Background: an optimization exercise with open tools, aiming at small area. Do not read the settings as production practice. RTL that was checked went through simulation tests only; none was proved equivalent to the original. The series may have gaps, and a smaller design here may also do less where the tests do not look. Only the layout flow was run in runs 2, 3, 9, 10, 12 and 13; the RTL was not checked for function there. Power and IR drop assume default switching activity.

## flow/design.v

```verilog
module jpc_regfile (
    input  wire                          clk,
    input  wire                          rst,
    input  wire                          r1_idx_op_I,
    input  wire [4:0]                    r1_idx_I,
    input  wire                          r1_idx_valid_I,
    output wire                          r1_idx_ready_O,
    input  wire                          r1_rdata_ready_I,
    output wire [32-1:0] r1_rdata_O,
    output wire                          r1_rdata_valid_O,
    output wire                          r1_wdata_ready_O,
    input  wire [32-1:0] r1_wdata_I,
    input  wire                          r1_wdata_valid_I
);
    reg [32-1:0] regs[31:0];
    reg [3-1:0] r1_state;
    reg r1_idx_ready;
    reg [32-1:0] r1_rdata;
    reg r1_rdata_valid;
    reg r1_wdata_ready;
    assign r1_idx_ready_O   = r1_idx_ready;
    assign r1_rdata_O       = r1_rdata;
    assign r1_rdata_valid_O = r1_rdata_valid;
    assign r1_wdata_ready_O = r1_wdata_ready;
    integer i;
    always @(posedge clk or posedge rst) begin
        if (rst) begin
            for (i = 0; i < 32; i = i + 1) begin
                regs[i] <= {32{1'b0}};
            end
            r1_idx_ready   <= 1'b1;
            r1_rdata       <= {32{1'b0}};
            r1_rdata_valid <= 1'b0;
            r1_wdata_ready <= 1'b1;
            r1_state <= 3'b001;
        end else
        begin
            case (r1_state)
            3'b000: begin
                r1_idx_ready   <= 1'b1;
                r1_rdata       <= {32{1'b0}};
                r1_rdata_valid <= 1'b0;
                r1_wdata_ready <= 1'b1;
                r1_state <= 3'b001;
            end
            3'b001: begin
                if ( r1_idx_valid_I ) begin
                    r1_idx_ready   <= 1'b0;  
                    if ( r1_idx_op_I == 1'b0 ) begin
                        if ( r1_rdata_ready_I ) begin
                            r1_rdata       <= regs[r1_idx_I];
                            r1_rdata_valid <= 1'b1;
                            r1_state <= 3'b000;
                        end else begin
                            r1_rdata       <= r1_rdata;
                            r1_rdata_valid <= 1'b0;
                            r1_state <= 3'b010;
                        end
                    end else if ( r1_idx_op_I == 1'b1 ) begin
                        if ( r1_wdata_valid_I ) begin
                            if ( r1_idx_I != 5'd0 ) begin
                                regs[r1_idx_I] <= r1_wdata_I;
                            end
                            r1_state <= 3'b000;
                        end else begin
                            r1_state <= 3'b011;
                        end
                    end
                end else begin
                    r1_state <= 3'b001;
                end
            end
            3'b010: begin
                if (r1_rdata_ready_I) begin
                    r1_rdata       <= regs[r1_idx_I];
                    r1_rdata_valid <= 1'b1;
                    r1_state       <= 3'b000;
                end else begin
                    r1_rdata_valid <= 1'b0;
                    r1_state       <= 3'b010;
                end
            end
            3'b011: begin
                if (r1_wdata_valid_I) begin
                    if ( r1_idx_I != 5'd0 ) begin
                        regs[r1_idx_I] <= r1_wdata_I;
                    end
                    r1_state       <= 3'b000;
                end else begin
                    r1_state       <= 3'b011;
                end
            end
            default: begin
                r1_state <= 3'b000;
            end
            endcase
        end
    end
endmodule
```

## flow/run.sh

```bash
#!/bin/bash
# synth_recipe.tcl (not shown) runs the flow's synth.tcl, then flattens the netlist and writes it again
# the make line also repeats each setting of config.mk as NAME=value (left out here)
make -C /OpenROAD-flow-scripts/flow DESIGN_CONFIG=/design/flow/config.mk WORK_HOME=/design/flow/orfs CLKGATE_MAP_FILE= SYNTH_SCRIPT=/design/flow/synth_recipe.tcl finish
```

## flow/config.mk

```make
export PLATFORM = sky130hd
export DESIGN_NAME = jpc_regfile
export DESIGN_NICKNAME = jpc_regfile
export VERILOG_FILES = /design/flow/design.v
export SDC_FILE = /design/flow/constraint.sdc
export NUM_CORES = 4
export LEC_CHECK = 0
export CAP_MARGIN = 20
export CORE_MARGIN = 2
export CORE_UTILIZATION = 40
export SLEW_MARGIN = 20
```

## flow/constraint.sdc

```tcl
create_clock -name core_clock -period 5.0 [get_ports {clk}]
set_input_delay 1.0000 -clock core_clock [delete_from_list [all_inputs] [get_ports {clk}]]
set_output_delay 1.0000 -clock core_clock [all_outputs]
set_load 0.01 [all_outputs]
```

Run 1, power grid:
Scale: 1 px per um. Pins as bars on the die edge. Tap cells in grey.
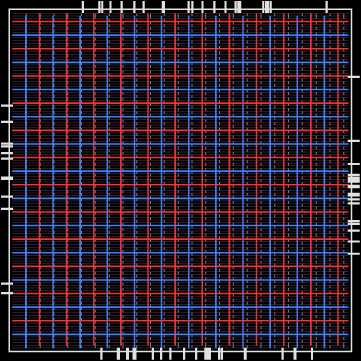
Key: VSS = blue; VDD = red
124 met1 rails follow the rows. 78 signal pins sit on the boundary. 24 straps on met4. The core has 123 rows. 1500 tap cells.
worst ir drop on vdd: 315 uV
Die Width: 341 um

Run 1, final layout:
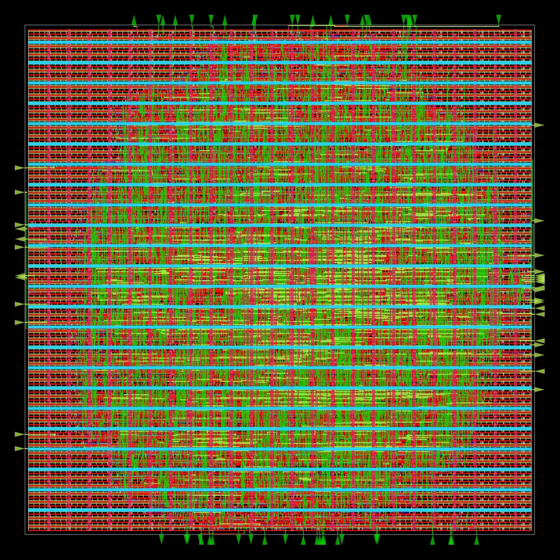
# rows: 123
Die Y: 341 um
cell area after layout: 51700 sq um

==> flow_metrics.py, run 1 <==
metrics = {
    "setup_path": {
        "cp.arrival_ps": 3900,
        "path_max_fanout": 18,
        "critPathSlowestCell": "nor2_4",
        "path_class": "input pin to register",
        "path_cells": "buf_2, buf_4, nand2_1, nor2_4, nand2_2, buf_4, mux2_2",
        "cpPeakStageDelay_ps": 990,
        "end_kind": "register",
    },
    "hold_path": {
        "min_path_type": "register to register",
    },
    "synth": {
        "ys_warn_count": 2,
        "synth_nets": 3404,
        "synth_cell_types": 67,
        "synthFlopType": "dfrtp_1",
        "yosysMostFrequentCell": "dfrtp_1",
        "yosysSeqAreaShare": 0.567,
        "avgSynthCellArea_sq_um": 13.5,
        "synth_edf_count": 0,
        "synth_area_sq_um": 45300,
    },
    "sta": {
        "final_hold_viol_count": 0,
        "fin_setup_tns_ps": 0,
        "rsz0062_at_grt": "no",
        "setup_viol": 0,
        "fin_hold_ws_ps": 486,
        "skew_ps": 42.1,
    },
    "final_layout": {
        "area_growth_syn_to_layout_pct": 14.0,
        "final_nets": 3441,
    },
    "pwr": {
        "p_leak_nw": 25.1,
        "power.density_nw_per_um2": 415,
        "power_w": 0.0214,
    },
    "cts": {
        "ctsResizeCount": 0,
        "insertion_delay_ps": 730,
        "clock-sinks": 1028,
        "path_clk_slew_ps": 60,
        "cts_setup_buffers": 0,
    },
    "route": {
        "ant_nets": 0,
        "wl_per_cell_um": 32.1,
        "wl_um": 160000,
        "drt_first_pass_iters": 5,
        "dr.first_iter.drc_count": 3315,
    },
    "flow_run": {
        "max_cap_violations": 0,
    },
    "placement": {
        "place_hpwl_um": 97400,
        "portBuffers": 76,
        "place_congestion": 0.853,
    },
    "outcome": {
        "outcome": "finished clean",
    },
    "grt": {
        "gr-usage-all-layers": 0.275,
        "grt_pass1_vias": 30700,
        "grt_pass1_wl_um": 230000,
    },
}
Run 1, a small window of the routed layout:
Region (243, 73) to (268, 98) um. Cells in grey, sequential cells in the stronger grey; small squares are vias.
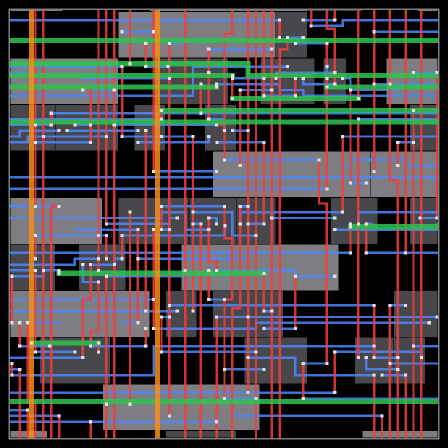
Key: metal 2 = red; metal 3 = green; metal 4 = orange; metal 1 = blue
28 logic cells have their middle in the window. Netlist names of flops here include regs (6), r1_rdata (1). Most frequent: mux2_2 (7), dfrtp_1 (7), a22oi_1 (3). Sequential cells in the window: 7.

Run 1, cell area per tile:
Scale: 1 px per um. The die is cut into 34 by 34 equal tiles; white is low, dark blue is high, 0 to 100% covered.
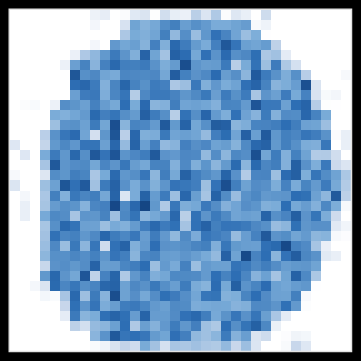
The mean over all tiles is 43%. The emptiest ninth of the die: top left. 23% of the tiles are nearly empty.
Initial Util: 0.403
Final Util: 0.459
Core ar.: 112000 sq um

## run 1: final cells by class
class                   count  area, sq um
multi-input cells        2008        18300
repair buffers            238         2150
inverters                   8         33.8
fillers                 10100        60800
clock buffers             183         3340
clock inverters            20          218
diodes                      2         5.00
flip-flops and latches   1028        25700
well taps                1500         1880
## run 1: cell usage in the layout (no fill, tap or decap), types with 38 or more instances in the layout
cell type / n
mux2_2: 888
mux2_1: 115
dfrtp_1: 1026
and3_1: 51
nand2_1: 98
buf_4: 140
a22oi_1: 343
clkbuf_1: 43
clkbuf_16: 111
nor2_1: 38
mux2i_1: 39
nand4_1: 55
a21oi_1: 38
clkdlybuf4s50_1: 51
## run 1: power by group
part,total [W],switching [W],internal (W)
clock network,0.00809,0.00345,0.00464
registers,0.0105,0.000753,0.00974
logic,0.00285,0.00146,0.00139
total,0.0214,0.00567,0.0158
## run 1: metrics by stage
stage | setup slack (ps) | std cells
2_1_floorplan | -10170 | 3357
3_3_place_gp | 1050 | 4779
3_5_place_dp | 1020 | 4781
4_1_cts | 1770 | 4984
5_1_grt | 1580 | 4985
6_report | 1690 | 4987
## run 1: flip-flops by register name (all words and copies together) (netlist names)
signal,count
r1_idx_ready,1
r1_rdata,32
r1_rdata_valid,1
r1_state,2
regs,992
## run 1: routing by layer
metal	vias to the layer above	part of all wire	GRT usage
met4	0	0.037	0.102
met5	-	0	0
met3	327	0.078	0.0555
li1	12600	-	-
met1	16600	0.43	0.379
met2	1293	0.46	0.429
## run 1: worst paths after layout
| check | from | end | slack, ps | cells past startpoint |
|---|---|---|---|---|
| setup reg to reg | r1_state[0]$_DFF_PP1_ | regs[13][10]$_DFFE_PP0P_ | 1980 | 7 |
| hold / removal | regs[1][0]$_DFFE_PP0P_ | regs[1][0]$_DFFE_PP0P_ | 490 | 1 |
| max in group asynchronous | rst | regs[27][8]$_DFFE_PP0P_ | 2740 | 4 |
| hold reg to reg | regs[1][0]$_DFFE_PP0P_ | regs[1][0]$_DFFE_PP0P_ | 490 | 1 |
| setup / recovery | r1_idx_I[2] | regs[12][11]$_DFFE_PP0P_ | 1690 | 7 |
| min in group asynchronous | rst | regs[27][11]$_DFFE_PP0P_ | 910 | 2 |
## run 1: critical path: cells and delay by family
family | cells | cell delay [ps]
mux | 1 | 330
buf+inv | 3 | 960
simple gates | 3 | 1570
## run 1: logic make-up after synthesis
| group | count (synthesis) | share of synthesized area |
|---|---|---|
| other cells | 1 | 0.0000827 |
| flops | 1028 | 0.567 |
| mux | 1042 | 0.258 |
| compound gates | 537 | 0.0894 |
| simple gates | 424 | 0.0509 |
| fa+ha+maj | 4 | 0.00110 |
| buf+inv | 321 | 0.0333 |
Run 1, clock wires, drivers and flops:
Scale: 1.5 px per um.
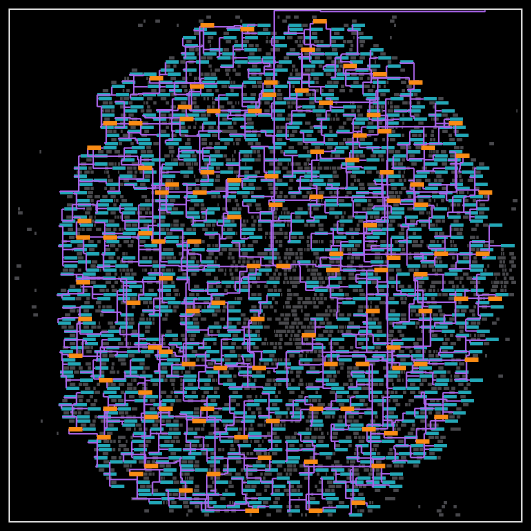

## Run 2: what changed since run 1
==> flow/design.v (replaced) <==
module jpc_regfile (
    input  wire                          clk,
    input  wire                          rst,
    input  wire                          r1_idx_op_I,
    input  wire [4:0]                    r1_idx_I,
    input  wire                          r1_idx_valid_I,
    output wire                          r1_idx_ready_O,
    input  wire                          r1_rdata_ready_I,
    output wire [32-1:0] r1_rdata_O,
    output wire                          r1_rdata_valid_O,
    output wire                          r1_wdata_ready_O,
    input  wire [32-1:0] r1_wdata_I,
    input  wire                          r1_wdata_valid_I
);
    localparam W = 32;
    reg rdy, pr, pw, rv;
    wire acc     = rdy & r1_idx_valid_I;
    wire rd_fire = ((acc & ~r1_idx_op_I) | pr) & r1_rdata_ready_I;
    wire wr_fire = ((acc &  r1_idx_op_I) | pw) & r1_wdata_valid_I;
    always @(posedge clk or posedge rst) begin
        if (rst) begin
            rdy <= 1'b1;
            pr  <= 1'b0;
            pw  <= 1'b0;
            rv  <= 1'b0;
        end else begin
            rdy <= (rdy & ~r1_idx_valid_I) | (~rdy & ~pr & ~pw);
            pr  <= ((acc & ~r1_idx_op_I) | pr) & ~r1_rdata_ready_I;
            pw  <= ((acc &  r1_idx_op_I) | pw) & ~r1_wdata_valid_I;
            rv  <= rd_fire;
        end
    end
    assign r1_idx_ready_O   = rdy;
    assign r1_rdata_valid_O = rv;
    assign r1_wdata_ready_O = 1'b1;
    reg par;
    always @(posedge clk or posedge rst) begin
        if (rst) par <= 1'b0;
        else     par <= ~par;
    end
    wire [W-1:0] col = r1_wdata_I ^ {W{par}};
    reg  [W-1:0] regs  [1:31];
    reg  [31:1]  valid;
    wire [31:1]  wr;      
    wire [31:1]  hold;    
    genvar i;
    generate
        for (i = 1; i < 32; i = i + 1) begin : g_reg
            assign wr[i]   = wr_fire & (r1_idx_I == i);
            assign hold[i] = valid[i] & ~wr[i];
            always @(posedge clk)
                regs[i] <= ~((regs[i] | {W{wr[i]}}) & (col | {W{hold[i]}}));
            always @(posedge clk or posedge rst) begin
                if (rst) valid[i] <= 1'b0;
                else     valid[i] <= valid[i] | wr[i];
            end
        end
    endgenerate
    wire [31:1] sel;
    wire [W-1:0] terms [1:31];
    generate
        for (i = 1; i < 32; i = i + 1) begin : g_sel
            assign sel[i]   = valid[i] & (r1_idx_I == i);
            assign terms[i] = regs[i] & {W{sel[i]}};
        end
    endgenerate
    reg [W-1:0] rsel;
    integer k;
    always @(*) begin
        rsel = {W{1'b0}};
        for (k = 1; k < 32; k = k + 1)
            rsel = rsel | terms[k];
    end
    wire psel = par & (|sel);
    reg [W-1:0] rdata_q;
    always @(posedge clk) rdata_q <= rsel ^ {W{psel}};
    assign r1_rdata_O = rdata_q;
endmodule
--- a/flow/config.mk
+++ b/flow/config.mk
@@ -8,4 +8,5 @@
 export CAP_MARGIN = 20
 export CORE_MARGIN = 2
-export CORE_UTILIZATION = 40
+export CORE_UTILIZATION = 65
+export CTS_BUF_LIST = sky130_fd_sc_hd__clkbuf_4 sky130_fd_sc_hd__clkbuf_8
 export SLEW_MARGIN = 20
Run 2, clock wires, drivers and flops:
Scale: 2 px per um.
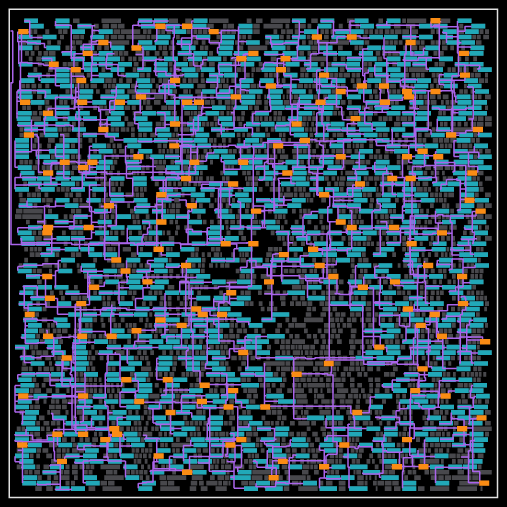
Key: flip-flops = cyan [count 1060]; clock drivers = orange [count 161]; clock wires = purple [length 11700 um]
Position of the flops: widely spread.

==> run 2 against run 1 <==
Still clean; cell count down 9.0%; first-iteration DRC count rose by 79%; non-clock buffer count increased by 11; global-route usage increased by 22 points; combinational power increased by 8.1%; utilization rose by 30 points; die area shrank 49%; critical endpoint is now rdata_q[22]$_DFF_P_; largest power group unchanged.
==> flow_metrics.py, run 2 <==
metrics = {
    "outcome": {
        "outcome": "finished clean",
    },
    "final_layout": {
        "final_area_sq_um": 42800,
        "area_growth_syn_to_layout_pct": 15.0,
        "regMostFlops": "regs",
        "final_nets": 3696,
        "largest_reg_flops": 992,
        "multi_input_area_sq_um": 14800,
        "ff_latch_area_sq_um": 21400,
        "mostFrequentLayoutCells": "dfxtp_1, o22ai_1, nand3_1, clkbuf_8, buf_4",
        "layout_commonest_cell": "dfxtp_1",
    },
    "synth": {
        "synth_area_sq_um": 37200,
        "synthSimpleGateAreaFrac": 0.126,
        "synth_compound_area_frac": 0.232,
        "synthAdderAreaFrac": 0,
        "synthXorXnorAreaFrac": 0.0151,
        "synth_edf_count": 0,
        "synth.mux.area_fraction": 0,
        "yosysSeqAreaShare": 0.575,
        "synth_top_family_by_area": "compound AO/OA/AOI/OAI gates",
    },
    "cts": {
        "path_clk_slew_ps": 60,
        "cts_setup_buffers": 0,
        "insertion_delay_ps": 840,
        "clock-sinks": 1060,
    },
    "setup_path": {
        "path_max_fanout": 20,
        "end_kind": "register",
        "worst_path_dominant_cell_family": "buffers and inverters",
        "cpPeakStageDelay_ps": 790,
        "path_cells": "clkdlybuf4s50_1, buf_4, nor3b_2, buf_4, and2_1, buf_4, a22o_1, nor3_1, nand4_1, xnor2_1",
        "cp.arrival_ps": 4330,
        "critPathSlowestCell": "nor3_1",
    },
    "route": {
        "wl_um": 151000,
        "drt_first_pass_iters": 10,
        "ant_nets": 0,
        "dr.first_iter.drc_count": 5943,
    },
    "sta": {
        "final_hold_viol_count": 0,
        "skew_ps": 33.0,
        "rsz0062_at_grt": "no",
        "fin_ws_ps": 1360,
        "fin_setup_tns_ps": 0,
    },
    "placement": {
        "place_congestion": 1.04,
        "place_hpwl_um": 90000,
        "dp_slack_ps": 588,
    },
    "floorplan": {
        "core-area_sq_um": 56500,
        "initial_core_util": 0.659,
    },
    "hold_path": {
        "min_path_type": "register to register",
    },
    "grt": {
        "grt_pass1_vias": 34200,
        "use_met1": 0.600,
        "grt_pass1_wl_um": 220000,
    },
    "pwr": {
        "power.density_nw_per_um2": 514,
    },
    "flow_run": {
        "max_cap_violations": 0,
    },
}
Run 2, cell area per tile:
Scale: 1.5 px per um. The die is cut into 24 by 24 equal tiles; white is low, dark blue is high, 0 to 100% covered.
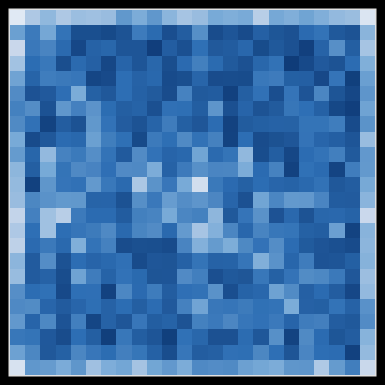
The fullest tile reaches 95%. The mean over all tiles is 71%. 48% of the tiles are over 75% full.

==> run 2: cell type report <==
| type | instances | area share |
|---|---|---|
| antenna | 3 | 0.000175 |
| timing repair buffer | 249 | 0.0505 |
| clock inverter | 26 | 0.00570 |
| clock buffer | 263 | 0.0769 |
| sequential | 1060 | 0.500 |
| tap | 756 | 0.0221 |
| inverter | 4 | 0.000350 |
| multi-input combinational | 2177 | 0.345 |
==> run 2: logic make-up (layout without fill, tap and decap cells) <==
kind of cell    after synthesis  after routing
compound gates             1281           1281
xor+xnor                     64             64
buf+inv                     489            542
flops                      1060           1060
other cells                   1              4
simple gates                831            831
==> run 2: worst paths after layout <==
check,startpoint,endpoint,slack [ps],cells after the start
max,r1_idx_I[4],rdata_q[22]$_DFF_P_,1360,10
min in group asynchronous,rst,valid[7]$_DFF_PP0_,670,2
max in group asynchronous,rst,par$_DFF_PP0_,3690,2
max reg2reg,rdy$_DFF_PP1_,regs[30][14]$_DFF_P_,1810,7
min,regs[2][31]$_DFF_P_,regs[2][31]$_DFF_P_,450,1
min reg2reg,regs[2][31]$_DFF_P_,regs[2][31]$_DFF_P_,450,1
==> run 2: power breakdown <==
group | internal, W | total, W | switching (W) | leakage, nW
registers | 0.0102 | 0.0112 | 0.000987 | 9.09
logic | 0.00126 | 0.00308 | 0.00181 | 5.36
clock network | 0.00432 | 0.00772 | 0.00340 | 1.88
==> run 2: per-stage QoR <==
step / total power, W / hold slack, ps / util
2_1_floorplan: 0.0130 / 426 / -
3_3_place_gp: 0.0140 / 433 / 0.694
3_5_place_dp: 0.0142 / 440 / 0.694
4_1_cts: 0.0218 / 448 / 0.757
5_1_grt: 0.0226 / 462 / 0.758
6_report: 0.0220 / 452 / 0.758
==> run 2: metal layers <==
metal | vias up | part of all wire
met1 | 16800 | 0.34
li1 | 14300 | -
met4 | 2 | 0.094
met2 | 3175 | 0.42
met5 | - | 0.000086
met3 | 769 | 0.14
==> run 2: worst register-to-register path: stages (launching register included) <==
cell      delay [ps]
dfstp_2          390
a31oi_1          250
nand3b_1         500
or2_2            300
nor2_2            60
nor2b_2          930
buf_4            440
o22ai_1          140
Run 2, power grid:
Scale: 1.5 px per um. Pins as bars on the die edge. Tap cells in grey.
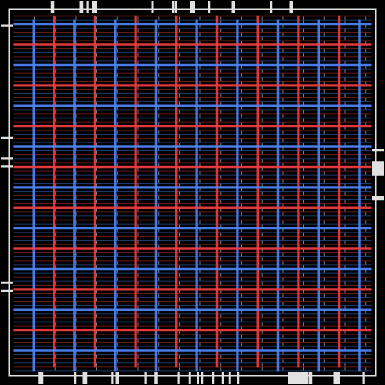

## Run 3: what changed since run 2
--- a/flow/config.mk
+++ b/flow/config.mk
@@ -8,5 +8,5 @@
 export CAP_MARGIN = 20
 export CORE_MARGIN = 2
-export CORE_UTILIZATION = 65
+export CORE_UTILIZATION = 40
 export CTS_BUF_LIST = sky130_fd_sc_hd__clkbuf_4 sky130_fd_sc_hd__clkbuf_8
 export SLEW_MARGIN = 20
Run 3, power grid:
Scale: 1 px per um. Pins as bars on the die edge. Tap cells in grey.
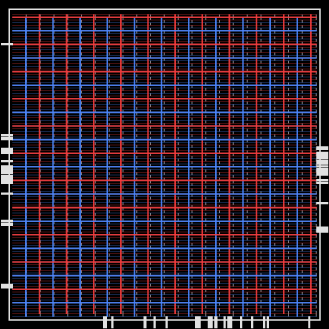
Key: VSS = blue; VDD = red
The core has 111 rows. 22 straps on met4. 22 straps on met5.
worst ir drop on vdd: 243 uV
Die Width: 309 um

==> run 3 against run 2 <==
Worst hold slack got worse by 4.2 ps; design area rose by 2.1%; die area up 61%; highest routed layer unchanged; non-clock buffer count is 3 higher; critical endpoint is now rdata_q[6]$_DFF_P_; cell count is 11% higher; largest power group unchanged; flip-flop and latch count stayed put; clock skew is 5.0 ps higher; via count decreased by 5.9%.
==> flow_metrics.py, run 3 <==
metrics = {
    "setup_path": {
        "end_kind": "register",
        "path_max_fanout": 22,
        "cp.arrival_ps": 4460,
        "r2r_slack_ps": 1920,
        "r2r_start": "rdy$_DFF_PP1_",
        "r2r-end": "regs[10][21]$_DFF_P_",
        "reg2reg_depth": 9,
        "startpoint_type": "input pin",
        "path_class": "input pin to register",
    },
    "final_layout": {
        "fill_cells": 8726,
        "largest_reg_flops": 992,
        "multi_input_area_sq_um": 14700,
        "final_area_sq_um": 43800,
        "largestRegisters": "regs: 992 flops, rdata_q: 32 flops, valid: 31 flops",
        "layout_commonest_cell": "dfxtp_1",
        "mostFrequentLayoutCells": "dfxtp_1, o22ai_1, nand3_1, clkbuf_8, buf_4",
        "final_nets": 3704,
        "regMostFlops": "regs",
    },
    "cts": {
        "clock-sinks": 1060,
        "path_clk_slew_ps": 60,
        "ctsResizeCount": 0,
        "cts_setup_buffers": 0,
    },
    "synth": {
        "synthSimpleGateAreaFrac": 0.126,
        "synth_top_family_by_area": "compound AO/OA/AOI/OAI gates",
        "ys_warn_count": 2,
        "synth_compound_area_frac": 0.232,
        "synthXorXnorAreaFrac": 0.0151,
        "yosysMostFrequentCell": "dfxtp_1",
        "yosysSeqAreaShare": 0.575,
        "synthAdderAreaFrac": 0,
        "synth_area_sq_um": 37200,
        "avgSynthCellArea_sq_um": 10.0,
        "synth_nets": 3769,
        "synthFlopType": "dfxtp_1",
    },
    "hold_path": {
        "min_path_type": "register to register",
        "worstHoldEndpoint": "regs[5][18]$_DFF_P_",
        "worstHoldStart": "regs[5][18]$_DFF_P_",
        "min_path_cells": 1,
    },
    "sta": {
        "worstMarginPinSlew_ps": 1180,
        "setup_viol": 0,
        "final_hold_viol_count": 0,
        "maxSlewHeadroom": 0.213,
        "fin_setup_tns_ps": 0,
        "rsz0062_at_grt": "no",
    },
    "grt": {
        "gr-usage-all-layers": 0.287,
        "grt_pass1_wl_um": 206000,
        "grt_pass1_vias": 31000,
    },
    "floorplan": {
        "row_count": 111,
        "initial_core_util": 0.405,
        "core-area_sq_um": 91900,
        "io_pins": 78,
        "dieArea_sq_um": 95600,
    },
    "route": {
        "drt_first_pass_iters": 6,
        "ant_nets": 0,
        "wl_per_cell_um": 27.8,
        "wl_um": 140000,
    },
    "placement": {
        "portBuffers": 76,
        "place_hpwl_um": 87800,
    },
    "flow_run": {
        "max_cap_violations": 0,
    },
    "outcome": {
        "outcome": "finished clean",
    },
}
Run 3, clock wires, drivers and flops:
Scale: 2 px per um.
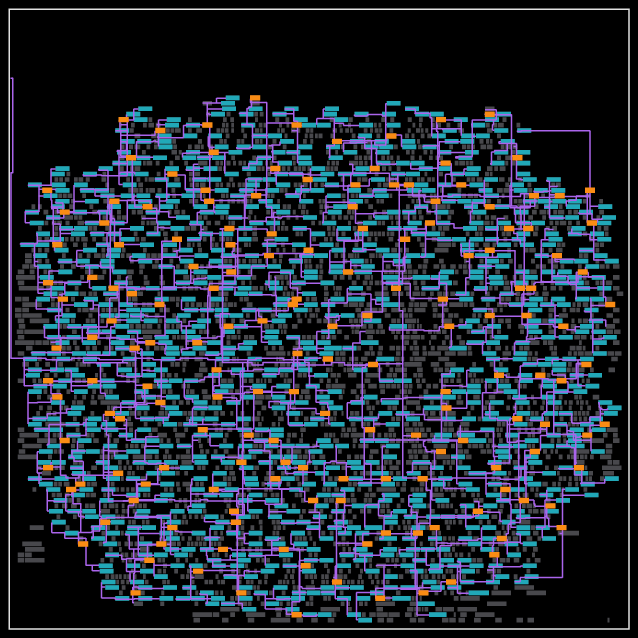
Key: clock drivers = orange [count 166]; flip-flops = cyan [count 1060]; clock wires = purple [length 13000 um]
There are 167 routed clock nets.
final clock skew: 38.0 ps
Clk network pwr share: 0.357
clock latency (worst-skew pair): 840 ps
Clk power: 0.00785 W

[run 3: cell count changes in the layout (fill, tap and decap cells not counted), sizes merged]
cell / previous run / this run
bufinv: 3 / 2
buf: 173 / 176
diode: 3 / 2
clkinvlp: 4 / 5
clkinv: 15 / 9
clkbuf: 263 / 276
inv: 8 / 7
[run 3: how the worst max path moves through the flow]
stage	from	to	slack, ps	cells past startpoint
after floorplan	r1_idx_I[1]	rdata_q[0]$_DFF_P_	2280	8
after global placement	r1_idx_I[2]	rdata_q[6]$_DFF_P_	620	8
after detailed placement	r1_idx_I[2]	rdata_q[6]$_DFF_P_	560	8
after CTS	r1_idx_I[2]	rdata_q[6]$_DFF_P_	1460	8
after global routing	r1_idx_I[2]	rdata_q[6]$_DFF_P_	1150	8
final	r1_idx_I[2]	rdata_q[6]$_DFF_P_	1230	8
[run 3: worst max-delay path, stage by stage]
cell,delay (ps)
clkdlybuf4s50_1,910
and3_1,670
and2_1,1010
nor4_1,100
nand4_1,170
o21ai_2,60
buf_4,310
xnor2_1,200
[run 3: cell type report]
| class | count | area share |
|---|---|---|
| clock inverters | 19 | 0.00412 |
| well taps | 1243 | 0.0355 |
| multi-input cells | 2177 | 0.337 |
| inverters | 4 | 0.000343 |
| clock buffers | 276 | 0.0781 |
| repair buffers | 252 | 0.0557 |
| diodes | 2 | 0.000114 |
| flip-flops and latches | 1060 | 0.489 |
[run 3: cell families (layout without fill, tap and decap cells)]
group                     count (synthesis)  in the layout
xor gates and xnor gates                 64             64
other                                     1              3
buffers and inverters                   489            551
DFF                                    1060           1060
AOI/OAI and AO/OA                      1281           1281
and+or+nand+nor                         831            831
[run 3: stage by stage]
step                      power, W  instances  hold WS [ps]  setup WS, ps  utilization
final                       0.0220       5033           448          1230        0.476
after global placement      0.0140       4727           434           622        0.434
after detailed placement    0.0142       4728           440           561        0.434
after floorplan             0.0130       3726           426          2280            -
after CTS                   0.0219       5023           449          1460        0.473
after global routing        0.0228       5033           460          1150        0.476
[run 3: report_power, final]
part           internal (W)  leakage, nW  total [W]  switching, W
logic               0.00130         5.46    0.00296       0.00165
registers            0.0102         9.09     0.0112      0.000934
clock network       0.00440         1.91    0.00785       0.00345
total                0.0159         16.5     0.0220       0.00603
[run 3: per-layer routing]
layer | vias up | global-route usage | wire [um]
met5 | - | 0 | 12
met1 | 16600 | 0.392 | 58500
li1 | 14300 | - | -
met3 | 321 | 0.0593 | 13600
met2 | 1823 | 0.427 | 61200
met4 | 2 | 0.148 | 6660
Run 3, final layout:
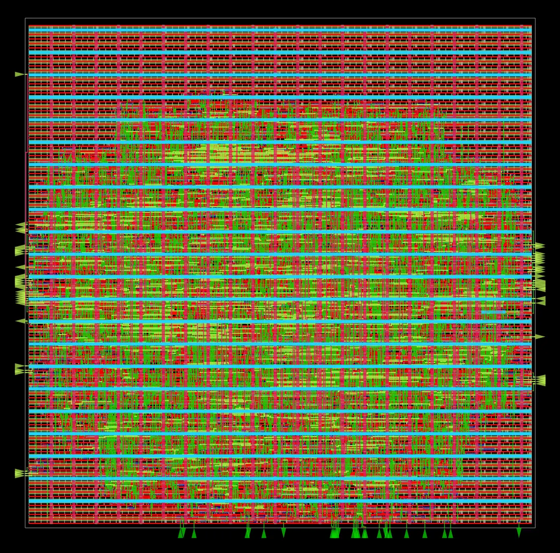

## Run 4: what changed since run 3
--- a/flow/design.v
+++ b/flow/design.v
@@ -42,6 +42,8 @@
     reg  [W-1:0] regs  [1:31];
     reg  [31:1]  valid;
+    reg  [4:0]   idx_q;
     wire [31:1]  wr;      
     wire [31:1]  hold;    
+    always @(posedge clk) idx_q <= r1_idx_I;
     genvar i;
     generate
@@ -61,5 +63,5 @@
     generate
         for (i = 1; i < 32; i = i + 1) begin : g_sel
-            assign sel[i]   = valid[i] & (r1_idx_I == i);
+            assign sel[i]   = valid[i] & (idx_q == i);
             assign terms[i] = regs[i] & {W{sel[i]}};
         end
@@ -73,6 +75,4 @@
     end
     wire psel = par & (|sel);
-    reg [W-1:0] rdata_q;
-    always @(posedge clk) rdata_q <= rsel ^ {W{psel}};
-    assign r1_rdata_O = rdata_q;
+    assign r1_rdata_O = rsel ^ {W{psel}};
 endmodule
--- a/flow/config.mk
+++ b/flow/config.mk
@@ -9,4 +9,3 @@
 export CORE_MARGIN = 2
 export CORE_UTILIZATION = 40
-export CTS_BUF_LIST = sky130_fd_sc_hd__clkbuf_4 sky130_fd_sc_hd__clkbuf_8
 export SLEW_MARGIN = 20
Run 4, final layout:
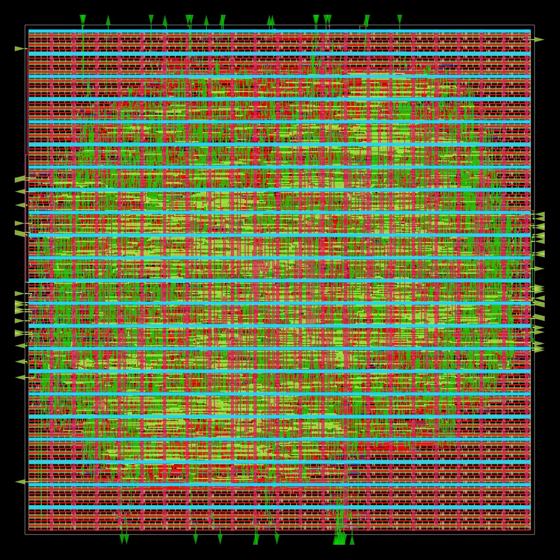
Die Y: 306 um
DRT Wirelength: 160000 um
# rows: 110
cell area after layout: 43200 sq um
Post-Layout Cell Count: 4718

==> run 4 against run 3 <==
Now fails the layout checks on setup timing; clock-buffer cell count down 126; cell count down 6.3%; worst setup slack worse by 1300 ps; non-clock buffer count up 46.
==> flow_metrics.py, run 4 <==
metrics = {
    "route": {
        "ant_nets": 0,
        "m1WireLength_um": 62700,
        "met2_length_um": 67600,
        "met3WireLength_um": 20200,
    },
    "grt": {
        "grt_pass1_wl_um": 225000,
        "grt_pass1_vias": 30800,
        "gr-usage-all-layers": 0.330,
    },
    "pwr": {
        "power.density_nw_per_um2": 508,
        "p_leak_nw": 16.9,
        "vdd_drop_max_uv": 296,
        "power_w": 0.0220,
    },
    "floorplan": {
        "initial_core_util": 0.404,
        "die_w_um": 306,
    },
    "synth": {
        "synthFlopType": "dfxtp_1",
        "synth_cell_types": 40,
        "synth_area_sq_um": 36400,
        "yosysSeqAreaShare": 0.573,
        "synth_edf_count": 0,
        "avgSynthCellArea_sq_um": 10.3,
        "yosysMostFrequentCell": "dfxtp_1",
    },
    "placement": {
        "portBuffers": 76,
        "place_congestion": 0.991,
    },
    "setup_path": {
        "path_cells": "buf_4, nor2b_1, and3_4, buf_12, a2111oi_0, nand3_1, nor4_1, buf_4, xor2_1, clkdlybuf4s50_1",
        "cp.depth": 10,
        "reg2reg_depth": 6,
        "worst_path_dominant_cell_family": "buffers and inverters",
        "end_kind": "output port",
        "cpPeakStageDelay_ps": 820,
        "path_buf_inv": 4,
        "startpoint_type": "register",
    },
    "sta": {
        "fin_ws_ps": -99.9,
        "skew_ps": 19.5,
        "maxSlewHeadroom": 0.241,
        "setup_viol": 1,
        "rsz0062_at_grt": "yes",
    },
    "cts": {
        "insertion_delay_ps": 690,
        "clock-sinks": 1033,
    },
    "final_layout": {
        "mostFrequentLayoutCells": "dfxtp_1, o22ai_1, a22oi_1, and3_1, buf_4",
        "final_nets": 3508,
        "largest_reg_flops": 992,
        "area_growth_syn_to_layout_pct": 18.9,
        "largestRegisters": "regs: 992 flops, valid: 31 flops, idx_q: 5 flops",
        "ff_latch_area_sq_um": 20900,
        "regMostFlops": "regs",
    },
    "hold_path": {
        "min_path_cells": 1,
        "min_path_type": "register to register",
    },
    "outcome": {
        "outcome": "failed layout checks",
        "so_faults": "setup timing",
    },
    "flow_run": {
        "max_cap_violations": 0,
    },
}
Run 4, power grid:
Scale: 1 px per um. Pins as bars on the die edge. Tap cells in grey.
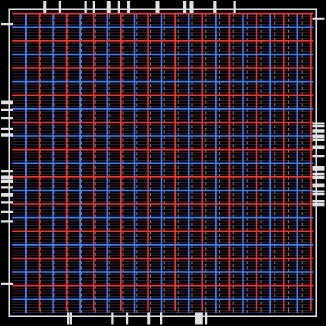
Key: VSS = blue; VDD = red
22 straps on met5. 1176 tap cells. 22 straps on met4. 78 signal pins sit on the boundary.

==> run 4: cell families (layout without fill, tap and decap cells) <==
family | count (synthesis) | count (layout) | share of synthesized area
compound gates | 1405 | 1405 | 0.265
other cells | 1 | 3 | 0.000103
xor+xnor | 64 | 64 | 0.0154
flops | 1033 | 1033 | 0.573
simple gates | 555 | 557 | 0.0922
buf+inv | 475 | 480 | 0.0539
==> run 4: worst reg2reg max path: cells and delay by family, from the launching register on <==
kind,cells,cell delay (ps)
flops,1,570
buf+inv,1,550
simple gates,3,1660
compound gates,2,310
==> run 4: worst paths after layout <==
kind / start / endpoint
setup / recovery: idx_q[3]$_DFF_P_ / r1_rdata_O[3]
setup reg to reg: rdy$_DFF_PP1_ / regs[15][24]$_DFF_P_
hold reg to reg: regs[28][28]$_DFF_P_ / regs[28][28]$_DFF_P_
min in group asynchronous: rst / pw$_DFF_PP0_
hold / removal: regs[28][28]$_DFF_P_ / regs[28][28]$_DFF_P_
max in group asynchronous: rst / par$_DFF_PP0_
==> run 4: where the power goes <==
group	switching (W)	internal (W)	total [W]
Clock	0.00336	0.00435	0.00770
Sequential	0.000918	0.00996	0.0109
Combinational	0.00192	0.00147	0.00339
==> run 4: per-stage QoR <==
| step | setup WS [ps] | cells | TNS [ps] | util |
|---|---|---|---|---|
| 6_report | -99.9 | 4718 | -99.9 | 0.480 |
| 5_1_grt | -16.4 | 4717 | -25.5 | 0.480 |
| 4_1_cts | -1.98 | 4711 | -1.98 | 0.477 |
| 3_5_place_dp | -141 | 4530 | -169 | 0.436 |
| 3_3_place_gp | -95.1 | 4530 | -130 | 0.436 |
| 2_1_floorplan | 1840 | 3533 | 0 | - |
==> run 4: per-layer routing <==
| layer | GRT usage | vias to the layer above |
|---|---|---|
| li1 | - | 13700 |
| met1 | 0.441 | 16600 |
| met2 | 0.485 | 2379 |
| met3 | 0.0908 | 541 |
| met4 | 0.175 | 0 |
| met5 | 0 | - |
==> run 4: cell type report <==
cell class | count | share of cell area
diodes | 2 | 0.000116
clock buffers | 150 | 0.0700
clock inverters | 29 | 0.00712
inverters | 3 | 0.000260
multi-input cells | 2027 | 0.342
flip-flops and latches | 1033 | 0.483
well taps | 1176 | 0.0340
repair buffers | 298 | 0.0636
==> run 4: what timing repair did <==
| action | 4_1_cts | 5_1_grt |
|---|---|---|
| setup buffers | 1 | 3 |
| gates cloned | 1 | 1 |
| hold endpoints to repair | 0 | 0 |
| endpoints found under the setup margin | 32 | 28 |
| gates resized for setup | 81 | 54 |
| pin swaps | 8 | 11 |
Run 4, a small window of the routed layout:
Region (217, 64) to (242, 89) um. Cells in grey, sequential cells in the stronger grey; small squares are vias.
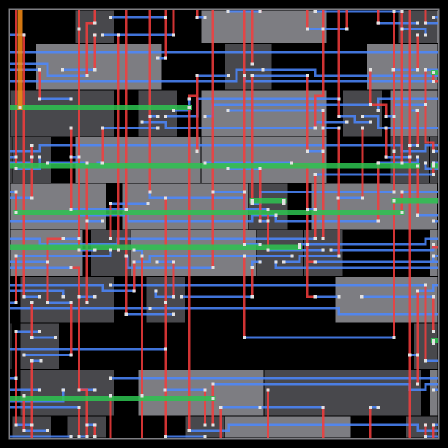

## Run 5: what changed since run 4
--- a/flow/design.v
+++ b/flow/design.v
@@ -42,15 +42,16 @@
     reg  [W-1:0] regs  [1:31];
     reg  [31:1]  valid;
-    reg  [4:0]   idx_q;
     wire [31:1]  wr;      
     wire [31:1]  hold;    
-    always @(posedge clk) idx_q <= r1_idx_I;
     genvar i;
     generate
         for (i = 1; i < 32; i = i + 1) begin : g_reg
             assign wr[i]   = wr_fire & (r1_idx_I == i);
-            assign hold[i] = valid[i] & ~wr[i];
+            assign hold[i] = ~wr[i];
+            wire [W-1:0] nxt;
+            jpc_regfile_wrow #(.W(W)) u_wrow (
+                .q(regs[i]), .wr(wr[i]), .hold(hold[i]), .col(col), .d(nxt));
             always @(posedge clk)
-                regs[i] <= ~((regs[i] | {W{wr[i]}}) & (col | {W{hold[i]}}));
+                regs[i] <= nxt;
             always @(posedge clk or posedge rst) begin
                 if (rst) valid[i] <= 1'b0;
@@ -60,19 +61,53 @@
     endgenerate
     wire [31:1] sel;
-    wire [W-1:0] terms [1:31];
+    wire [W-1:0] rsel;
     generate
         for (i = 1; i < 32; i = i + 1) begin : g_sel
-            assign sel[i]   = valid[i] & (idx_q == i);
-            assign terms[i] = regs[i] & {W{sel[i]}};
+            assign sel[i] = valid[i] & (r1_idx_I == i);
+        end
+        for (i = 0; i < W; i = i + 1) begin : g_rbit
+            wire [31:1] col_bits;
+            genvar r;
+            for (r = 1; r < 32; r = r + 1) begin : g_r
+                assign col_bits[r] = regs[r][i];
+            end
+            jpc_regfile_rdbit u_rd (.d(col_bits), .sel(sel), .q(rsel[i]));
         end
     endgenerate
-    reg [W-1:0] rsel;
-    integer k;
-    always @(*) begin
-        rsel = {W{1'b0}};
-        for (k = 1; k < 32; k = k + 1)
-            rsel = rsel | terms[k];
-    end
     wire psel = par & (|sel);
-    assign r1_rdata_O = rsel ^ {W{psel}};
+    reg [W-1:0] rdata_q;
+    always @(posedge clk) rdata_q <= rsel ^ {W{psel}};
+    assign r1_rdata_O = rdata_q;
 endmodule
+module jpc_regfile_rdbit (
+    input  wire [31:1] d,
+    input  wire [31:1] sel,
+    output wire        q
+);
+    wire [10:0] t;
+    genvar g;
+    generate
+        for (g = 0; g < 10; g = g + 1) begin : g_grp
+            jpc_regfile_aoi3 u_aoi (
+                .d(d[3*g+3:3*g+1]), .s(sel[3*g+3:3*g+1]), .y(t[g]));
+        end
+    endgenerate
+    assign t[10] = ~(d[31] & sel[31]);
+    assign q = ~(&t);
+endmodule
+module jpc_regfile_aoi3 (
+    input  wire [2:0] d,
+    input  wire [2:0] s,
+    output wire       y
+);
+    assign y = ~|(d & s);
+endmodule
+module jpc_regfile_wrow #(parameter W = 32) (
+    input  wire [W-1:0] q,
+    input  wire         wr,
+    input  wire         hold,
+    input  wire [W-1:0] col,
+    output wire [W-1:0] d
+);
+    assign d = ~((q | {W{wr}}) & (col | {W{hold}}));
+endmodule
==> flow/flow/run.sh (new file) <==
#!/bin/bash
# Layout: the standard ORFS flow (standard.sh, unchanged synthesis), with a
# clock tree built without dummy loads from one buffer type, and the smallest
# buffer on every port. Full tool output goes to standard.log here; ORFS's own
# per-step logs stay under orfs/logs/.
set -euo pipefail
CTS="-sink_clustering_enable -repair_clock_nets -dont_use_dummy_load -buf_list sky130_fd_sc_hd__clkbuf_8 -sink_clustering_size 20 -sink_clustering_max_diameter 60"
bash standard.sh "CTS_ARGS=$CTS" "BUFFER_PORTS_ARGS=-buffer_cell sky130_fd_sc_hd__buf_1" finish > standard.log 2>&1
==> flow/standard.sh (new file) <==
#!/bin/bash
# synth_recipe.tcl (not shown) runs the flow's synth.tcl, then flattens the netlist and writes it again
# the make line also repeats each setting of config.mk as NAME=value (left out here)
make -C /OpenROAD-flow-scripts/flow DESIGN_CONFIG=/design/flow/config.mk WORK_HOME=/design/flow/orfs CLKGATE_MAP_FILE= SYNTH_SCRIPT=/design/flow/synth_recipe.tcl "${@:-finish}"
--- a/flow/config.mk
+++ b/flow/config.mk
@@ -8,4 +8,6 @@
 export CAP_MARGIN = 20
 export CORE_MARGIN = 2
-export CORE_UTILIZATION = 40
+export CORE_UTILIZATION = 60
 export SLEW_MARGIN = 20
+export SYNTH_HIERARCHICAL = 1
+export SYNTH_MINIMUM_KEEP_SIZE = 0
removed: flow/run.sh
Run 5, a small window of the routed layout:
Region (172, 49) to (197, 74) um. Cells in grey, sequential cells in the stronger grey; small squares are vias.
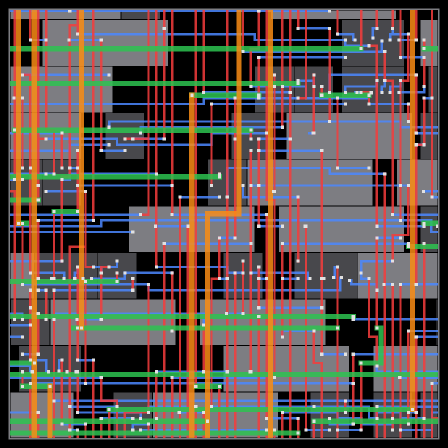
Key: metal 1 = blue; metal 3 = green; metal 4 = orange; metal 2 = red
Most frequent: dfxtp_1 (14), o22ai_1 (11), a222oi_1 (5). Sequential cells in the window: 14. 32 logic cells have their middle in the window. Netlist names of flops here include regs (14).

==> run 5 against run 4 <==
Now clean on timing, DRC and antenna; worst setup slack improved by 1600 ps; area after synthesis is 3.7% lower; fmax increased by 47%; utilization increased by 16 points; die area is 35% lower; design area is 15% lower; cell count is 19% lower; global-route usage increased by 5.5 points; sequential power shrank 4%; sequential share of layout area up 10 points; clock power shrank 54%.
==> flow_metrics.py, run 5 <==
metrics = {
    "outcome": {
        "outcome": "finished clean",
    },
    "sta": {
        "worstMarginPinSlew_ps": 1240,
        "rsz0062_at_grt": "no",
        "maxSlewHeadroom": 0.174,
        "skew_ps": 63.3,
    },
    "cts": {
        "path_clk_slew_ps": 120,
        "clock-sinks": 1060,
        "ctsResizeCount": 0,
    },
    "route": {
        "ant_nets": 0,
        "met2_length_um": 53400,
        "met3WireLength_um": 13100,
        "dr.first_iter.drc_count": 4991,
        "wl_per_cell_um": 31.5,
        "drt_first_pass_iters": 14,
    },
    "placement": {
        "dp_slack_ps": 899,
        "place_congestion": 0.920,
        "place_hpwl_um": 71600,
    },
    "floorplan": {
        "core-area_sq_um": 57700,
        "die_w_um": 246,
    },
    "grt": {
        "grt_pass1_vias": 28100,
        "grt_pass1_wl_um": 178000,
    },
    "synth": {
        "yosysSeqAreaShare": 0.611,
    },
    "setup_path": {
        "startpoint_type": "input pin",
        "path_class": "input pin to register",
        "path_max_fanout": 19,
        "cp.arrival_ps": 4070,
    },
    "final_layout": {
        "area_growth_syn_to_layout_pct": 4.81,
    },
}
Run 5, final layout:
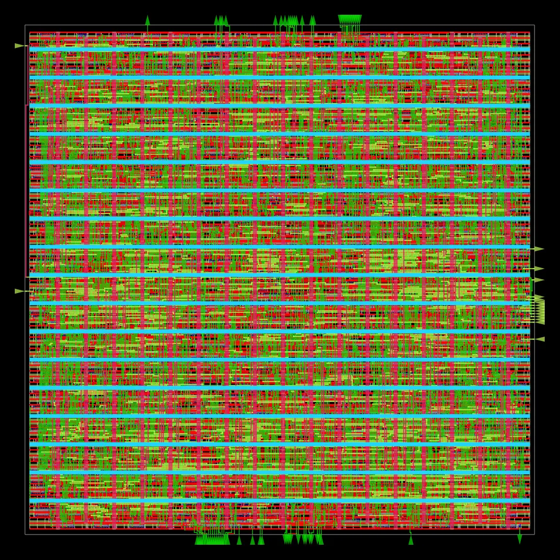
Die Y: 246 um
DRT Wirelength: 120000 um
# rows: 88

==> run 5: cell types whose count changed after synthesis, moves of 32 or more <==
cell,before,now
a222oi_1,32,320
buf_2,26,67
xnor2_1,0,32
nand4_1,26,64
and3_1,231,31
a2111oi_0,60,1
buf_6,10,96
nand3_1,106,5
xor2_1,64,32
clkbuf_1,427,9
a22oi_1,304,1
nand2_1,4,66
a2111o_1,0,32
==> run 5: cell type report <==
type	count	area, sq um
diodes	1	2.50
inverters	34	128
fillers	4677	21000
multi-input cells	1671	12100
flip-flops and latches	1060	21400
well taps	765	957
clock buffers	61	840
repair buffers	207	1320
==> run 5: final timing paths <==
check | endpoint | slack (ps) | cells past startpoint
min reg2reg | regs[18][30]$_DFF_P_ | 450 | 1
min in group core_clock | pr$_DFF_PP0_ | 420 | 2
max reg2reg | regs[15][26]$_DFF_P_ | 1710 | 9
min | valid[3]$_DFF_PP0_ | 310 | 3
max in group asynchronous | par$_DFF_PP0_ | 4240 | 3
max | rdata_q[1]$_DFF_P_ | 1540 | 8
==> run 5: metal layers <==
metal / up-vias / global-route usage
li1: 12500 / -
met1: 14600 / 0.534
met2: 1988 / 0.589
met3: 337 / 0.0754
met4: 0 / 0.168
met5: - / 0
==> run 5: report_power, final <==
part	leakage, nW	internal, W	switching [W]
combinational	3.71	0.000685	0.000697
clock	0.439	0.00109	0.00249
sequential	9.57	0.00978	0.000735
==> run 5: cell families after synthesis <==
| family | Yosys count | synth area share |
|---|---|---|
| buf+inv | 238 | 0.0519 |
| xor+xnor | 64 | 0.0160 |
| compound gates | 1357 | 0.282 |
| simple gates | 246 | 0.0384 |
| other cells | 1 | 0.000107 |
| flops | 1060 | 0.611 |
| mux | 3 | 0.000857 |
==> run 5: per-module statistics from Yosys (local to each module, per instance), a selection <==
module | cells inside | cell area (sq um)
jpc_regfile | 1343 | 23200
jpc_regfile_rdbit | 4 | 27.5
jpc_regfile_aoi3 | 1 | 10.0
==> run 5: worst max-delay path, stage by stage <==
cell      delay, ps
buf_1           510
nor3b_1         200
and3_1          670
buf_4           440
a222oi_1        370
nand4_1         330
a2111o_1        390
xnor2_1         140
==> run 5: per-stage QoR <==
stage / area, sq um / utilization / total power, W / hold slack [ps]
after global routing: 36700 / 0.636 / 0.0161 / 361
after CTS: 36700 / 0.636 / 0.0155 / 305
after detailed placement: 35800 / 0.621 / 0.0120 / 436
after global placement: 35800 / 0.621 / 0.0119 / 428
after floorplan: 35000 / - / 0.0115 / 421
final: 36700 / 0.636 / 0.0155 / 314
Run 5, cell area per tile:
Scale: 1.5 px per um. The die is cut into 25 by 25 equal tiles; white is low, dark blue is high, 0 to 100% covered.
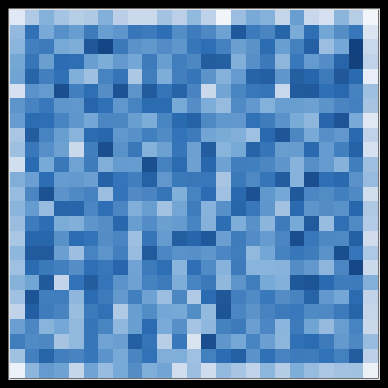

## Run 6: what changed since run 5
--- a/flow/flow/run.sh
+++ b/flow/flow/run.sh
@@ -5,4 +5,4 @@
 # per-step logs stay under orfs/logs/.
 set -euo pipefail
-CTS="-sink_clustering_enable -repair_clock_nets -dont_use_dummy_load -buf_list sky130_fd_sc_hd__clkbuf_8 -sink_clustering_size 20 -sink_clustering_max_diameter 60"
+CTS="-sink_clustering_enable -repair_clock_nets -dont_use_dummy_load -buf_list sky130_fd_sc_hd__clkbuf_16 -sink_clustering_size 30 -sink_clustering_max_diameter 60"
 bash standard.sh "CTS_ARGS=$CTS" "BUFFER_PORTS_ARGS=-buffer_cell sky130_fd_sc_hd__buf_1" finish > standard.log 2>&1
--- a/flow/config.mk
+++ b/flow/config.mk
@@ -8,5 +8,5 @@
 export CAP_MARGIN = 20
 export CORE_MARGIN = 2
-export CORE_UTILIZATION = 60
+export CORE_UTILIZATION = 40
 export SLEW_MARGIN = 20
 export SYNTH_HIERARCHICAL = 1
Run 6, cell area per tile:
Scale: 1 px per um. The die is cut into 30 by 30 equal tiles; white is low, dark blue is high, 0 to 100% covered.
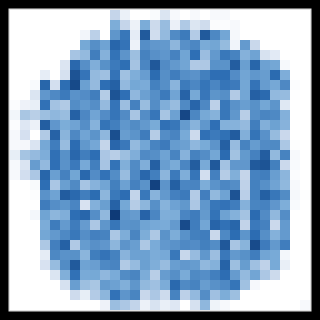
The fullest tile reaches 96%. 22% of the tiles are nearly empty. The densest ninth of the die: middle. 7.4% of the tiles are over 75% full. The emptiest ninth of the die: top left.
Initial Util: 0.404
Core ar.: 86800 sq um

Run 6, a small window of the routed layout:
Region (212, 62) to (237, 87) um. Cells in grey, sequential cells in the stronger grey; small squares are vias.
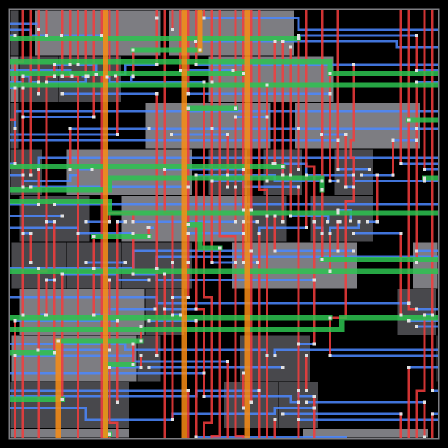
Key: metal 4 = orange; metal 1 = blue; metal 2 = red; metal 3 = green
29 logic cells have their middle in the window. Most frequent: dfxtp_1 (10), o22ai_1 (8). Sequential cells in the window: 10. Netlist names of flops here include regs (8), rdata_q (2).

==> run 6 against run 5 <==
Still clean; cell count rose by 10%; flip-flop and latch count did not move; clock skew grew 26 ps; sequential power about the same; largest power group unchanged; highest routed layer is now met5.
==> flow_metrics.py, run 6 <==
metrics = {
    "final_layout": {
        "post-route-util": 0.437,
        "largestRegisters": "regs: 992 flops, rdata_q: 32 flops, valid: 31 flops",
        "layout_commonest_cell": "dfxtp_1",
        "area_growth_syn_to_layout_pct": 8.15,
        "largest_reg_flops": 992,
        "regMostFlops": "regs",
    },
    "floorplan": {
        "dieArea_sq_um": 90000,
        "die_w_um": 300,
    },
    "flow_run": {
        "max_cap_violations": 0,
    },
    "setup_path": {
        "reg2reg_depth": 8,
        "path_class": "input pin to register",
        "r2r_slack_ps": 1650,
        "path_max_fanout": 22,
        "startpoint_type": "input pin",
        "cp.arrival_ps": 4040,
        "r2r_start": "rdy$_DFF_PP1_",
        "end_kind": "register",
    },
    "synth": {
        "avgSynthCellArea_sq_um": 11.8,
        "synth_cell_types": 42,
        "synth_edf_count": 0,
        "yosysMostFrequentCell": "dfxtp_1",
        "synthFlopType": "dfxtp_1",
        "synth_nets": 3012,
        "synth_area_sq_um": 35000,
        "ys_warn_count": 9,
    },
    "cts": {
        "clock-sinks": 1060,
        "cts_setup_buffers": 0,
        "path_clk_slew_ps": 110,
        "insertion_delay_ps": 670,
        "ctsResizeCount": 0,
    },
    "sta": {
        "worstMarginPinSlew_ps": 1190,
        "setup_viol": 0,
        "final_hold_viol_count": 0,
        "maxSlewHeadroom": 0.208,
        "rsz0062_at_grt": "no",
        "fin_setup_tns_ps": 0,
    },
    "pwr": {
        "p_leak_nw": 14.1,
        "power.density_nw_per_um2": 441,
    },
    "route": {
        "wl_um": 129000,
        "top_layer_used": "met5",
        "drt_first_pass_iters": 10,
    },
    "placement": {
        "place_hpwl_um": 78200,
        "place_congestion": 0.906,
    },
    "grt": {
        "grt_pass1_vias": 29200,
    },
    "outcome": {
        "outcome": "finished clean",
    },
}
-- run 6: cell counts after synthesis --
No cell type changed its count.
-- run 6: area by class of cell --
type | count | area (sq um)
inverter | 34 | 128
clock buffer | 59 | 1480
fill | 8070 | 48900
multi-input combinational | 1671 | 12100
timing repair buffer | 212 | 1370
sequential | 1060 | 21400
tap | 1155 | 1450
-- run 6: how the worst max path moves through the flow --
| stage | end | cells after the start | startpoint |
|---|---|---|---|
| 6_report | rdata_q[23]$_DFF_P_ | 8 | r1_idx_I[0] |
| 5_1_grt | rdata_q[3]$_DFF_P_ | 8 | r1_idx_I[0] |
| 4_1_cts | rdata_q[23]$_DFF_P_ | 7 | r1_idx_I[0] |
| 3_5_place_dp | rdata_q[5]$_DFF_P_ | 7 | r1_idx_I[0] |
| 3_3_place_gp | rdata_q[11]$_DFF_P_ | 7 | r1_idx_I[0] |
| 2_1_floorplan | rdata_q[0]$_DFF_P_ | 8 | r1_idx_I[0] |
-- run 6: modules after synthesis (local to each module, per instance), a selection --
module             copies in the design  cells  area (sq um)
jpc_regfile_aoi3                    320      1          10.0
jpc_regfile                           1   1343         23200
jpc_regfile_rdbit                    32      4          27.5
-- run 6: per-layer routing --
layer	vias to the layer above	global-route usage
met1	14900	0.363
met5	-	0
met3	385	0.0583
li1	12500	-
met4	2	0.127
met2	2081	0.433
-- run 6: cell families (layout without fill, tap and decap cells) --
family / Yosys count / in the layout / share of synthesized area
multiplexers: 3 / 3 / 0.000857
other: 1 / 1 / 0.000107
buffers and inverters: 238 / 305 / 0.0519
flip-flops: 1060 / 1060 / 0.611
AO/OA/AOI/OAI: 1357 / 1357 / 0.282
AND/OR/NAND/NOR: 246 / 246 / 0.0384
XOR/XNOR: 64 / 64 / 0.0160
-- run 6: power breakdown --
group	switching (W)	internal [W]	leakage (nW)	total [W]
Sequential	0.000779	0.00978	9.57	0.0106
Combinational	0.000712	0.000686	3.75	0.00140
Clock	0.00267	0.00209	0.727	0.00475
-- run 6: worst max-delay path, cell delays in order --
cell	delay, ps
buf_1	440
nor2_1	240
and3_1	630
buf_4	390
a222oi_1	400
nand4_1	380
a2111o_1	410
xnor2_1	130
-- run 6: stage by stage --
stage                     setup slack (ps)  instances  area, sq um  hold WS (ps)
after global placement                 914       4132        36400           429
final                                 1460       4191        37900           407
after detailed placement               879       4132        36400           437
after floorplan                       1220       2969        35000           421
after CTS                             1550       4191        37900           405
after global routing                  1410       4191        37900           456
Run 6, clock wires, drivers and flops:
Scale: 2 px per um.
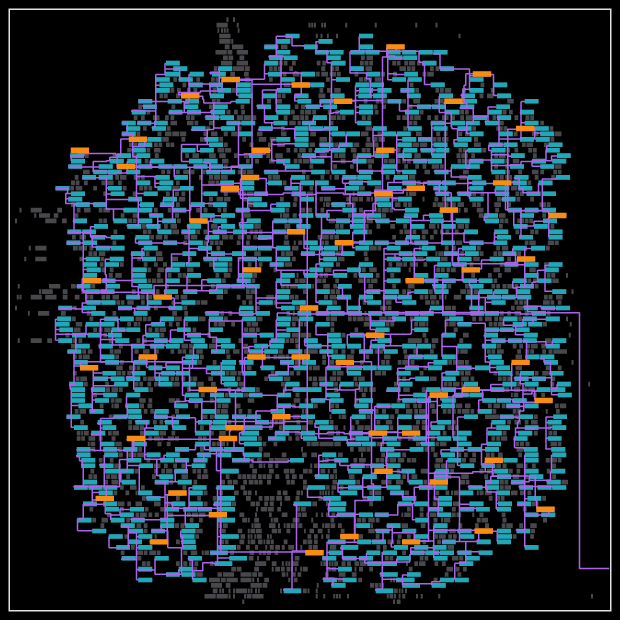

## Run 7: what changed since run 6
--- a/flow/flow/run.sh
+++ b/flow/flow/run.sh
@@ -5,4 +5,4 @@
 # per-step logs stay under orfs/logs/.
 set -euo pipefail
-CTS="-sink_clustering_enable -repair_clock_nets -dont_use_dummy_load -buf_list sky130_fd_sc_hd__clkbuf_16 -sink_clustering_size 30 -sink_clustering_max_diameter 60"
+CTS="-sink_clustering_enable -repair_clock_nets -dont_use_dummy_load -buf_list sky130_fd_sc_hd__clkbuf_8 -sink_clustering_size 18 -sink_clustering_max_diameter 60"
 bash standard.sh "CTS_ARGS=$CTS" "BUFFER_PORTS_ARGS=-buffer_cell sky130_fd_sc_hd__buf_1" finish > standard.log 2>&1
--- a/flow/config.mk
+++ b/flow/config.mk
@@ -8,5 +8,5 @@
 export CAP_MARGIN = 20
 export CORE_MARGIN = 2
-export CORE_UTILIZATION = 40
+export CORE_UTILIZATION = 60
 export SLEW_MARGIN = 20
 export SYNTH_HIERARCHICAL = 1
Run 7, clock wires, drivers and flops:
Scale: 2 px per um.
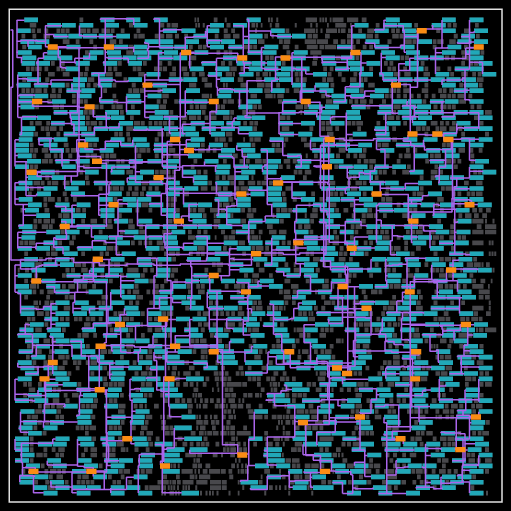
Key: clock wires = purple [length 10100 um]; flip-flops = cyan [count 1060]; clock drivers = orange [count 70]
There are 71 routed clock nets. Position of the flops: widely spread.

==> run 7 against run 6 <==
Still clean on timing, DRC and antenna; clock skew down 24 ps; global-route usage is 11 points higher; via count shrank 1.5%; worst setup slack worse by 27 ps; worst hold slack lost 11 ps; cell count fell by 9.1%; critical path depth shrank 1; first-iteration DRC count fell by 7.7%; flip-flop and latch count is the same; design area is 2.7% lower.
==> flow_metrics.py, run 7 <==
metrics = {
    "final_layout": {
        "final_area_sq_um": 36900,
        "largestRegisters": "regs: 992 flops, rdata_q: 32 flops, valid: 31 flops",
        "layout_commonest_cell": "dfxtp_1",
        "final_nets": 3088,
        "regMostFlops": "regs",
    },
    "floorplan": {
        "core-area_sq_um": 57700,
        "initial_core_util": 0.607,
    },
    "cts": {
        "clock-sinks": 1060,
        "insertion_delay_ps": 710,
        "path_clk_slew_ps": 100,
        "ctsResizeCount": 0,
        "cts_setup_buffers": 0,
    },
    "grt": {
        "gr-usage-all-layers": 0.388,
    },
    "sta": {
        "maxSlewHeadroom": 0.175,
        "skew_ps": 65.9,
        "setup_viol": 0,
    },
    "synth": {
        "synth_cell_types": 42,
        "yosysMostFrequentCell": "dfxtp_1",
        "synth_area_sq_um": 35000,
        "ys_warn_count": 9,
        "synth_nets": 3012,
    },
    "setup_path": {
        "critPathLaunch": "r1_idx_I[1]",
        "cp.arrival_ps": 4080,
        "startpoint_type": "input pin",
        "path_class": "input pin to register",
        "end_kind": "register",
    },
    "placement": {
        "place_congestion": 0.920,
        "dpl-instance-area_sq_um": 35800,
        "portBuffers": 76,
        "numPlacedInstances": 3735,
    },
    "route": {
        "drt_first_pass_iters": 14,
        "wl_per_cell_um": 31.5,
        "ant_nets": 0,
    },
    "flow_run": {
        "max_cap_violations": 0,
    },
    "pwr": {
        "p_leak_nw": 13.8,
        "power_w": 0.0157,
    },
    "hold_path": {
        "min_path_type": "input pin to asynchronous set/reset pin",
    },
    "outcome": {
        "outcome": "finished clean",
    },
}
Run 7, final layout:
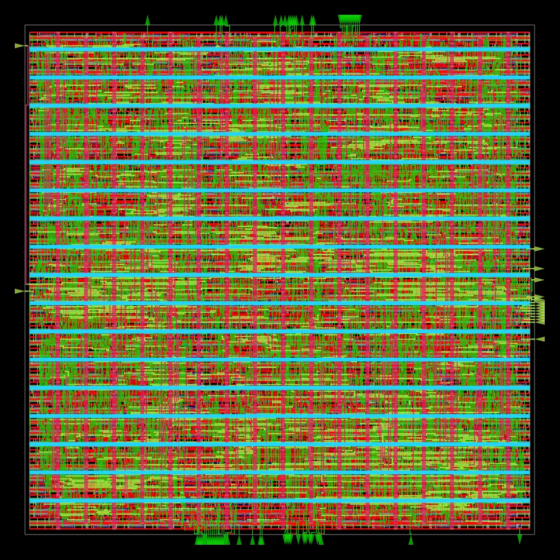
die area: 60300 sq um
Final Util: 0.639
Die Width: 246 um
I/O Pins: 78

-- run 7: cell counts after synthesis --
Identical to the previous run, type by type.
-- run 7: cell families (layout without fill, tap and decap cells) --
logic type,count (synthesis),count (layout),synth area share
xor+xnor,64,64,0.0160
compound gates,1357,1357,0.282
simple gates,246,246,0.0384
other cells,1,2,0.000107
flops,1060,1060,0.611
buf+inv,238,312,0.0519
mux,3,3,0.000857
-- run 7: layer usage --
| metal | share of wire | track usage | vias up |
|---|---|---|---|
| met5 | 0 | 0 | - |
| met4 | 0.044 | 0.180 | 0 |
| met3 | 0.11 | 0.0849 | 343 |
| met2 | 0.45 | 0.588 | 1897 |
| met1 | 0.40 | 0.530 | 14700 |
| li1 | - | - | 12500 |
-- run 7: worst min path at each step --
stage	startpoint	to	cells after the start
5_1_grt	rst	valid[3]$_DFF_PP0_	3
3_5_place_dp	regs[4][0]$_DFF_P_	regs[4][0]$_DFF_P_	1
4_1_cts	rst	valid[3]$_DFF_PP0_	3
3_3_place_gp	regs[13][1]$_DFF_P_	regs[13][1]$_DFF_P_	1
6_report	rst	valid[3]$_DFF_PP0_	3
2_1_floorplan	regs[10][0]$_DFF_P_	regs[10][0]$_DFF_P_	1
-- run 7: area by class of cell --
cell class / count / area, sq um
flip-flops and latches: 1060 / 21400
fillers: 4660 / 20800
multi-input cells: 1671 / 12100
repair buffers: 208 / 1340
clock buffers: 70 / 963
well taps: 765 / 957
inverters: 34 / 128
diodes: 1 / 2.50
-- run 7: critical path: stages --
cell and delay (ps):
buf_1 520, and3b_1 300, and3_1 570, a222oi_1 720, nand4_1 370, a2111o_1 450
xnor2_1 130
-- run 7: through the flow --
| step | worst slack [ps] | util |
|---|---|---|
| CTS | 1630 | 0.638 |
| detailed placement | 899 | 0.621 |
| global placement | 914 | 0.621 |
| global route | 1360 | 0.639 |
| floorplan | 1220 | - |
| finish | 1430 | 0.639 |
-- run 7: per-module statistics from Yosys, one instance, submodules excluded, a selection --
module / times used / flip-flops and latches / cells
jpc_regfile: 1 / 1060 / 1343
jpc_regfile_rdbit: 32 / 0 / 4
jpc_regfile_aoi3: 320 / 0 / 1
-- run 7: power breakdown --
part | switching (W) | internal (W)
clock | 0.00254 | 0.00127
combinational | 0.000697 | 0.000685
sequential | 0.000735 | 0.00978
total | 0.00397 | 0.0117
Run 7, cell area per tile:
Scale: 1.5 px per um. The die is cut into 25 by 25 equal tiles; white is low, dark blue is high, 0 to 100% covered.
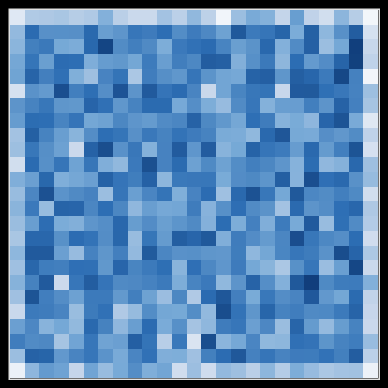

## Run 8: what changed since run 7
--- a/flow/flow/run.sh
+++ b/flow/flow/run.sh
@@ -5,4 +5,4 @@
 # per-step logs stay under orfs/logs/.
 set -euo pipefail
-CTS="-sink_clustering_enable -repair_clock_nets -dont_use_dummy_load -buf_list sky130_fd_sc_hd__clkbuf_8 -sink_clustering_size 18 -sink_clustering_max_diameter 60"
+CTS="-sink_clustering_enable -repair_clock_nets -dont_use_dummy_load -buf_list sky130_fd_sc_hd__clkbuf_8 -sink_clustering_size 16 -sink_clustering_max_diameter 45"
 bash standard.sh "CTS_ARGS=$CTS" "BUFFER_PORTS_ARGS=-buffer_cell sky130_fd_sc_hd__buf_1" finish > standard.log 2>&1
Run 8, cell area per tile:
Scale: 1.5 px per um. The die is cut into 25 by 25 equal tiles; white is low, dark blue is high, 0 to 100% covered.
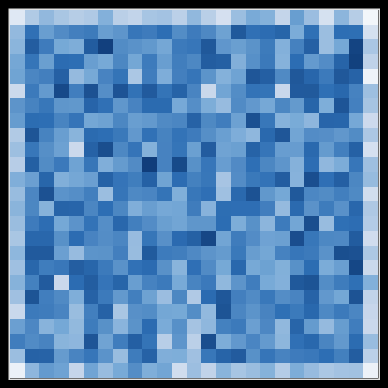
The mean over all tiles is 60%. 20% of the tiles are over 75% full. The fullest tile reaches 95%.

Run 8, a small window of the routed layout:
Region (172, 49) to (197, 74) um. Cells in grey, sequential cells in the stronger grey; small squares are vias.
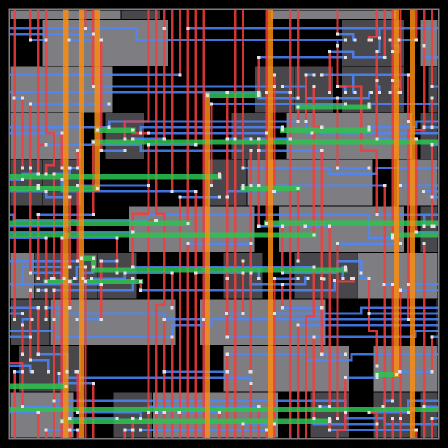
Key: metal 4 = orange; metal 3 = green; metal 1 = blue; metal 2 = red
Sequential cells in the window: 14. Most frequent: dfxtp_1 (14), o22ai_1 (11), a222oi_1 (5). Netlist names of flops here include regs (14). 32 logic cells have their middle in the window.

==> run 8 against run 7 <==
Combinational power hardly changed; still clean on timing, DRC and antenna; via count is 1.1% higher; flip-flop and latch count is the same; critical path depth increased by 1; highest routed layer is now met5; non-clock buffer count is 1 lower; fmax increased by 0.29%; worst setup slack better by 10 ps; largest power group unchanged; first-iteration DRC count rose by 3.8%; cell count rose by 0.97%; total power rose by 5.2%.
==> flow_metrics.py, run 8 <==
metrics = {
    "final_layout": {
        "largestRegisters": "regs: 992 flops, rdata_q: 32 flops, valid: 31 flops",
        "layout_commonest_cell": "dfxtp_1",
        "area_growth_syn_to_layout_pct": 6.66,
        "post-route-util": 0.648,
        "multi_input_area_sq_um": 12100,
        "fill_cells": 4638,
        "largest_reg_flops": 992,
        "ff_latch_area_sq_um": 21400,
        "regMostFlops": "regs",
        "mostFrequentLayoutCells": "dfxtp_1, o22ai_1, a222oi_1, buf_4, clkbuf_8",
    },
    "floorplan": {
        "io_pins": 78,
        "die_w_um": 246,
        "dieArea_sq_um": 60300,
        "initial_core_util": 0.607,
        "core-area_sq_um": 57700,
        "die_y_um": 246,
    },
    "pwr": {
        "power.density_nw_per_um2": 442,
        "vdd_drop_max_uv": 295,
        "power_w": 0.0165,
        "p_leak_nw": 14.1,
    },
    "sta": {
        "worstMarginPinSlew_ps": 1260,
        "rsz0062_at_grt": "no",
        "maxSlewHeadroom": 0.158,
        "skew_ps": 108,
        "fin_setup_tns_ps": 0,
    },
    "grt": {
        "gr-usage-all-layers": 0.390,
    },
    "route": {
        "ant_nets": 0,
        "wl_per_cell_um": 31.3,
        "drt_first_pass_iters": 13,
        "m1WireLength_um": 47900,
        "met3WireLength_um": 13600,
        "met2_length_um": 53100,
        "dr.first_iter.drc_count": 4914,
        "top_layer_used": "met5",
    },
    "synth": {
        "yosysMostFrequentCell": "dfxtp_1",
        "ys_warn_count": 9,
        "synth_cell_types": 42,
        "synth_compound_area_frac": 0.282,
        "synthFlopType": "dfxtp_1",
        "synthXorXnorAreaFrac": 0.0160,
        "synth.mux.area_fraction": 0.000857,
        "synth_top_family_by_area": "compound AO/OA/AOI/OAI gates",
        "synth_nets": 3012,
        "synthAdderAreaFrac": 0,
        "avgSynthCellArea_sq_um": 11.8,
    },
    "setup_path": {
        "path_max_fanout": 23,
        "end_kind": "register",
        "cp.arrival_ps": 4080,
        "path_class": "input pin to register",
    },
    "cts": {
        "cts_setup_buffers": 0,
        "insertion_delay_ps": 770,
        "ctsResizeCount": 0,
        "path_clk_slew_ps": 100,
    },
    "placement": {
        "place_hpwl_um": 71600,
        "portBuffers": 76,
    },
    "flow_run": {
        "max_cap_violations": 0,
    },
    "outcome": {
        "outcome": "finished clean",
    },
    "hold_path": {
        "min_path_type": "input pin to asynchronous set/reset pin",
    },
}
## run 8: layer usage
| metal | global-route usage | up-vias |
|---|---|---|
| met5 | 0 | - |
| met4 | 0.176 | 2 |
| met3 | 0.0817 | 387 |
| met2 | 0.591 | 2017 |
| met1 | 0.537 | 14800 |
| li1 | - | 12600 |
## run 8: worst max-delay path, cell delays in order
cell and delay [ps]:
buf_1 520, nor3b_1 200, and3_1 490, buf_4 390, a222oi_1 530, nand4_1 340
a2111o_1 440, xnor2_1 130
## run 8: path summary, 6_finish.rpt
check	startpoint	end	slack, ps	depth (start not counted)
hold / removal	rst	valid[30]$_DFF_PP0_	360	3
min in group core_clock	regs[1][8]$_DFF_P_	regs[1][8]$_DFF_P_	440	1
setup / recovery	r1_idx_I[1]	rdata_q[26]$_DFF_P_	1440	8
hold reg to reg	regs[1][8]$_DFF_P_	regs[1][8]$_DFF_P_	440	1
max in group asynchronous	rst	par$_DFF_PP0_	4210	3
setup reg to reg	rdy$_DFF_PP1_	regs[15][29]$_DFF_P_	1700	9
## run 8: modules after synthesis, one instance, submodules excluded, excerpt
module	flops+latches	copies in the design	area (sq um)	cells inside
jpc_regfile	1060	1	23200	1343
jpc_regfile_aoi3	0	320	10.0	1
jpc_regfile_rdbit	0	32	27.5	4
## run 8: area by class of cell
type	count	share of cell area
antenna	1	0.0000670
tap	765	0.0256
multi-input combinational	1671	0.323
sequential	1060	0.573
inverter	34	0.00342
timing repair buffer	207	0.0354
clock buffer	108	0.0398
## run 8: through the flow
| stage | instances | setup WS [ps] | area (sq um) |
|---|---|---|---|
| 6_report | 3846 | 1440 | 37400 |
| 5_1_grt | 3846 | 1390 | 37400 |
| 4_1_cts | 3843 | 1600 | 37300 |
| 3_5_place_dp | 3735 | 899 | 35800 |
| 3_3_place_gp | 3735 | 914 | 35800 |
| 2_1_floorplan | 2969 | 1220 | 35000 |
## run 8: kinds of logic (layout without fill, tap and decap cells)
logic type / after synthesis / in the layout
flops: 1060 / 1060
simple gates: 246 / 246
mux: 3 / 3
xor+xnor: 64 / 64
compound gates: 1357 / 1357
other cells: 1 / 2
buf+inv: 238 / 349
## run 8: power by group
group	total [W]	leakage [nW]	switching (W)	internal (W)
clock network	0.00461	0.777	0.00270	0.00191
logic	0.00138	3.70	0.000696	0.000685
registers	0.0105	9.57	0.000737	0.00979
total	0.0165	14.1	0.00414	0.0124
Run 8, power grid:
Scale: 1.5 px per um. Pins as bars on the die edge. Tap cells in grey.
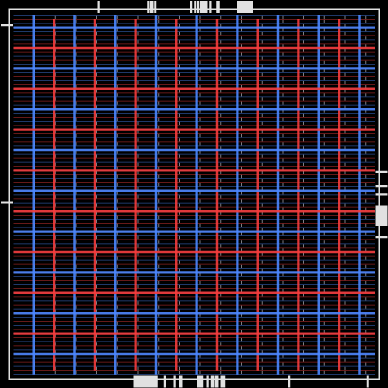

--- run 9 (changed files replaced; the others as in run 8) ---
==> flow/design.v <==
module jpc_regfile (
    input  wire                          clk,
    input  wire                          rst,
    input  wire                          r1_idx_op_I,
    input  wire [4:0]                    r1_idx_I,
    input  wire                          r1_idx_valid_I,
    output wire                          r1_idx_ready_O,
    input  wire                          r1_rdata_ready_I,
    output wire [32-1:0] r1_rdata_O,
    output wire                          r1_rdata_valid_O,
    output wire                          r1_wdata_ready_O,
    input  wire [32-1:0] r1_wdata_I,
    input  wire                          r1_wdata_valid_I
);
    localparam W = 32;
    reg rdy, pr, pw, rv;
    wire acc     = rdy & r1_idx_valid_I;
    wire rd_fire = ((acc & ~r1_idx_op_I) | pr) & r1_rdata_ready_I;
    wire wr_fire = ((acc &  r1_idx_op_I) | pw) & r1_wdata_valid_I;
    always @(posedge clk or posedge rst) begin
        if (rst) begin
            rdy <= 1'b1;
            pr  <= 1'b0;
            pw  <= 1'b0;
            rv  <= 1'b0;
        end else begin
            rdy <= (rdy & ~r1_idx_valid_I) | (~rdy & ~pr & ~pw);
            pr  <= ((acc & ~r1_idx_op_I) | pr) & ~r1_rdata_ready_I;
            pw  <= ((acc &  r1_idx_op_I) | pw) & ~r1_wdata_valid_I;
            rv  <= rd_fire;
        end
    end
    assign r1_idx_ready_O   = rdy;
    assign r1_rdata_valid_O = rv;
    assign r1_wdata_ready_O = 1'b1;
    reg [4:0] tc;        
    always @(posedge clk or posedge rst) begin
        if (rst)               tc <= 5'd0;
        else if (tc == 5'd30)  tc <= 5'd0;
        else                   tc <= tc + 5'd1;
    end
    function [4:0] mod31;
        input [4:0] a;
        input [4:0] b;
        reg   [5:0] s;
        begin
            s = a + b;
            if (s >= 6'd62)      mod31 = s - 6'd62;
            else if (s >= 6'd31) mod31 = s - 6'd31;
            else                 mod31 = s[4:0];
        end
    endfunction
    wire [4:0] pos_now  = mod31(r1_idx_I, tc);          
    wire [4:0] pos_next = mod31(r1_idx_I, tc + 5'd1);   
    wire       wr_reg  = wr_fire & (r1_idx_I != 5'd0);   
    wire       ins_now = wr_reg & ~pos_next[0];      
    reg        ins_pend;                            
    reg  [3:0] ins_k;                               
    reg  [W-1:0] wbuf;
    always @(posedge clk or posedge rst) begin
        if (rst) ins_pend <= 1'b0;
        else     ins_pend <= wr_reg & pos_next[0];
    end
    always @(posedge clk) begin
        ins_k <= pos_next[4:1] + 4'd1;
        wbuf  <= r1_wdata_I;
    end
    wire [3:0] wk   = ins_pend ? ins_k : pos_next[4:1];
    wire       wany = ins_now | ins_pend;
    wire [W-1:0] wdata = ins_pend ? wbuf : r1_wdata_I;
    wire [W-1:0] col = ~(wdata ^ {W{wk[0]}});
    reg  [W-1:0] ring [0:30];
    wire [15:0]  ld;
    wire [15:0]  keep;
    genvar p;
    generate
        for (p = 0; p < 31; p = p + 1) begin : g_pos
            if (p % 2 == 1) begin : g_copy
                always @(posedge clk)
                    ring[p] <= ring[p-1];
            end else begin : g_load
                assign ld[p/2]   = wany & (wk == p/2);
                assign keep[p/2] = ~ld[p/2];
                wire [W-1:0] nxt;
                jpc_regfile_ldrow #(.W(W)) u_ld (
                    .q(ring[(p + 30) % 31]), .ld(ld[p/2]), .keep(keep[p/2]),
                    .col(col), .d(nxt));
                always @(posedge clk)
                    ring[p] <= nxt;
            end
        end
    endgenerate
    reg  [31:1] valid;
    genvar i;
    generate
        for (i = 1; i < 32; i = i + 1) begin : g_valid
            always @(posedge clk or posedge rst) begin
                if (rst)                              valid[i] <= 1'b0;
                else if (wr_fire && r1_idx_I == i)    valid[i] <= 1'b1;
            end
        end
    endgenerate
    wire        rvalid = (r1_idx_I != 5'd0) & valid[r1_idx_I];
    wire [30:0] sel;
    wire [W-1:0] rsel;
    generate
        for (p = 0; p < 31; p = p + 1) begin : g_sel
            assign sel[p] = rvalid & (pos_now == p);
        end
        for (i = 0; i < W; i = i + 1) begin : g_rbit
            wire [30:0] col_bits;
            for (p = 0; p < 31; p = p + 1) begin : g_r
                assign col_bits[p] = ring[p][i];
            end
            jpc_regfile_rdbit u_rd (.d(col_bits), .sel(sel), .q(rsel[i]));
        end
    endgenerate
    reg [W-1:0] rdata_q;
    always @(posedge clk) rdata_q <= rsel ^ {W{rvalid & pos_now[1]}};
    assign r1_rdata_O = rdata_q;
endmodule
module jpc_regfile_ldrow #(parameter W = 32) (
    input  wire [W-1:0] q,
    input  wire         ld,
    input  wire         keep,
    input  wire [W-1:0] col,
    output wire [W-1:0] d
);
    assign d = ~((q | {W{ld}}) & (col | {W{keep}}));
endmodule
module jpc_regfile_rdbit (
    input  wire [30:0] d,
    input  wire [30:0] sel,
    output wire        q
);
    wire [10:0] t;
    genvar g;
    generate
        for (g = 0; g < 10; g = g + 1) begin : g_grp
            jpc_regfile_aoi3 u_aoi (
                .d(d[3*g+2:3*g]), .s(sel[3*g+2:3*g]), .y(t[g]));
        end
    endgenerate
    assign t[10] = ~(d[30] & sel[30]);
    assign q = ~(&t);
endmodule
module jpc_regfile_aoi3 (
    input  wire [2:0] d,
    input  wire [2:0] s,
    output wire       y
);
    assign y = ~|(d & s);
endmodule
Run 9, power grid:
Scale: 1.5 px per um. Pins as bars on the die edge. Tap cells in grey.
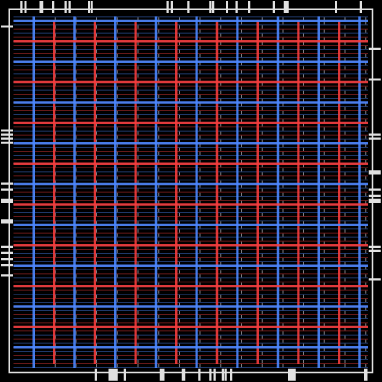
Key: VDD = red; VSS = blue
748 tap cells. The core has 86 rows. 17 straps on met5. 87 met1 rails follow the rows.

Run 9, final layout:
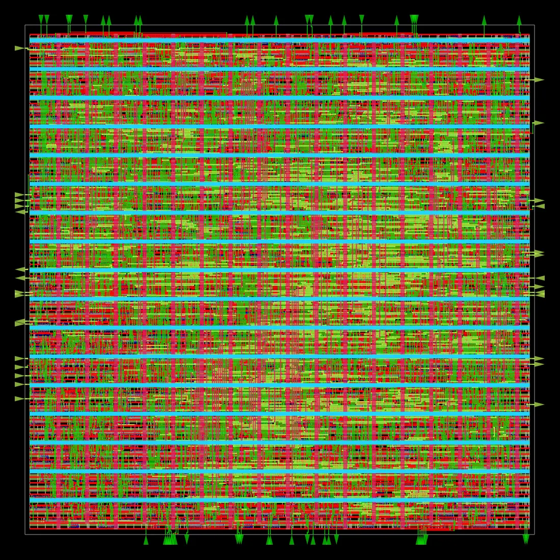
# rows: 86
Die Y: 241 um
Post-Layout Cell Count: 3654
Die Width: 241 um
DRT Wirelength: 117000 um

==> run 9 against run 8 <==
Still clean; sequential power is 25% higher; worst setup slack worse by 970 ps; non-clock buffer count is 114 higher; register-to-register slack worse by 1200 ps; die area is 3.6% lower; synthesized cell count is 12% lower; via count is 9.8% lower; fmax is 21% lower; routed wire length is 2.3% lower; critical path type unchanged; critical endpoint is now ring[2][3]$_DFF_P_.
==> flow_metrics.py, run 9 <==
metrics = {
    "placement": {
        "place_hpwl_um": 71800,
        "portBuffers": 76,
        "place_congestion": 0.895,
        "dpl-instance-area_sq_um": 37200,
    },
    "synth": {
        "synth_cell_types": 75,
        "avgSynthCellArea_sq_um": 13.0,
        "yosysSeqAreaShare": 0.659,
        "ys_warn_count": 9,
        "yosysMostFrequentCell": "dfxtp_1",
        "synth_edf_count": 0,
        "synth_area_sq_um": 33700,
        "synth_nets": 2672,
    },
    "setup_path": {
        "cp.arrival_ps": 5100,
        "end_kind": "register",
        "path_buf_inv": 5,
        "worst_path_dominant_cell_family": "compound AO/OA/AOI/OAI gates",
        "cpPeakStageDelay_ps": 510,
        "startpoint_type": "input pin",
        "path_class": "input pin to register",
        "path_cells": "buf_1, buf_4, ha_1, inv_1, fa_1, inv_1, ha_1, nand2_1, o31ai_2, a211oi_1, o41a_1, nor2_2, and2_4, buf_4, o22ai_1",
        "path_max_fanout": 13,
        "critPathSlowestCell": "fa_1",
    },
    "grt": {
        "grt_pass1_wl_um": 170000,
        "grt_pass1_vias": 26300,
        "gr-usage-all-layers": 0.399,
    },
    "cts": {
        "clock-sinks": 1101,
        "path_clk_slew_ps": 80,
        "insertion_delay_ps": 750,
        "clock-root-buffer": "clkbuf_8",
        "htreeDepth": 3,
        "ctsResizeCount": 0,
        "cts_setup_buffers": 0,
    },
    "route": {
        "wl_per_cell_um": 32.2,
        "ant_nets": 0,
        "drt_first_pass_iters": 11,
        "dr.first_iter.drc_count": 5190,
        "drc": 0,
    },
    "final_layout": {
        "largest_reg_flops": 992,
        "final_nets": 2975,
        "area_growth_syn_to_layout_pct": 14.7,
        "regMostFlops": "ring",
        "final_area_sq_um": 38700,
        "mostFrequentLayoutCells": "dfxtp_1, o22ai_1, a222oi_1, buf_4, clkbuf_8",
        "largestRegisters": "ring: 992 flops, rdata_q: 32 flops, wbuf: 32 flops",
    },
    "sta": {
        "skew_ps": 85.5,
        "final_hold_viol_count": 0,
        "worstMarginPinSlew_ps": 1130,
        "rsz0062_at_grt": "no",
        "setup_viol": 0,
    },
    "pwr": {
        "vdd_drop_max_uv": 433,
        "power.density_nw_per_um2": 527,
        "power_w": 0.0204,
    },
    "outcome": {
        "outcome": "finished clean",
    },
    "flow_run": {
        "max_cap_violations": 0,
    },
    "hold_path": {
        "min_path_type": "register to register",
    },
    "floorplan": {
        "initial_core_util": 0.610,
        "io_pins": 78,
        "dieArea_sq_um": 58200,
        "core-area_sq_um": 55300,
    },
}
==> run 9: changes by cell type after synthesis, sizes merged, moves of 23 or more <==
cell | previous run | this run
nand2b | 37 | 11
o22ai | 992 | 512
o21bai | 0 | 32
nor2 | 14 | 43
ha | 0 | 23
mux2i | 3 | 38
dfxtp | 1024 | 1060
buf | 195 | 114
and3 | 31 | 1
==> run 9: logic make-up (layout without fill, tap and decap cells) <==
family,count (synthesis),after routing,share of synthesized area
flops,1101,1101,0.659
compound gates,948,948,0.219
simple gates,262,262,0.0422
buf+inv,140,441,0.0308
xor+xnor,78,78,0.0209
mux,49,49,0.0178
fa+ha+maj,25,25,0.00971
other cells,1,2,0.000111
==> run 9: layer usage <==
| metal | wire length [um] | track usage |
|---|---|---|
| met5 | 0 | 0 |
| met1 | 44700 | 0.516 |
| met2 | 52200 | 0.613 |
| met4 | 6490 | 0.208 |
| met3 | 14100 | 0.109 |
==> run 9: final timing paths <==
| check | endpoint | depth (start not counted) | slack (ps) | startpoint |
|---|---|---|---|---|
| min in group asynchronous | pr$_DFF_PP0_ | 3 | 360 | rst |
| setup / recovery | ring[2][3]$_DFF_P_ | 15 | 470 | r1_idx_I[0] |
| setup reg to reg | rdata_q[13]$_DFF_P_ | 17 | 480 | tc[0]$_DFF_PP0_ |
| max in group asynchronous | ins_pend$_DFF_PP0_ | 3 | 4200 | rst |
| hold reg to reg | ring[11][1]$_DFF_P_ | 0 | 290 | ring[10][1]$_DFF_P_ |
| hold / removal | ring[11][1]$_DFF_P_ | 0 | 290 | ring[10][1]$_DFF_P_ |
==> run 9: per-stage QoR <==
| stage | utilization | setup WS, ps | cells | hold WS [ps] | setup TNS, ps |
|---|---|---|---|---|---|
| after floorplan | - | 113 | 2604 | 330 | 0 |
| after global placement | 0.672 | -320 | 3545 | 332 | -6660 |
| after detailed placement | 0.673 | -189 | 3549 | 335 | -15380 |
| after CTS | 0.699 | 548 | 3651 | 299 | 0 |
| after global routing | 0.700 | 232 | 3653 | 303 | 0 |
| final | 0.700 | 472 | 3654 | 290 | 0 |
==> run 9: final cells by class <==
class                   count  area (sq um)
diodes                      1          2.50
fillers                  4095         16600
well taps                 748           936
repair buffers            321          3230
multi-input cells        1363         10800
clock buffers             102          1400
flip-flops and latches   1101         22200
inverters                  18          67.6
==> run 9: report_power, final <==
group          total (W)  switching (W)  internal [W]
logic            0.00275        0.00150       0.00125
clock network    0.00458        0.00277       0.00181
registers         0.0131        0.00154        0.0115
==> run 9: worst register-to-register path, cell delays in order (launching register included) <==
cell	delay (ps)
dfrtp_1	410
ha_1	230
fa_1	430
a21o_1	180
a21oi_1	200
xnor2_1	210
a211oi_2	170
nand2b_1	190
o221a_2	270
buf_4	140
nand2b_1	190
buf_4	240
nor3_4	860
buf_12	250
a222oi_1	120
nand4_1	150
a2111o_1	130
xnor2_1	70
==> run 9: Yosys stat by module, one instance, submodules excluded, a selection <==
module / flip-flops and latches / copies in the design
jpc_regfile: 1101 / 1
jpc_regfile_rdbit: 0 / 32
jpc_regfile_aoi3: 0 / 320
Run 9, cell area per tile:
Scale: 1.5 px per um. The die is cut into 24 by 24 equal tiles; white is low, dark blue is high, 0 to 100% covered.
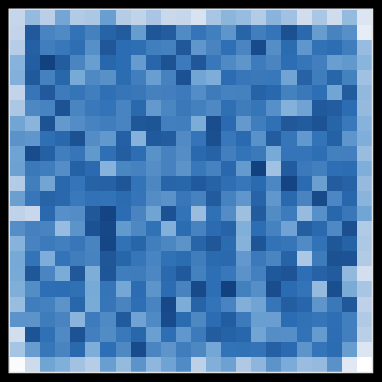

## Run 10: what changed since run 9
--- a/flow/design.v
+++ b/flow/design.v
@@ -51,5 +51,4 @@
         end
     endfunction
-    wire [4:0] pos_now  = mod31(r1_idx_I, tc);          
     wire [4:0] pos_next = mod31(r1_idx_I, tc + 5'd1);   
     wire       wr_reg  = wr_fire & (r1_idx_I != 5'd0);   
@@ -101,10 +100,15 @@
         end
     endgenerate
-    wire        rvalid = (r1_idx_I != 5'd0) & valid[r1_idx_I];
+    reg  [4:0]  rpos;      
+    reg         rvalid;    
+    always @(posedge clk) begin
+        rpos   <= pos_next;
+        rvalid <= (r1_idx_I != 5'd0) & valid[r1_idx_I];
+    end
     wire [30:0] sel;
     wire [W-1:0] rsel;
     generate
         for (p = 0; p < 31; p = p + 1) begin : g_sel
-            assign sel[p] = rvalid & (pos_now == p);
+            assign sel[p] = rvalid & (rpos == p);
         end
         for (i = 0; i < W; i = i + 1) begin : g_rbit
@@ -116,7 +120,5 @@
         end
     endgenerate
-    reg [W-1:0] rdata_q;
-    always @(posedge clk) rdata_q <= rsel ^ {W{rvalid & pos_now[1]}};
-    assign r1_rdata_O = rdata_q;
+    assign r1_rdata_O = rsel ^ {W{rvalid & rpos[1]}};
 endmodule
 module jpc_regfile_ldrow #(parameter W = 32) (
Run 10, cell area per tile:
Scale: 1.5 px per um. The die is cut into 24 by 24 equal tiles; white is low, dark blue is high, 0 to 100% covered.
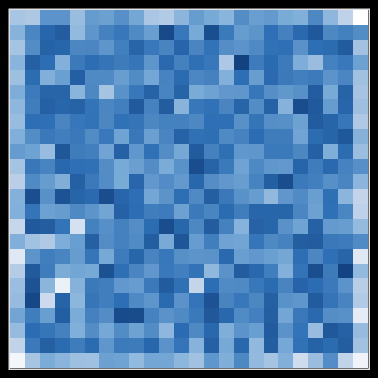
The mean over all tiles is 63%. The fullest tile reaches 93%. 0.20% of the tiles are nearly empty.

Run 10, clock wires, drivers and flops:
Scale: 2 px per um.
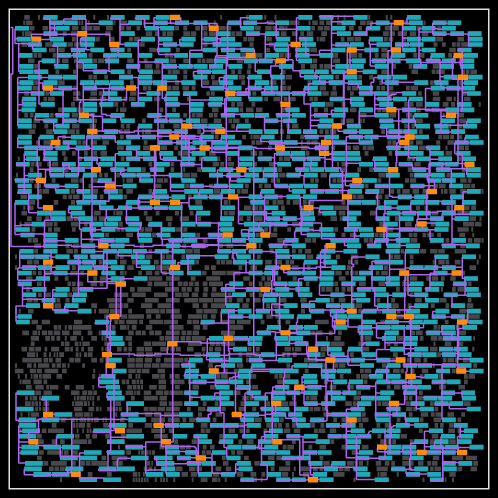
Key: flip-flops = cyan [count 1075]; clock drivers = orange [count 100]; clock wires = purple [length 10400 um]
Position of the flops: widely spread.
final clock skew: 79.5 ps
Clk power: 0.00445 W

==> run 10 against run 9 <==
Still clean; register-to-register slack better by 60 ps; utilization down 3.0 points; critical path depth down 7; worst hold slack better by 7.9 ps; design area down 5.0%; combinational power down 9.1%; clock skew down 5.9 ps; clock power down 3%; via count down 3.1%; cell count down 5.2%; sequential share of layout area up 1.6 points; worst setup slack worse by 210 ps; critical path type is now register to output port; largest power group unchanged.
==> flow_metrics.py, run 10 <==
metrics = {
    "pwr": {
        "p_comb_frac": 0.128,
        "pwr-share-seq": 0.643,
        "intPower_w": 0.0140,
        "pwr-share-clk": 0.229,
    },
    "synth": {
        "synth_nets": 2626,
        "synthFlopType": "dfxtp_1",
        "yosysMostFrequentCell": "dfxtp_1",
        "yosysSeqAreaShare": 0.656,
        "synth_cell_types": 71,
        "ys_warn_count": 9,
        "avgSynthCellArea_sq_um": 12.9,
    },
    "hold_path": {
        "min_path_type": "register to register",
    },
    "final_layout": {
        "largestRegisters": "ring: 992 flops, wbuf: 32 flops, valid: 31 flops",
        "area_growth_syn_to_layout_pct": 11.0,
        "final_nets": 2820,
        "fin_cells": 3463,
    },
    "setup_path": {
        "cp.arrival_ps": 3740,
        "startpoint_type": "register",
        "critPathSlowestCell": "nand2b_1",
        "path_max_fanout": 24,
        "worst_path_dominant_cell_family": "simple AND/OR/NAND/NOR gates",
        "path_buf_inv": 2,
    },
    "placement": {
        "place_congestion": 0.875,
        "numPlacedInstances": 3362,
        "portBuffers": 76,
        "place_hpwl_um": 67100,
    },
    "floorplan": {
        "die_y_um": 239,
        "initial_core_util": 0.604,
        "io_pins": 78,
        "row_count": 86,
        "die_w_um": 239,
    },
    "sta": {
        "fin_ws_ps": 261,
        "worstMarginPinSlew_ps": 1110,
        "final_hold_viol_count": 0,
        "fin_setup_tns_ps": 0,
        "setup_viol": 0,
    },
    "outcome": {
        "outcome": "finished clean",
    },
    "cts": {
        "path_clk_slew_ps": 100,
        "insertion_delay_ps": 730,
        "htreeDepth": 3,
        "clock-sinks": 1075,
        "ctsResizeCount": 0,
    },
    "route": {
        "wl_um": 114000,
        "wl_per_cell_um": 33.0,
        "drt_first_pass_iters": 15,
        "dr.first_iter.drc_count": 4706,
    },
    "grt": {
        "gr-usage-all-layers": 0.394,
    },
    "flow_run": {
        "max_cap_violations": 0,
    },
}
run 10: path summary, 6_finish.rpt:
check	from	to	slack (ps)	cells past startpoint
worst max-delay path	rpos[3]$_DFF_P_	r1_rdata_O[13]	260	8
worst min-delay path	ring[12][28]$_DFF_P_	ring[13][28]$_DFF_P_	300	0
worst max register to register	tc[0]$_DFF_PP0_	ring[30][26]$_DFF_P_	540	13
worst min register to register	ring[12][28]$_DFF_P_	ring[13][28]$_DFF_P_	300	0
max in group asynchronous	rst	ins_pend$_DFF_PP0_	4170	3
min in group asynchronous	rst	pr$_DFF_PP0_	400	3
run 10: kinds of logic after synthesis:
family / Yosys count / share of synthesized area
simple gates: 247 / 0.0379
fa+ha+maj: 17 / 0.00665
buf+inv: 142 / 0.0316
compound gates: 968 / 0.230
other cells: 1 / 0.000113
flops: 1075 / 0.656
mux: 42 / 0.0153
xor+xnor: 74 / 0.0221
run 10: final cells by class:
cell class	count	area, sq um	area share
antenna	1	2.50	0.0000680
sequential	1075	21700	0.591
clock buffer	100	1380	0.0374
tap	704	881	0.0239
multi-input combinational	1349	10800	0.292
inverter	14	55.1	0.00150
timing repair buffer	220	1980	0.0539
run 10: power by group through the flow:
| stage | sequential (W) | clock [W] | combinational, W |
|---|---|---|---|
| floorplan | 0.0122 | 0 | 0.00168 |
| global placement | 0.0125 | 0 | 0.00237 |
| detailed placement | 0.0126 | 0 | 0.00245 |
| CTS | 0.0124 | 0.00449 | 0.00246 |
| global route | 0.0127 | 0.00481 | 0.00267 |
| finish | 0.0125 | 0.00445 | 0.00250 |
run 10: per-module statistics from Yosys, one instance, submodules excluded, excerpt:
module / area [sq um] / times used
jpc_regfile: 25000 / 1
jpc_regfile_rdbit: 27.5 / 32
jpc_regfile_aoi3: 10.0 / 320
run 10: per-layer routing:
layer | vias up | track usage | part of all wire
met2 | 1860 | 0.588 | 0.43
met4 | 0 | 0.197 | 0.055
met5 | - | 0 | 0
met3 | 400 | 0.112 | 0.13
li1 | 10900 | - | -
met1 | 12900 | 0.527 | 0.39
run 10: stage by stage:
| step | total power [W] | area, sq um | hold slack, ps |
|---|---|---|---|
| 6_report | 0.0194 | 36800 | 298 |
| 5_1_grt | 0.0202 | 36800 | 309 |
| 4_1_cts | 0.0194 | 36800 | 305 |
| 3_5_place_dp | 0.0150 | 35400 | 336 |
| 3_3_place_gp | 0.0149 | 35300 | 333 |
| 2_1_floorplan | 0.0138 | 33100 | 330 |
Run 10, a small window of the routed layout:
Region (167, 47) to (192, 72) um. Cells in grey, sequential cells in the stronger grey; small squares are vias.
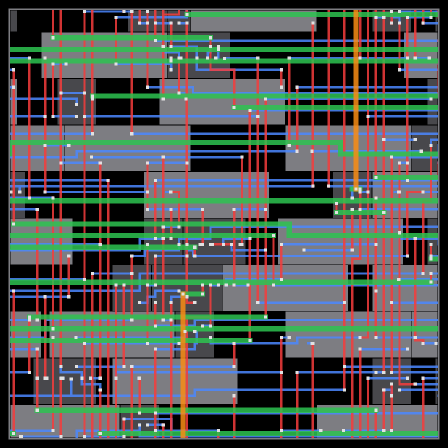

## Run 11: what changed since run 10
--- a/flow/design.v
+++ b/flow/design.v
@@ -40,16 +40,7 @@
         else                   tc <= tc + 5'd1;
     end
-    function [4:0] mod31;
-        input [4:0] a;
-        input [4:0] b;
-        reg   [5:0] s;
-        begin
-            s = a + b;
-            if (s >= 6'd62)      mod31 = s - 6'd62;
-            else if (s >= 6'd31) mod31 = s - 6'd31;
-            else                 mod31 = s[4:0];
-        end
-    endfunction
-    wire [4:0] pos_next = mod31(r1_idx_I, tc + 5'd1);   
+    wire [5:0] psum  = r1_idx_I + tc;
+    wire [5:0] psum1 = r1_idx_I + tc + 6'd1;
+    wire [4:0] pos_next = psum1[5] ? psum1[4:0] : psum[4:0];
     wire       wr_reg  = wr_fire & (r1_idx_I != 5'd0);   
     wire       ins_now = wr_reg & ~pos_next[0];      
--- a/flow/flow/run.sh
+++ b/flow/flow/run.sh
@@ -5,4 +5,4 @@
 # per-step logs stay under orfs/logs/.
 set -euo pipefail
-CTS="-sink_clustering_enable -repair_clock_nets -dont_use_dummy_load -buf_list sky130_fd_sc_hd__clkbuf_8 -sink_clustering_size 16 -sink_clustering_max_diameter 45"
+CTS="-sink_clustering_enable -repair_clock_nets -dont_use_dummy_load -buf_list sky130_fd_sc_hd__clkbuf_8 -sink_clustering_size 18 -sink_clustering_max_diameter 60"
 bash standard.sh "CTS_ARGS=$CTS" "BUFFER_PORTS_ARGS=-buffer_cell sky130_fd_sc_hd__buf_1" finish > standard.log 2>&1
Run 11, a small window of the routed layout:
Region (166, 47) to (191, 72) um. Cells in grey, sequential cells in the stronger grey; small squares are vias.
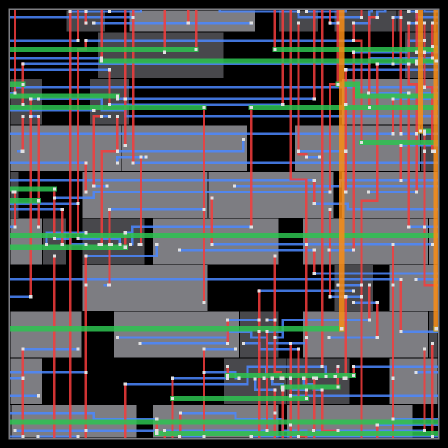
Key: metal 3 = green; metal 1 = blue; metal 2 = red; metal 4 = orange
Most frequent: dfxtp_1 (16), o22ai_1 (5), a222oi_1 (3). Netlist names of flops here include ring (16). Sequential cells in the window: 16. 26 logic cells have their middle in the window.

Run 11, power grid:
Scale: 1.5 px per um. Pins as bars on the die edge. Tap cells in grey.
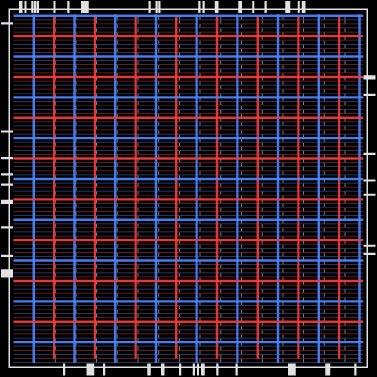
Key: VDD = red; VSS = blue
17 straps on met4. The core has 85 rows. 86 met1 rails follow the rows.

==> run 11 against run 10 <==
Utilization shrank 0.31 points; worst setup slack lost 95 ps; non-clock buffer count grew 17; critical path type unchanged; critical endpoint is now r1_rdata_O[8]; largest cell class unchanged.
==> flow_metrics.py, run 11 <==
metrics = {
    "cts": {
        "insertion_delay_ps": 700,
        "clock-root-buffer": "clkbuf_8",
        "ctsResizeCount": 0,
        "clock-sinks": 1075,
        "path_clk_slew_ps": 100,
    },
    "synth": {
        "synth_nets": 2600,
        "yosysSeqAreaShare": 0.663,
        "synth_cell_types": 62,
        "yosysMostFrequentCell": "dfxtp_1",
        "ys_warn_count": 9,
    },
    "setup_path": {
        "path_class": "register to output port",
        "end_kind": "output port",
        "startpoint_type": "register",
    },
    "route": {
        "drt_first_pass_iters": 13,
    },
    "sta": {
        "fin_hold_ws_ps": 162,
        "worstMarginPinSlew_ps": 1070,
    },
    "pwr": {
        "power_w": 0.0193,
    },
    "final_layout": {
        "multi_input_area_sq_um": 10400,
        "area_growth_syn_to_layout_pct": 9.73,
        "ff_latch_area_sq_um": 21700,
        "mostFrequentLayoutCells": "dfxtp_1, o22ai_1, a222oi_1, buf_4, buf_1",
        "fill_cells": 4099,
        "final_nets": 2787,
        "largestRegisters": "ring: 992 flops, wbuf: 32 flops, valid: 31 flops",
    },
    "floorplan": {
        "dieArea_sq_um": 56500,
        "row_count": 85,
        "die_w_um": 238,
        "core-area_sq_um": 53900,
    },
    "placement": {
        "place_hpwl_um": 68100,
        "numPlacedInstances": 3353,
    },
    "flow_run": {
        "max_cap_violations": 0,
    },
    "outcome": {
        "outcome": "finished clean",
    },
    "grt": {
        "grt_pass1_wl_um": 166000,
    },
}
==> run 11: cell types whose count changed in the layout (fill, tap and decap cells not counted), moves of 12 or more <==
cell	previous run	this run
or3_2	0	12
buf_12	46	34
xnor2_1	57	39
buf_4	96	127
xor2_1	6	39
clkbuf_8	100	71
==> run 11: worst max-delay path, stage by stage (launching register included) <==
cell and delay (ps):
dfxtp_1 470, nor2b_1 290, nand2_1 300, nor2_4 870
buf_4 340, a222oi_1 130, nand4_1 170, a2111o_1 240
xnor2_1 150, buf_1 180
==> run 11: per-module statistics from Yosys, one instance, submodules excluded, excerpt <==
module | flops+latches | cells inside
jpc_regfile_aoi3 | 0 | 1
jpc_regfile_rdbit | 0 | 4
jpc_regfile | 1075 | 1487
==> run 11: power by group <==
part	leakage (nW)	switching, W	internal, W	total [W]
Sequential	9.28	0.00154	0.0114	0.0130
Combinational	3.81	0.00139	0.00114	0.00253
Clock	0.510	0.00254	0.00129	0.00383
Total	13.6	0.00548	0.0139	0.0193
==> run 11: area by class of cell <==
cell class | count | area share
sequential | 1075 | 0.604
inverter | 16 | 0.00167
tap | 696 | 0.0242
timing repair buffer | 237 | 0.0534
antenna | 1 | 0.0000696
multi-input combinational | 1329 | 0.290
clock buffer | 71 | 0.0272
==> run 11: final timing paths <==
path                                       from  slack [ps]              endpoint  depth (start not counted)
min in group core_clock    ring[20][15]$_DFF_P_         290  ring[21][15]$_DFF_P_                          0
max in group asynchronous                   rst        4170  valid[9]$_DFFE_PP0P_                          3
hold reg to reg            ring[20][15]$_DFF_P_         290  ring[21][15]$_DFF_P_                          0
hold / removal                              rst         160    ins_pend$_DFF_PP0_                          2
setup / recovery                 rvalid$_DFF_P_         170         r1_rdata_O[8]                          9
setup reg to reg                tc[0]$_DFF_PP0_         690  ring[28][30]$_DFF_P_                         12
==> run 11: metrics by stage <==
step / util / setup slack, ps / cell area [sq um]
finish: 0.667 / 166 / 36000
global route: 0.667 / 36.2 / 36000
CTS: 0.667 / 253 / 36000
detailed placement: 0.649 / 58.9 / 35000
global placement: 0.649 / 102 / 35000
floorplan: - / 597 / 32800
==> run 11: logic make-up after synthesis <==
family | synth area share
compound gates | 0.224
xor+xnor | 0.0208
fa+ha+maj | 0.00557
buf+inv | 0.0304
flops | 0.663
mux | 0.0175
other cells | 0.000114
simple gates | 0.0386
==> run 11: per-layer routing <==
layer,track usage,wire (um)
met3,0.110,15000
met5,0,0
met4,0.221,7240
met1,0.526,43500
met2,0.608,50100
Run 11, clock wires, drivers and flops:
Scale: 2 px per um.
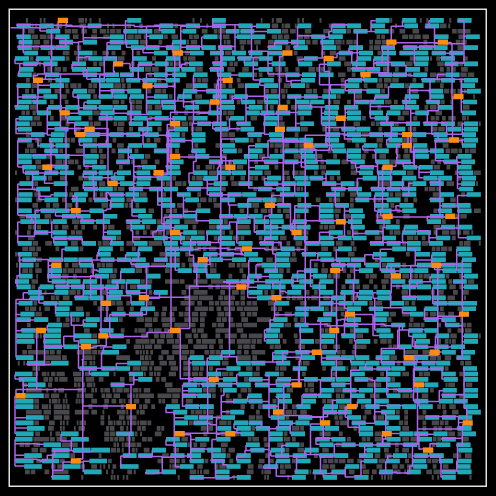

## Run 12: what changed since run 11
--- a/flow/design.v
+++ b/flow/design.v
@@ -56,8 +56,7 @@
         wbuf  <= r1_wdata_I;
     end
-    wire [3:0] wk   = ins_pend ? ins_k : pos_next[4:1];
-    wire       wany = ins_now | ins_pend;
+    wire         wpol  = ins_pend ? ins_k[0] : pos_next[1];
     wire [W-1:0] wdata = ins_pend ? wbuf : r1_wdata_I;
-    wire [W-1:0] col = ~(wdata ^ {W{wk[0]}});
+    wire [W-1:0] col   = ~(wdata ^ {W{wpol}});
     reg  [W-1:0] ring [0:30];
     wire [15:0]  ld;
@@ -70,5 +69,6 @@
                     ring[p] <= ring[p-1];
             end else begin : g_load
-                assign ld[p/2]   = wany & (wk == p/2);
+                assign ld[p/2]   = (ins_now  & (pos_next[4:1] == p/2)) |
+                                   (ins_pend & (ins_k == p/2));
                 assign keep[p/2] = ~ld[p/2];
                 wire [W-1:0] nxt;
Run 12, clock wires, drivers and flops:
Scale: 2 px per um.
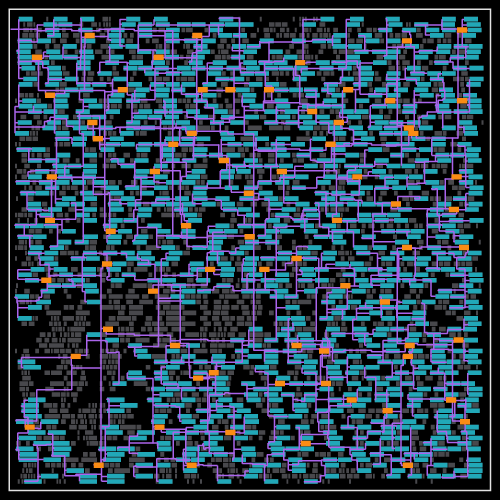
Key: flip-flops = cyan [count 1075]; clock wires = purple [length 9910 um]; clock drivers = orange [count 71]
There are 72 routed clock nets. Position of the flops: widely spread.

==> run 12 against run 11 <==
Still clean on timing, DRC and antenna; via count decreased by 0.57%; utilization decreased by 0.67 points; routed wire length decreased by 4.9%; global-route usage decreased by 2.1 points; critical endpoint is now r1_rdata_O[0].
==> flow_metrics.py, run 12 <==
metrics = {
    "final_layout": {
        "regMostFlops": "ring",
        "final_nets": 2858,
        "area_growth_syn_to_layout_pct": 9.03,
        "fill_cells": 4346,
        "largest_reg_flops": 992,
        "multi_input_area_sq_um": 11100,
    },
    "grt": {
        "use_met1": 0.510,
        "gr-usage-all-layers": 0.381,
        "grt_pass1_vias": 25400,
        "grt_util_met3": 0.0945,
    },
    "sta": {
        "fin_hold_ws_ps": 307,
        "skew_ps": 82.1,
        "setup_viol": 0,
        "final_hold_viol_count": 0,
        "worstMarginPinSlew_ps": 1210,
        "maxSlewHeadroom": 0.192,
        "rsz0062_at_grt": "no",
    },
    "placement": {
        "place_hpwl_um": 67500,
        "numPlacedInstances": 3475,
    },
    "cts": {
        "htreeDepth": 3,
        "insertion_delay_ps": 710,
        "ctsResizeCount": 0,
    },
    "pwr": {
        "power.density_nw_per_um2": 538,
        "power_w": 0.0196,
        "p_leak_nw": 13.8,
    },
    "route": {
        "drc": 0,
        "dr.first_iter.drc_count": 4490,
        "ant_nets": 0,
        "wl_um": 110000,
        "drt_first_pass_iters": 10,
        "wl_per_cell_um": 31.1,
    },
    "setup_path": {
        "end_kind": "output port",
        "r2r_slack_ps": 970,
        "path_class": "register to output port",
        "critPathLaunch": "rvalid$_DFF_P_",
        "r2r_start": "tc[0]$_DFF_PP0_",
    },
    "synth": {
        "ys_warn_count": 9,
        "synth_area_sq_um": 33400,
        "synth_cell_types": 63,
    },
    "floorplan": {
        "die_w_um": 240,
        "io_pins": 78,
    },
    "flow_run": {
        "max_cap_violations": 0,
    },
    "outcome": {
        "outcome": "finished clean",
    },
}
Run 12, a small window of the routed layout:
Region (167, 47) to (192, 72) um. Cells in grey, sequential cells in the stronger grey; small squares are vias.
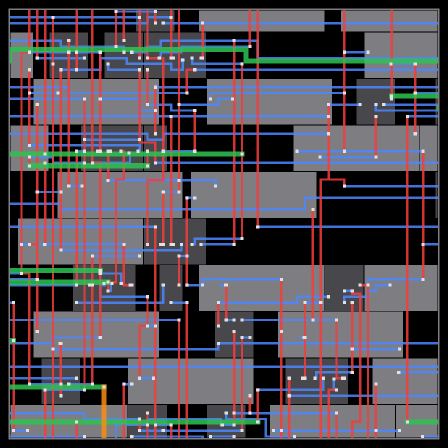
Key: metal 3 = green; metal 1 = blue; metal 4 = orange; metal 2 = red
Most frequent: dfxtp_1 (15), o22ai_1 (8), a222oi_1 (5). Netlist names of flops here include ring (15). 30 logic cells have their middle in the window. Sequential cells in the window: 15.

[run 12: cell count changes after synthesis, moves of 16 or more]
cell	delta
o22ai_1	+16
o21ai_1	+29
xnor2_1	+68
xor2_1	-36
o22a_1	+16
mux2i_1	-35
nand2_1	+39
[run 12: Yosys stat by module, one instance, submodules excluded, excerpt]
| module | copies in the design | area (sq um) | flip-flops and latches | cells inside |
|---|---|---|---|---|
| jpc_regfile | 1 | 25300 | 1075 | 1592 |
| jpc_regfile_rdbit | 32 | 27.5 | 0 | 4 |
| jpc_regfile_aoi3 | 320 | 10.0 | 0 | 1 |
[run 12: worst min-delay path by stage]
stage / start / to / slack [ps] / cells past startpoint
after floorplan: ring[12][0]$_DFF_P_ / ring[13][0]$_DFF_P_ / 330 / 0
after global placement: ring[24][11]$_DFF_P_ / ring[25][11]$_DFF_P_ / 330 / 0
after detailed placement: ring[0][28]$_DFF_P_ / ring[1][28]$_DFF_P_ / 340 / 0
after CTS: ring[2][1]$_DFF_P_ / ring[3][1]$_DFF_P_ / 310 / 0
after global routing: ring[2][1]$_DFF_P_ / ring[3][1]$_DFF_P_ / 320 / 0
final: ring[2][1]$_DFF_P_ / ring[3][1]$_DFF_P_ / 310 / 0
[run 12: critical path, cell delays in order (launching register included)]
cell	delay (ps)
dfxtp_1	510
nor2b_1	290
nand2_1	280
nor2_4	1000
a222oi_1	430
nand4_1	230
a2111o_1	170
xnor2_1	170
buf_1	190
[run 12: metrics by stage]
step / instance area, sq um / setup WS [ps]
floorplan: 33400 / 695
global placement: 35400 / 305
detailed placement: 35400 / 261
CTS: 36400 / 181
global route: 36400 / 50.1
finish: 36400 / 98.7
[run 12: area by class of cell]
cell class	count	area share
Multi-Input combinational cell	1431	0.304
Sequential cell	1075	0.597
Inverter	9	0.000928
Clock buffer	71	0.0269
Tap cell	748	0.0257
Timing Repair Buffer	213	0.0454
[run 12: per-layer routing]
| layer | up-vias | share of wire |
|---|---|---|
| met1 | 12900 | 0.39 |
| met2 | 1698 | 0.45 |
| met4 | 0 | 0.043 |
| met3 | 318 | 0.12 |
| met5 | - | 0 |
| li1 | 11100 | - |
[run 12: where the power goes]
part / total [W] / internal (W) / switching (W)
clock network: 0.00383 / 0.00129 / 0.00254
logic: 0.00264 / 0.00121 / 0.00143
registers: 0.0131 / 0.0115 / 0.00160
[run 12: logic make-up (layout without fill, tap and decap cells)]
| logic type | count (synthesis) | in the layout | synth area share |
|---|---|---|---|
| compound gates | 1015 | 1015 | 0.234 |
| xor+xnor | 111 | 111 | 0.0294 |
| fa+ha+maj | 14 | 14 | 0.00547 |
| buf+inv | 142 | 293 | 0.0318 |
| flops | 1075 | 1075 | 0.651 |
| mux | 11 | 11 | 0.00600 |
| other cells | 1 | 1 | 0.000112 |
| simple gates | 279 | 279 | 0.0417 |
Run 12, cell area per tile:
Scale: 1.5 px per um. The die is cut into 24 by 24 equal tiles; white is low, dark blue is high, 0 to 100% covered.
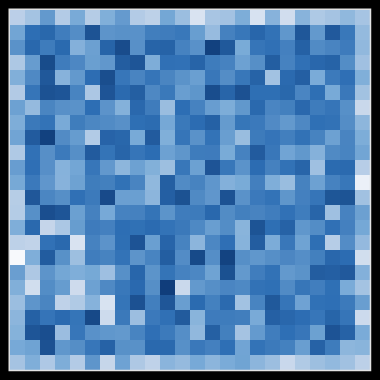

## Run 13: what changed since run 12
--- a/flow/config.mk
+++ b/flow/config.mk
@@ -6,8 +6,8 @@
 export NUM_CORES = 4
 export LEC_CHECK = 0
-export CAP_MARGIN = 20
+export CAP_MARGIN = 5
 export CORE_MARGIN = 2
 export CORE_UTILIZATION = 60
-export SLEW_MARGIN = 20
+export SLEW_MARGIN = 5
 export SYNTH_HIERARCHICAL = 1
 export SYNTH_MINIMUM_KEEP_SIZE = 0
Run 13, cell area per tile:
Scale: 1.5 px per um. The die is cut into 24 by 24 equal tiles; white is low, dark blue is high, 0 to 100% covered.
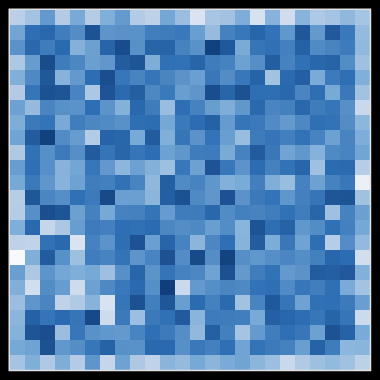
The fullest tile reaches 95%. 20% of the tiles are over 75% full. The emptiest ninth of the die: bottom left.

Run 13, power grid:
Scale: 1.5 px per um. Pins as bars on the die edge. Tap cells in grey.
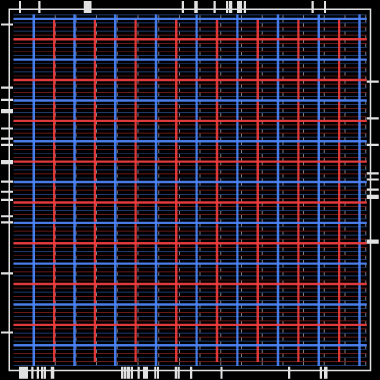
Key: VSS = blue; VDD = red
17 straps on met5. 748 tap cells. 87 met1 rails follow the rows.

==> run 13 against run 12 <==
Synthesized cell count is the same; highest routed layer unchanged; sequential power is essentially flat; non-clock buffer count is 1 lower; clock power hardly changed; worst hold slack improved by 4.3 ps; largest power group unchanged; utilization hardly changed; total power hardly changed; routed wire length about the same.
==> flow_metrics.py, run 13 <==
metrics = {
    "pwr": {
        "vdd_drop_max_uv": 329,
        "power.density_nw_per_um2": 538,
        "p_leak_nw": 13.8,
    },
    "setup_path": {
        "path_class": "register to output port",
        "cp.arrival_ps": 3910,
        "critPathSlowestCell": "nor2_4",
        "r2r_slack_ps": 970,
        "startpoint_type": "register",
        "reg2reg_depth": 11,
        "path_max_fanout": 32,
        "r2r_start": "tc[0]$_DFF_PP0_",
        "end_kind": "output port",
    },
    "cts": {
        "clock-sinks": 1075,
        "insertion_delay_ps": 700,
        "htreeDepth": 3,
        "clock-root-buffer": "clkbuf_8",
        "path_clk_slew_ps": 100,
    },
    "flow_run": {
        "max_cap_violations": 0,
    },
    "final_layout": {
        "mostFrequentLayoutCells": "dfxtp_1, o22ai_1, a222oi_1, buf_4, xnor2_1",
        "layout_commonest_cell": "dfxtp_1",
        "final_nets": 2857,
        "area_growth_syn_to_layout_pct": 8.99,
        "multi_input_area_sq_um": 11100,
        "fill_cells": 4347,
        "ff_latch_area_sq_um": 21700,
    },
    "synth": {
        "synth_nets": 2705,
        "synthXorXnorAreaFrac": 0.0294,
        "synth_top_family_by_area": "compound AO/OA/AOI/OAI gates",
        "synthAdderAreaFrac": 0.00547,
        "synthFlopType": "dfxtp_1",
        "synth_cell_types": 63,
        "ys_warn_count": 9,
    },
    "placement": {
        "place_hpwl_um": 67500,
        "portBuffers": 76,
    },
    "route": {
        "wl_per_cell_um": 31.1,
        "wl_um": 110000,
        "dr.first_iter.drc_count": 4546,
        "ant_nets": 0,
    },
    "grt": {
        "grt_pass1_vias": 25400,
        "grt_pass1_wl_um": 163000,
    },
    "outcome": {
        "outcome": "finished clean",
    },
    "floorplan": {
        "die_y_um": 240,
        "die_w_um": 240,
        "core-area_sq_um": 55100,
        "row_count": 86,
    },
    "hold_path": {
        "min_path_type": "register to register",
        "worstHoldEndpoint": "ring[3][1]$_DFF_P_",
        "worstHoldStart": "ring[2][1]$_DFF_P_",
        "min_path_cells": 0,
    },
    "sta": {
        "fin_hold_ws_ps": 311,
        "skew_ps": 80.7,
        "fin_setup_tns_ps": 0,
        "final_hold_viol_count": 0,
        "maxSlewHeadroom": 0.175,
        "setup_viol": 0,
    },
}
[run 13: cell type report]
| class | count | share of cell area |
|---|---|---|
| clock buffers | 71 | 0.0269 |
| inverters | 9 | 0.000929 |
| multi-input cells | 1431 | 0.304 |
| flip-flops and latches | 1075 | 0.597 |
| well taps | 748 | 0.0257 |
| repair buffers | 212 | 0.0449 |
[run 13: metrics by stage]
stage               area [sq um]  total power [W]
global placement           35400           0.0156
floorplan                  33400           0.0145
finish                     36400           0.0196
global route               36400           0.0204
detailed placement         35400           0.0158
CTS                        36400           0.0195
[run 13: Yosys stat by module (local to each module, per instance), a selection]
| module | cells | flops+latches | copies in the design |
|---|---|---|---|
| jpc_regfile_aoi3 | 1 | 0 | 320 |
| jpc_regfile_rdbit | 4 | 0 | 32 |
| jpc_regfile | 1592 | 1075 | 1 |
[run 13: logic make-up after synthesis]
| group | after synthesis |
|---|---|
| AOI/OAI and AO/OA | 1015 |
| xor gates and xnor gates | 111 |
| adders and majority gates | 14 |
| buffers and inverters | 142 |
| DFF | 1075 |
| muxes | 11 |
| other | 1 |
| and+or+nand+nor | 279 |
[run 13: how the worst max path moves through the flow]
stage                         start                   end  slack, ps  depth (start not counted)
floorplan               r1_idx_I[0]    ring[0][0]$_DFF_P_        700                         11
global placement        r1_idx_I[0]  ring[22][30]$_DFF_P_        310                         12
detailed placement      r1_idx_I[0]   ring[6][30]$_DFF_P_        260                         12
CTS                 rpos[0]$_DFF_P_         r1_rdata_O[0]        180                          8
global route         rvalid$_DFF_P_        r1_rdata_O[16]         30                          8
finish               rvalid$_DFF_P_         r1_rdata_O[7]         90                          8
[run 13: power by group]
group          switching (W)  internal (W)
registers            0.00160        0.0115
clock network        0.00255       0.00129
logic                0.00143       0.00121
[run 13: layer usage]
| metal | up-vias | track usage | share of wire |
|---|---|---|---|
| met3 | 309 | 0.0945 | 0.12 |
| met1 | 12900 | 0.510 | 0.39 |
| met4 | 0 | 0.156 | 0.040 |
| li1 | 11100 | - | - |
| met5 | - | 0 | 0 |
| met2 | 1743 | 0.593 | 0.45 |
[run 13: worst reg2reg max path, cell delays in order, from the launching register on]
cell     delay [ps]
dfrtp_1         440
ha_1            240
fa_1            450
and3_1          230
or3_1           390
nand2_1         210
nor2_1          100
a32o_1          290
o21ai_1         140
buf_4           220
o22a_2          960
o22ai_1         200
[run 13: timing repair]
action,in CTS,in global routing
setup endpoints to repair,0,3
gates resized for setup,0,1
hold buffers,0,0
Run 13, clock wires, drivers and flops:
Scale: 2 px per um.
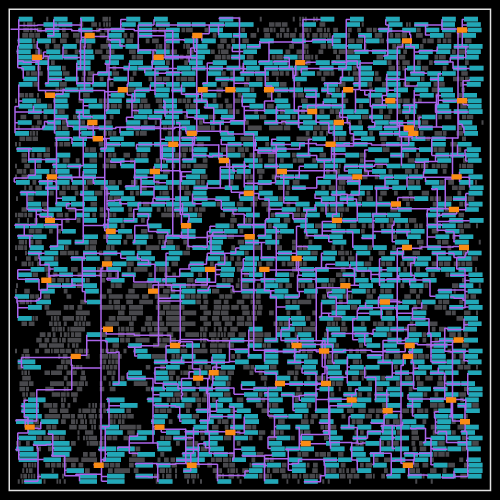

## Run 14: what changed since run 13
--- a/flow/design.v
+++ b/flow/design.v
@@ -43,20 +43,36 @@
     wire [5:0] psum1 = r1_idx_I + tc + 6'd1;
     wire [4:0] pos_next = psum1[5] ? psum1[4:0] : psum[4:0];
-    wire       wr_reg  = wr_fire & (r1_idx_I != 5'd0);   
-    wire       ins_now = wr_reg & ~pos_next[0];      
-    reg        ins_pend;                            
-    reg  [3:0] ins_k;                               
-    reg  [W-1:0] wbuf;
+    wire       wr_reg = wr_fire & (r1_idx_I != 5'd0);   
+    wire [4:0] pos1 = (pos_next == 5'd30) ? 5'd0 : pos_next + 5'd1;
+    reg        ins1;       
+    reg        ins2a;      
+    reg        ins2;       
+    reg  [3:0] ins_k;      
+    reg        ins_pol;    
     always @(posedge clk or posedge rst) begin
-        if (rst) ins_pend <= 1'b0;
-        else     ins_pend <= wr_reg & pos_next[0];
+        if (rst) begin
+            ins1  <= 1'b0;
+            ins2a <= 1'b0;
+            ins2  <= 1'b0;
+        end else begin
+            ins1  <= wr_reg & ~pos1[0];
+            ins2a <= wr_reg &  pos1[0];
+            ins2  <= ins2a;
+        end
     end
     always @(posedge clk) begin
-        ins_k <= pos_next[4:1] + 4'd1;
-        wbuf  <= r1_wdata_I;
+        if (wr_reg) begin
+            ins_k   <= pos1[0] ? pos1[4:1] + 4'd1 : pos1[4:1];
+            ins_pol <= ~pos1[1];    
+        end
     end
-    wire         wpol  = ins_pend ? ins_k[0] : pos_next[1];
-    wire [W-1:0] wdata = ins_pend ? wbuf : r1_wdata_I;
-    wire [W-1:0] col   = ~(wdata ^ {W{wpol}});
+    wire         done = ~rdy & ~pr & ~pw;
+    reg  [W-1:0] wbuf;
+    wire [W-1:0] wbuf_nxt;
+    jpc_regfile_ldrow #(.W(W)) u_wbuf (
+        .q(wbuf), .ld(~done), .keep(done), .col(~r1_wdata_I), .d(wbuf_nxt));
+    always @(posedge clk) wbuf <= wbuf_nxt;
+    wire         wany = ins1 | ins2;
+    wire [W-1:0] col  = wbuf ^ {W{ins_pol}};
     reg  [W-1:0] ring [0:30];
     wire [15:0]  ld;
@@ -69,6 +85,5 @@
                     ring[p] <= ring[p-1];
             end else begin : g_load
-                assign ld[p/2]   = (ins_now  & (pos_next[4:1] == p/2)) |
-                                   (ins_pend & (ins_k == p/2));
+                assign ld[p/2]   = wany & (ins_k == p/2);
                 assign keep[p/2] = ~ld[p/2];
                 wire [W-1:0] nxt;
--- a/flow/config.mk
+++ b/flow/config.mk
@@ -6,8 +6,9 @@
 export NUM_CORES = 4
 export LEC_CHECK = 0
-export CAP_MARGIN = 5
+export CAP_MARGIN = 20
 export CORE_MARGIN = 2
 export CORE_UTILIZATION = 60
-export SLEW_MARGIN = 5
+export GPL_TIMING_DRIVEN = 0
+export SLEW_MARGIN = 20
 export SYNTH_HIERARCHICAL = 1
 export SYNTH_MINIMUM_KEEP_SIZE = 0
Run 14, clock wires, drivers and flops:
Scale: 2 px per um.
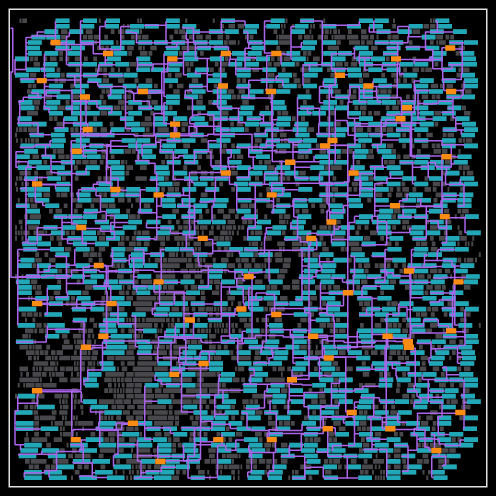
Key: clock drivers = orange [count 70]; flip-flops = cyan [count 1078]; clock wires = purple [length 10300 um]
There are 71 routed clock nets.

Run 14, power grid:
Scale: 1.5 px per um. Pins as bars on the die edge. Tap cells in grey.
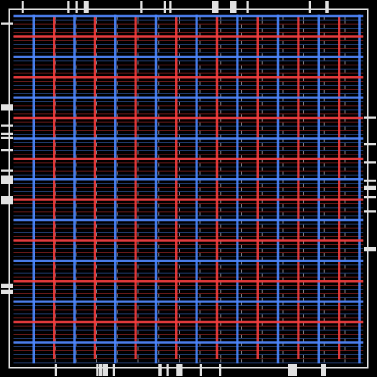
Key: VSS = blue; VDD = red
The core has 85 rows. 17 straps on met4.

==> run 14 against run 13 <==
Still clean; clock power is essentially flat; fmax grew 3.0%; flip-flop and latch count grew 3; area after synthesis shrank 1.6%; combinational power grew 39%; highest routed layer unchanged.
==> flow_metrics.py, run 14 <==
metrics = {
    "cts": {
        "clock-sinks": 1078,
        "clock-root-buffer": "clkbuf_8",
        "htreeDepth": 3,
        "hold_buffers": 0,
        "insertion_delay_ps": 720,
        "ctsResizeCount": 1,
    },
    "final_layout": {
        "largest_reg_flops": 992,
        "multi_input_area_sq_um": 10300,
        "fill_cells": 3977,
        "post-route-util": 0.680,
        "regMostFlops": "ring",
        "largestRegisters": "ring: 992 flops, wbuf: 32 flops, valid: 31 flops",
        "layout_commonest_cell": "dfxtp_1",
        "area_growth_syn_to_layout_pct": 11.7,
    },
    "hold_path": {
        "min_path_type": "input pin to asynchronous set/reset pin",
    },
    "sta": {
        "maxSlewHeadroom": 0.249,
        "final_hold_viol_count": 0,
    },
    "setup_path": {
        "path_class": "register to output port",
        "startpoint_type": "register",
        "cp.arrival_ps": 3760,
        "cpPeakStageDelay_ps": 420,
        "cp_common_cell": "buf_16",
        "critPathSlowestCell": "dfxtp_1",
    },
    "route": {
        "ant_nets": 0,
        "dr.first_iter.drc_count": 5247,
    },
    "pwr": {
        "intPower_w": 0.0140,
        "p_sw_w": 0.00634,
        "p_leak_nw": 14.4,
        "power_w": 0.0204,
        "power.density_nw_per_um2": 555,
        "switching_share": 0.311,
    },
    "placement": {
        "dp_slack_ps": -77.7,
        "portBuffers": 76,
        "numPlacedInstances": 3387,
    },
    "synth": {
        "synthSimpleGateAreaFrac": 0.0357,
        "yosysMostFrequentCell": "dfxtp_1",
        "ys_warn_count": 9,
        "synth_edf_count": 5,
        "synth_top_family_by_area": "compound AO/OA/AOI/OAI gates",
    },
    "floorplan": {
        "row_count": 85,
    },
    "grt": {
        "gr-usage-all-layers": 0.411,
        "grt_pass1_vias": 25900,
    },
    "outcome": {
        "outcome": "finished clean",
    },
}
## run 14: changes by cell type after synthesis, sizes merged, moves of 5 or more
cell	change
xnor2	-71
inv	+53
o21ai	-39
xor2	+37
nand2	-24
o22a	-16
o22ai	+16
clkbuf	-12
nor3	-6
edfxtp	+5
nand3	-5
## run 14: power by group through the flow
stage	clock network [W]	registers, W	logic, W
floorplan	0	0.0124	0.00244
global placement	0	0.0127	0.00336
detailed placement	0	0.0129	0.00357
CTS	0.00386	0.0127	0.00358
global route	0.00416	0.0130	0.00388
finish	0.00386	0.0128	0.00368
## run 14: worst paths after layout
| path | from | to | slack, ps | cells after the start |
|---|---|---|---|---|
| setup / recovery | rpos[3]$_DFF_P_ | r1_rdata_O[0] | 240 | 10 |
| setup reg to reg | tc[0]$_DFF_PP0_ | ins_k[3]$_DFFE_PP_ | 680 | 13 |
| min in group core_clock | ring[20][8]$_DFF_P_ | ring[21][8]$_DFF_P_ | 340 | 0 |
| hold reg to reg | ring[20][8]$_DFF_P_ | ring[21][8]$_DFF_P_ | 340 | 0 |
| hold / removal | rst | valid[28]$_DFFE_PP0P_ | 190 | 2 |
| max in group asynchronous | rst | valid[11]$_DFFE_PP0P_ | 4330 | 3 |
## run 14: cell type report
class | instances | share of cell area
antenna | 2 | 0.000136
buffer | 116 | 0.0255
clock buffer | 70 | 0.0263
inverter | 62 | 0.00635
multi-input combinational | 1307 | 0.281
sequential | 1078 | 0.596
tap | 696 | 0.0237
timing repair buffer | 126 | 0.0416
## run 14: kinds of logic after synthesis
kind of cell / Yosys count
adders and majority gates: 16
muxes: 13
buffers and inverters: 180
DFF: 1078
AOI/OAI and AO/OA: 967
xor gates and xnor gates: 77
and+or+nand+nor: 233
other: 1
## run 14: stage by stage
stage               instance area (sq um)  hold WS (ps)
floorplan                           32800           330
global placement                    34000           333
detailed placement                  35700           335
CTS                                 36600           171
global route                        36700           185
finish                              36700           191
## run 14: metal layers
metal	global-route usage	wire length, um
met2	0.623	51100
met3	0.125	15700
met1	0.519	42900
met4	0.250	8240
met5	0	0
## run 14: critical path: cells and delay by family (launching register included)
family / cells / cell delay (ps)
buffers and inverters: 4 / 990
AOI/OAI and AO/OA: 2 / 760
and+or+nand+nor: 3 / 530
DFF: 1 / 420
xor gates and xnor gates: 1 / 360
## run 14: modules after synthesis, one instance, submodules excluded, excerpt
module | copies in the design | flip-flops and latches
jpc_regfile_aoi3 | 320 | 0
jpc_regfile_rdbit | 32 | 0
jpc_regfile | 1 | 1078

static timing again, ports no longer ideal:
In the flow no input, the clock included, has a driving cell. The finished layouts below were timed again as built, in two steps.
Step 1 assumes that a clkbuf_16 drives the clock port and a buf_2 every other input.
Step 2 also shifts input and output timing later by t, the mid clock arrival at the registers, as if the neighbouring blocks saw the same clock.
Three values: ideal ports, drivers, drivers and shift; two values: the first two.
| run | t, ns | slack for setup (ns) | hold slack, ns | worst setup path at the end |
|---|---|---|---|---|
| run 1 | 0.780 | 1.693 / 1.740 / 0.960 | 0.486 / 0.486 / 0.486 | input to register |
| run 2 | 0.882 | 1.357 / 1.390 / 0.508 | 0.452 / 0.452 / 0.452 | input to register |
| run 3 | 0.888 | 1.233 / 1.252 / 0.364 | 0.448 / 0.448 / 0.448 | input to register |
| run 4 | 0.742 | -0.100 / -0.166 / 0.576 | 0.447 / 0.447 / 0.447 | register to output |
| run 5 | 0.792 | 1.542 / 1.574 / 0.782 | 0.314 / 0.281 / 0.451 | input to register |
| run 6 | 0.696 | 1.460 / 1.500 / 0.804 | 0.407 / 0.358 / 0.443 | input to register |
| run 7 | 0.738 | 1.433 / 1.467 / 0.728 | 0.396 / 0.360 / 0.449 | input to register |
| run 8 | 0.761 | 1.444 / 1.477 / 0.715 | 0.359 / 0.324 / 0.444 | input to register |
| run 9 | 0.760 | 0.472 / 0.481 / -0.252 | 0.290 / 0.290 / 0.290 | input to register |
| run 10 | 0.740 | 0.261 / 0.203 / 0.028 | 0.298 / 0.298 / 0.298 | input to register |
| run 11 | 0.728 | 0.166 / 0.104 / -0.067 | 0.162 / 0.120 / 0.294 | input to register |
| run 12 | 0.727 | 0.099 / 0.038 / 0.255 | 0.307 / 0.307 / 0.307 | input to register |
| run 13 | 0.724 | 0.093 / 0.033 / 0.259 | 0.311 / 0.311 / 0.311 | input to register |
| run 14 | 0.752 | 0.235 / 0.176 / -0.054 | 0.191 / 0.157 / 0.336 | input to register |
With both steps, setup timing fails in run 9, run 11 and run 14, where it was met with ideal ports. For run 3, which loses most, drivers alone change the setup slack by +0.019 ns; drivers and shift together by -0.869 ns.
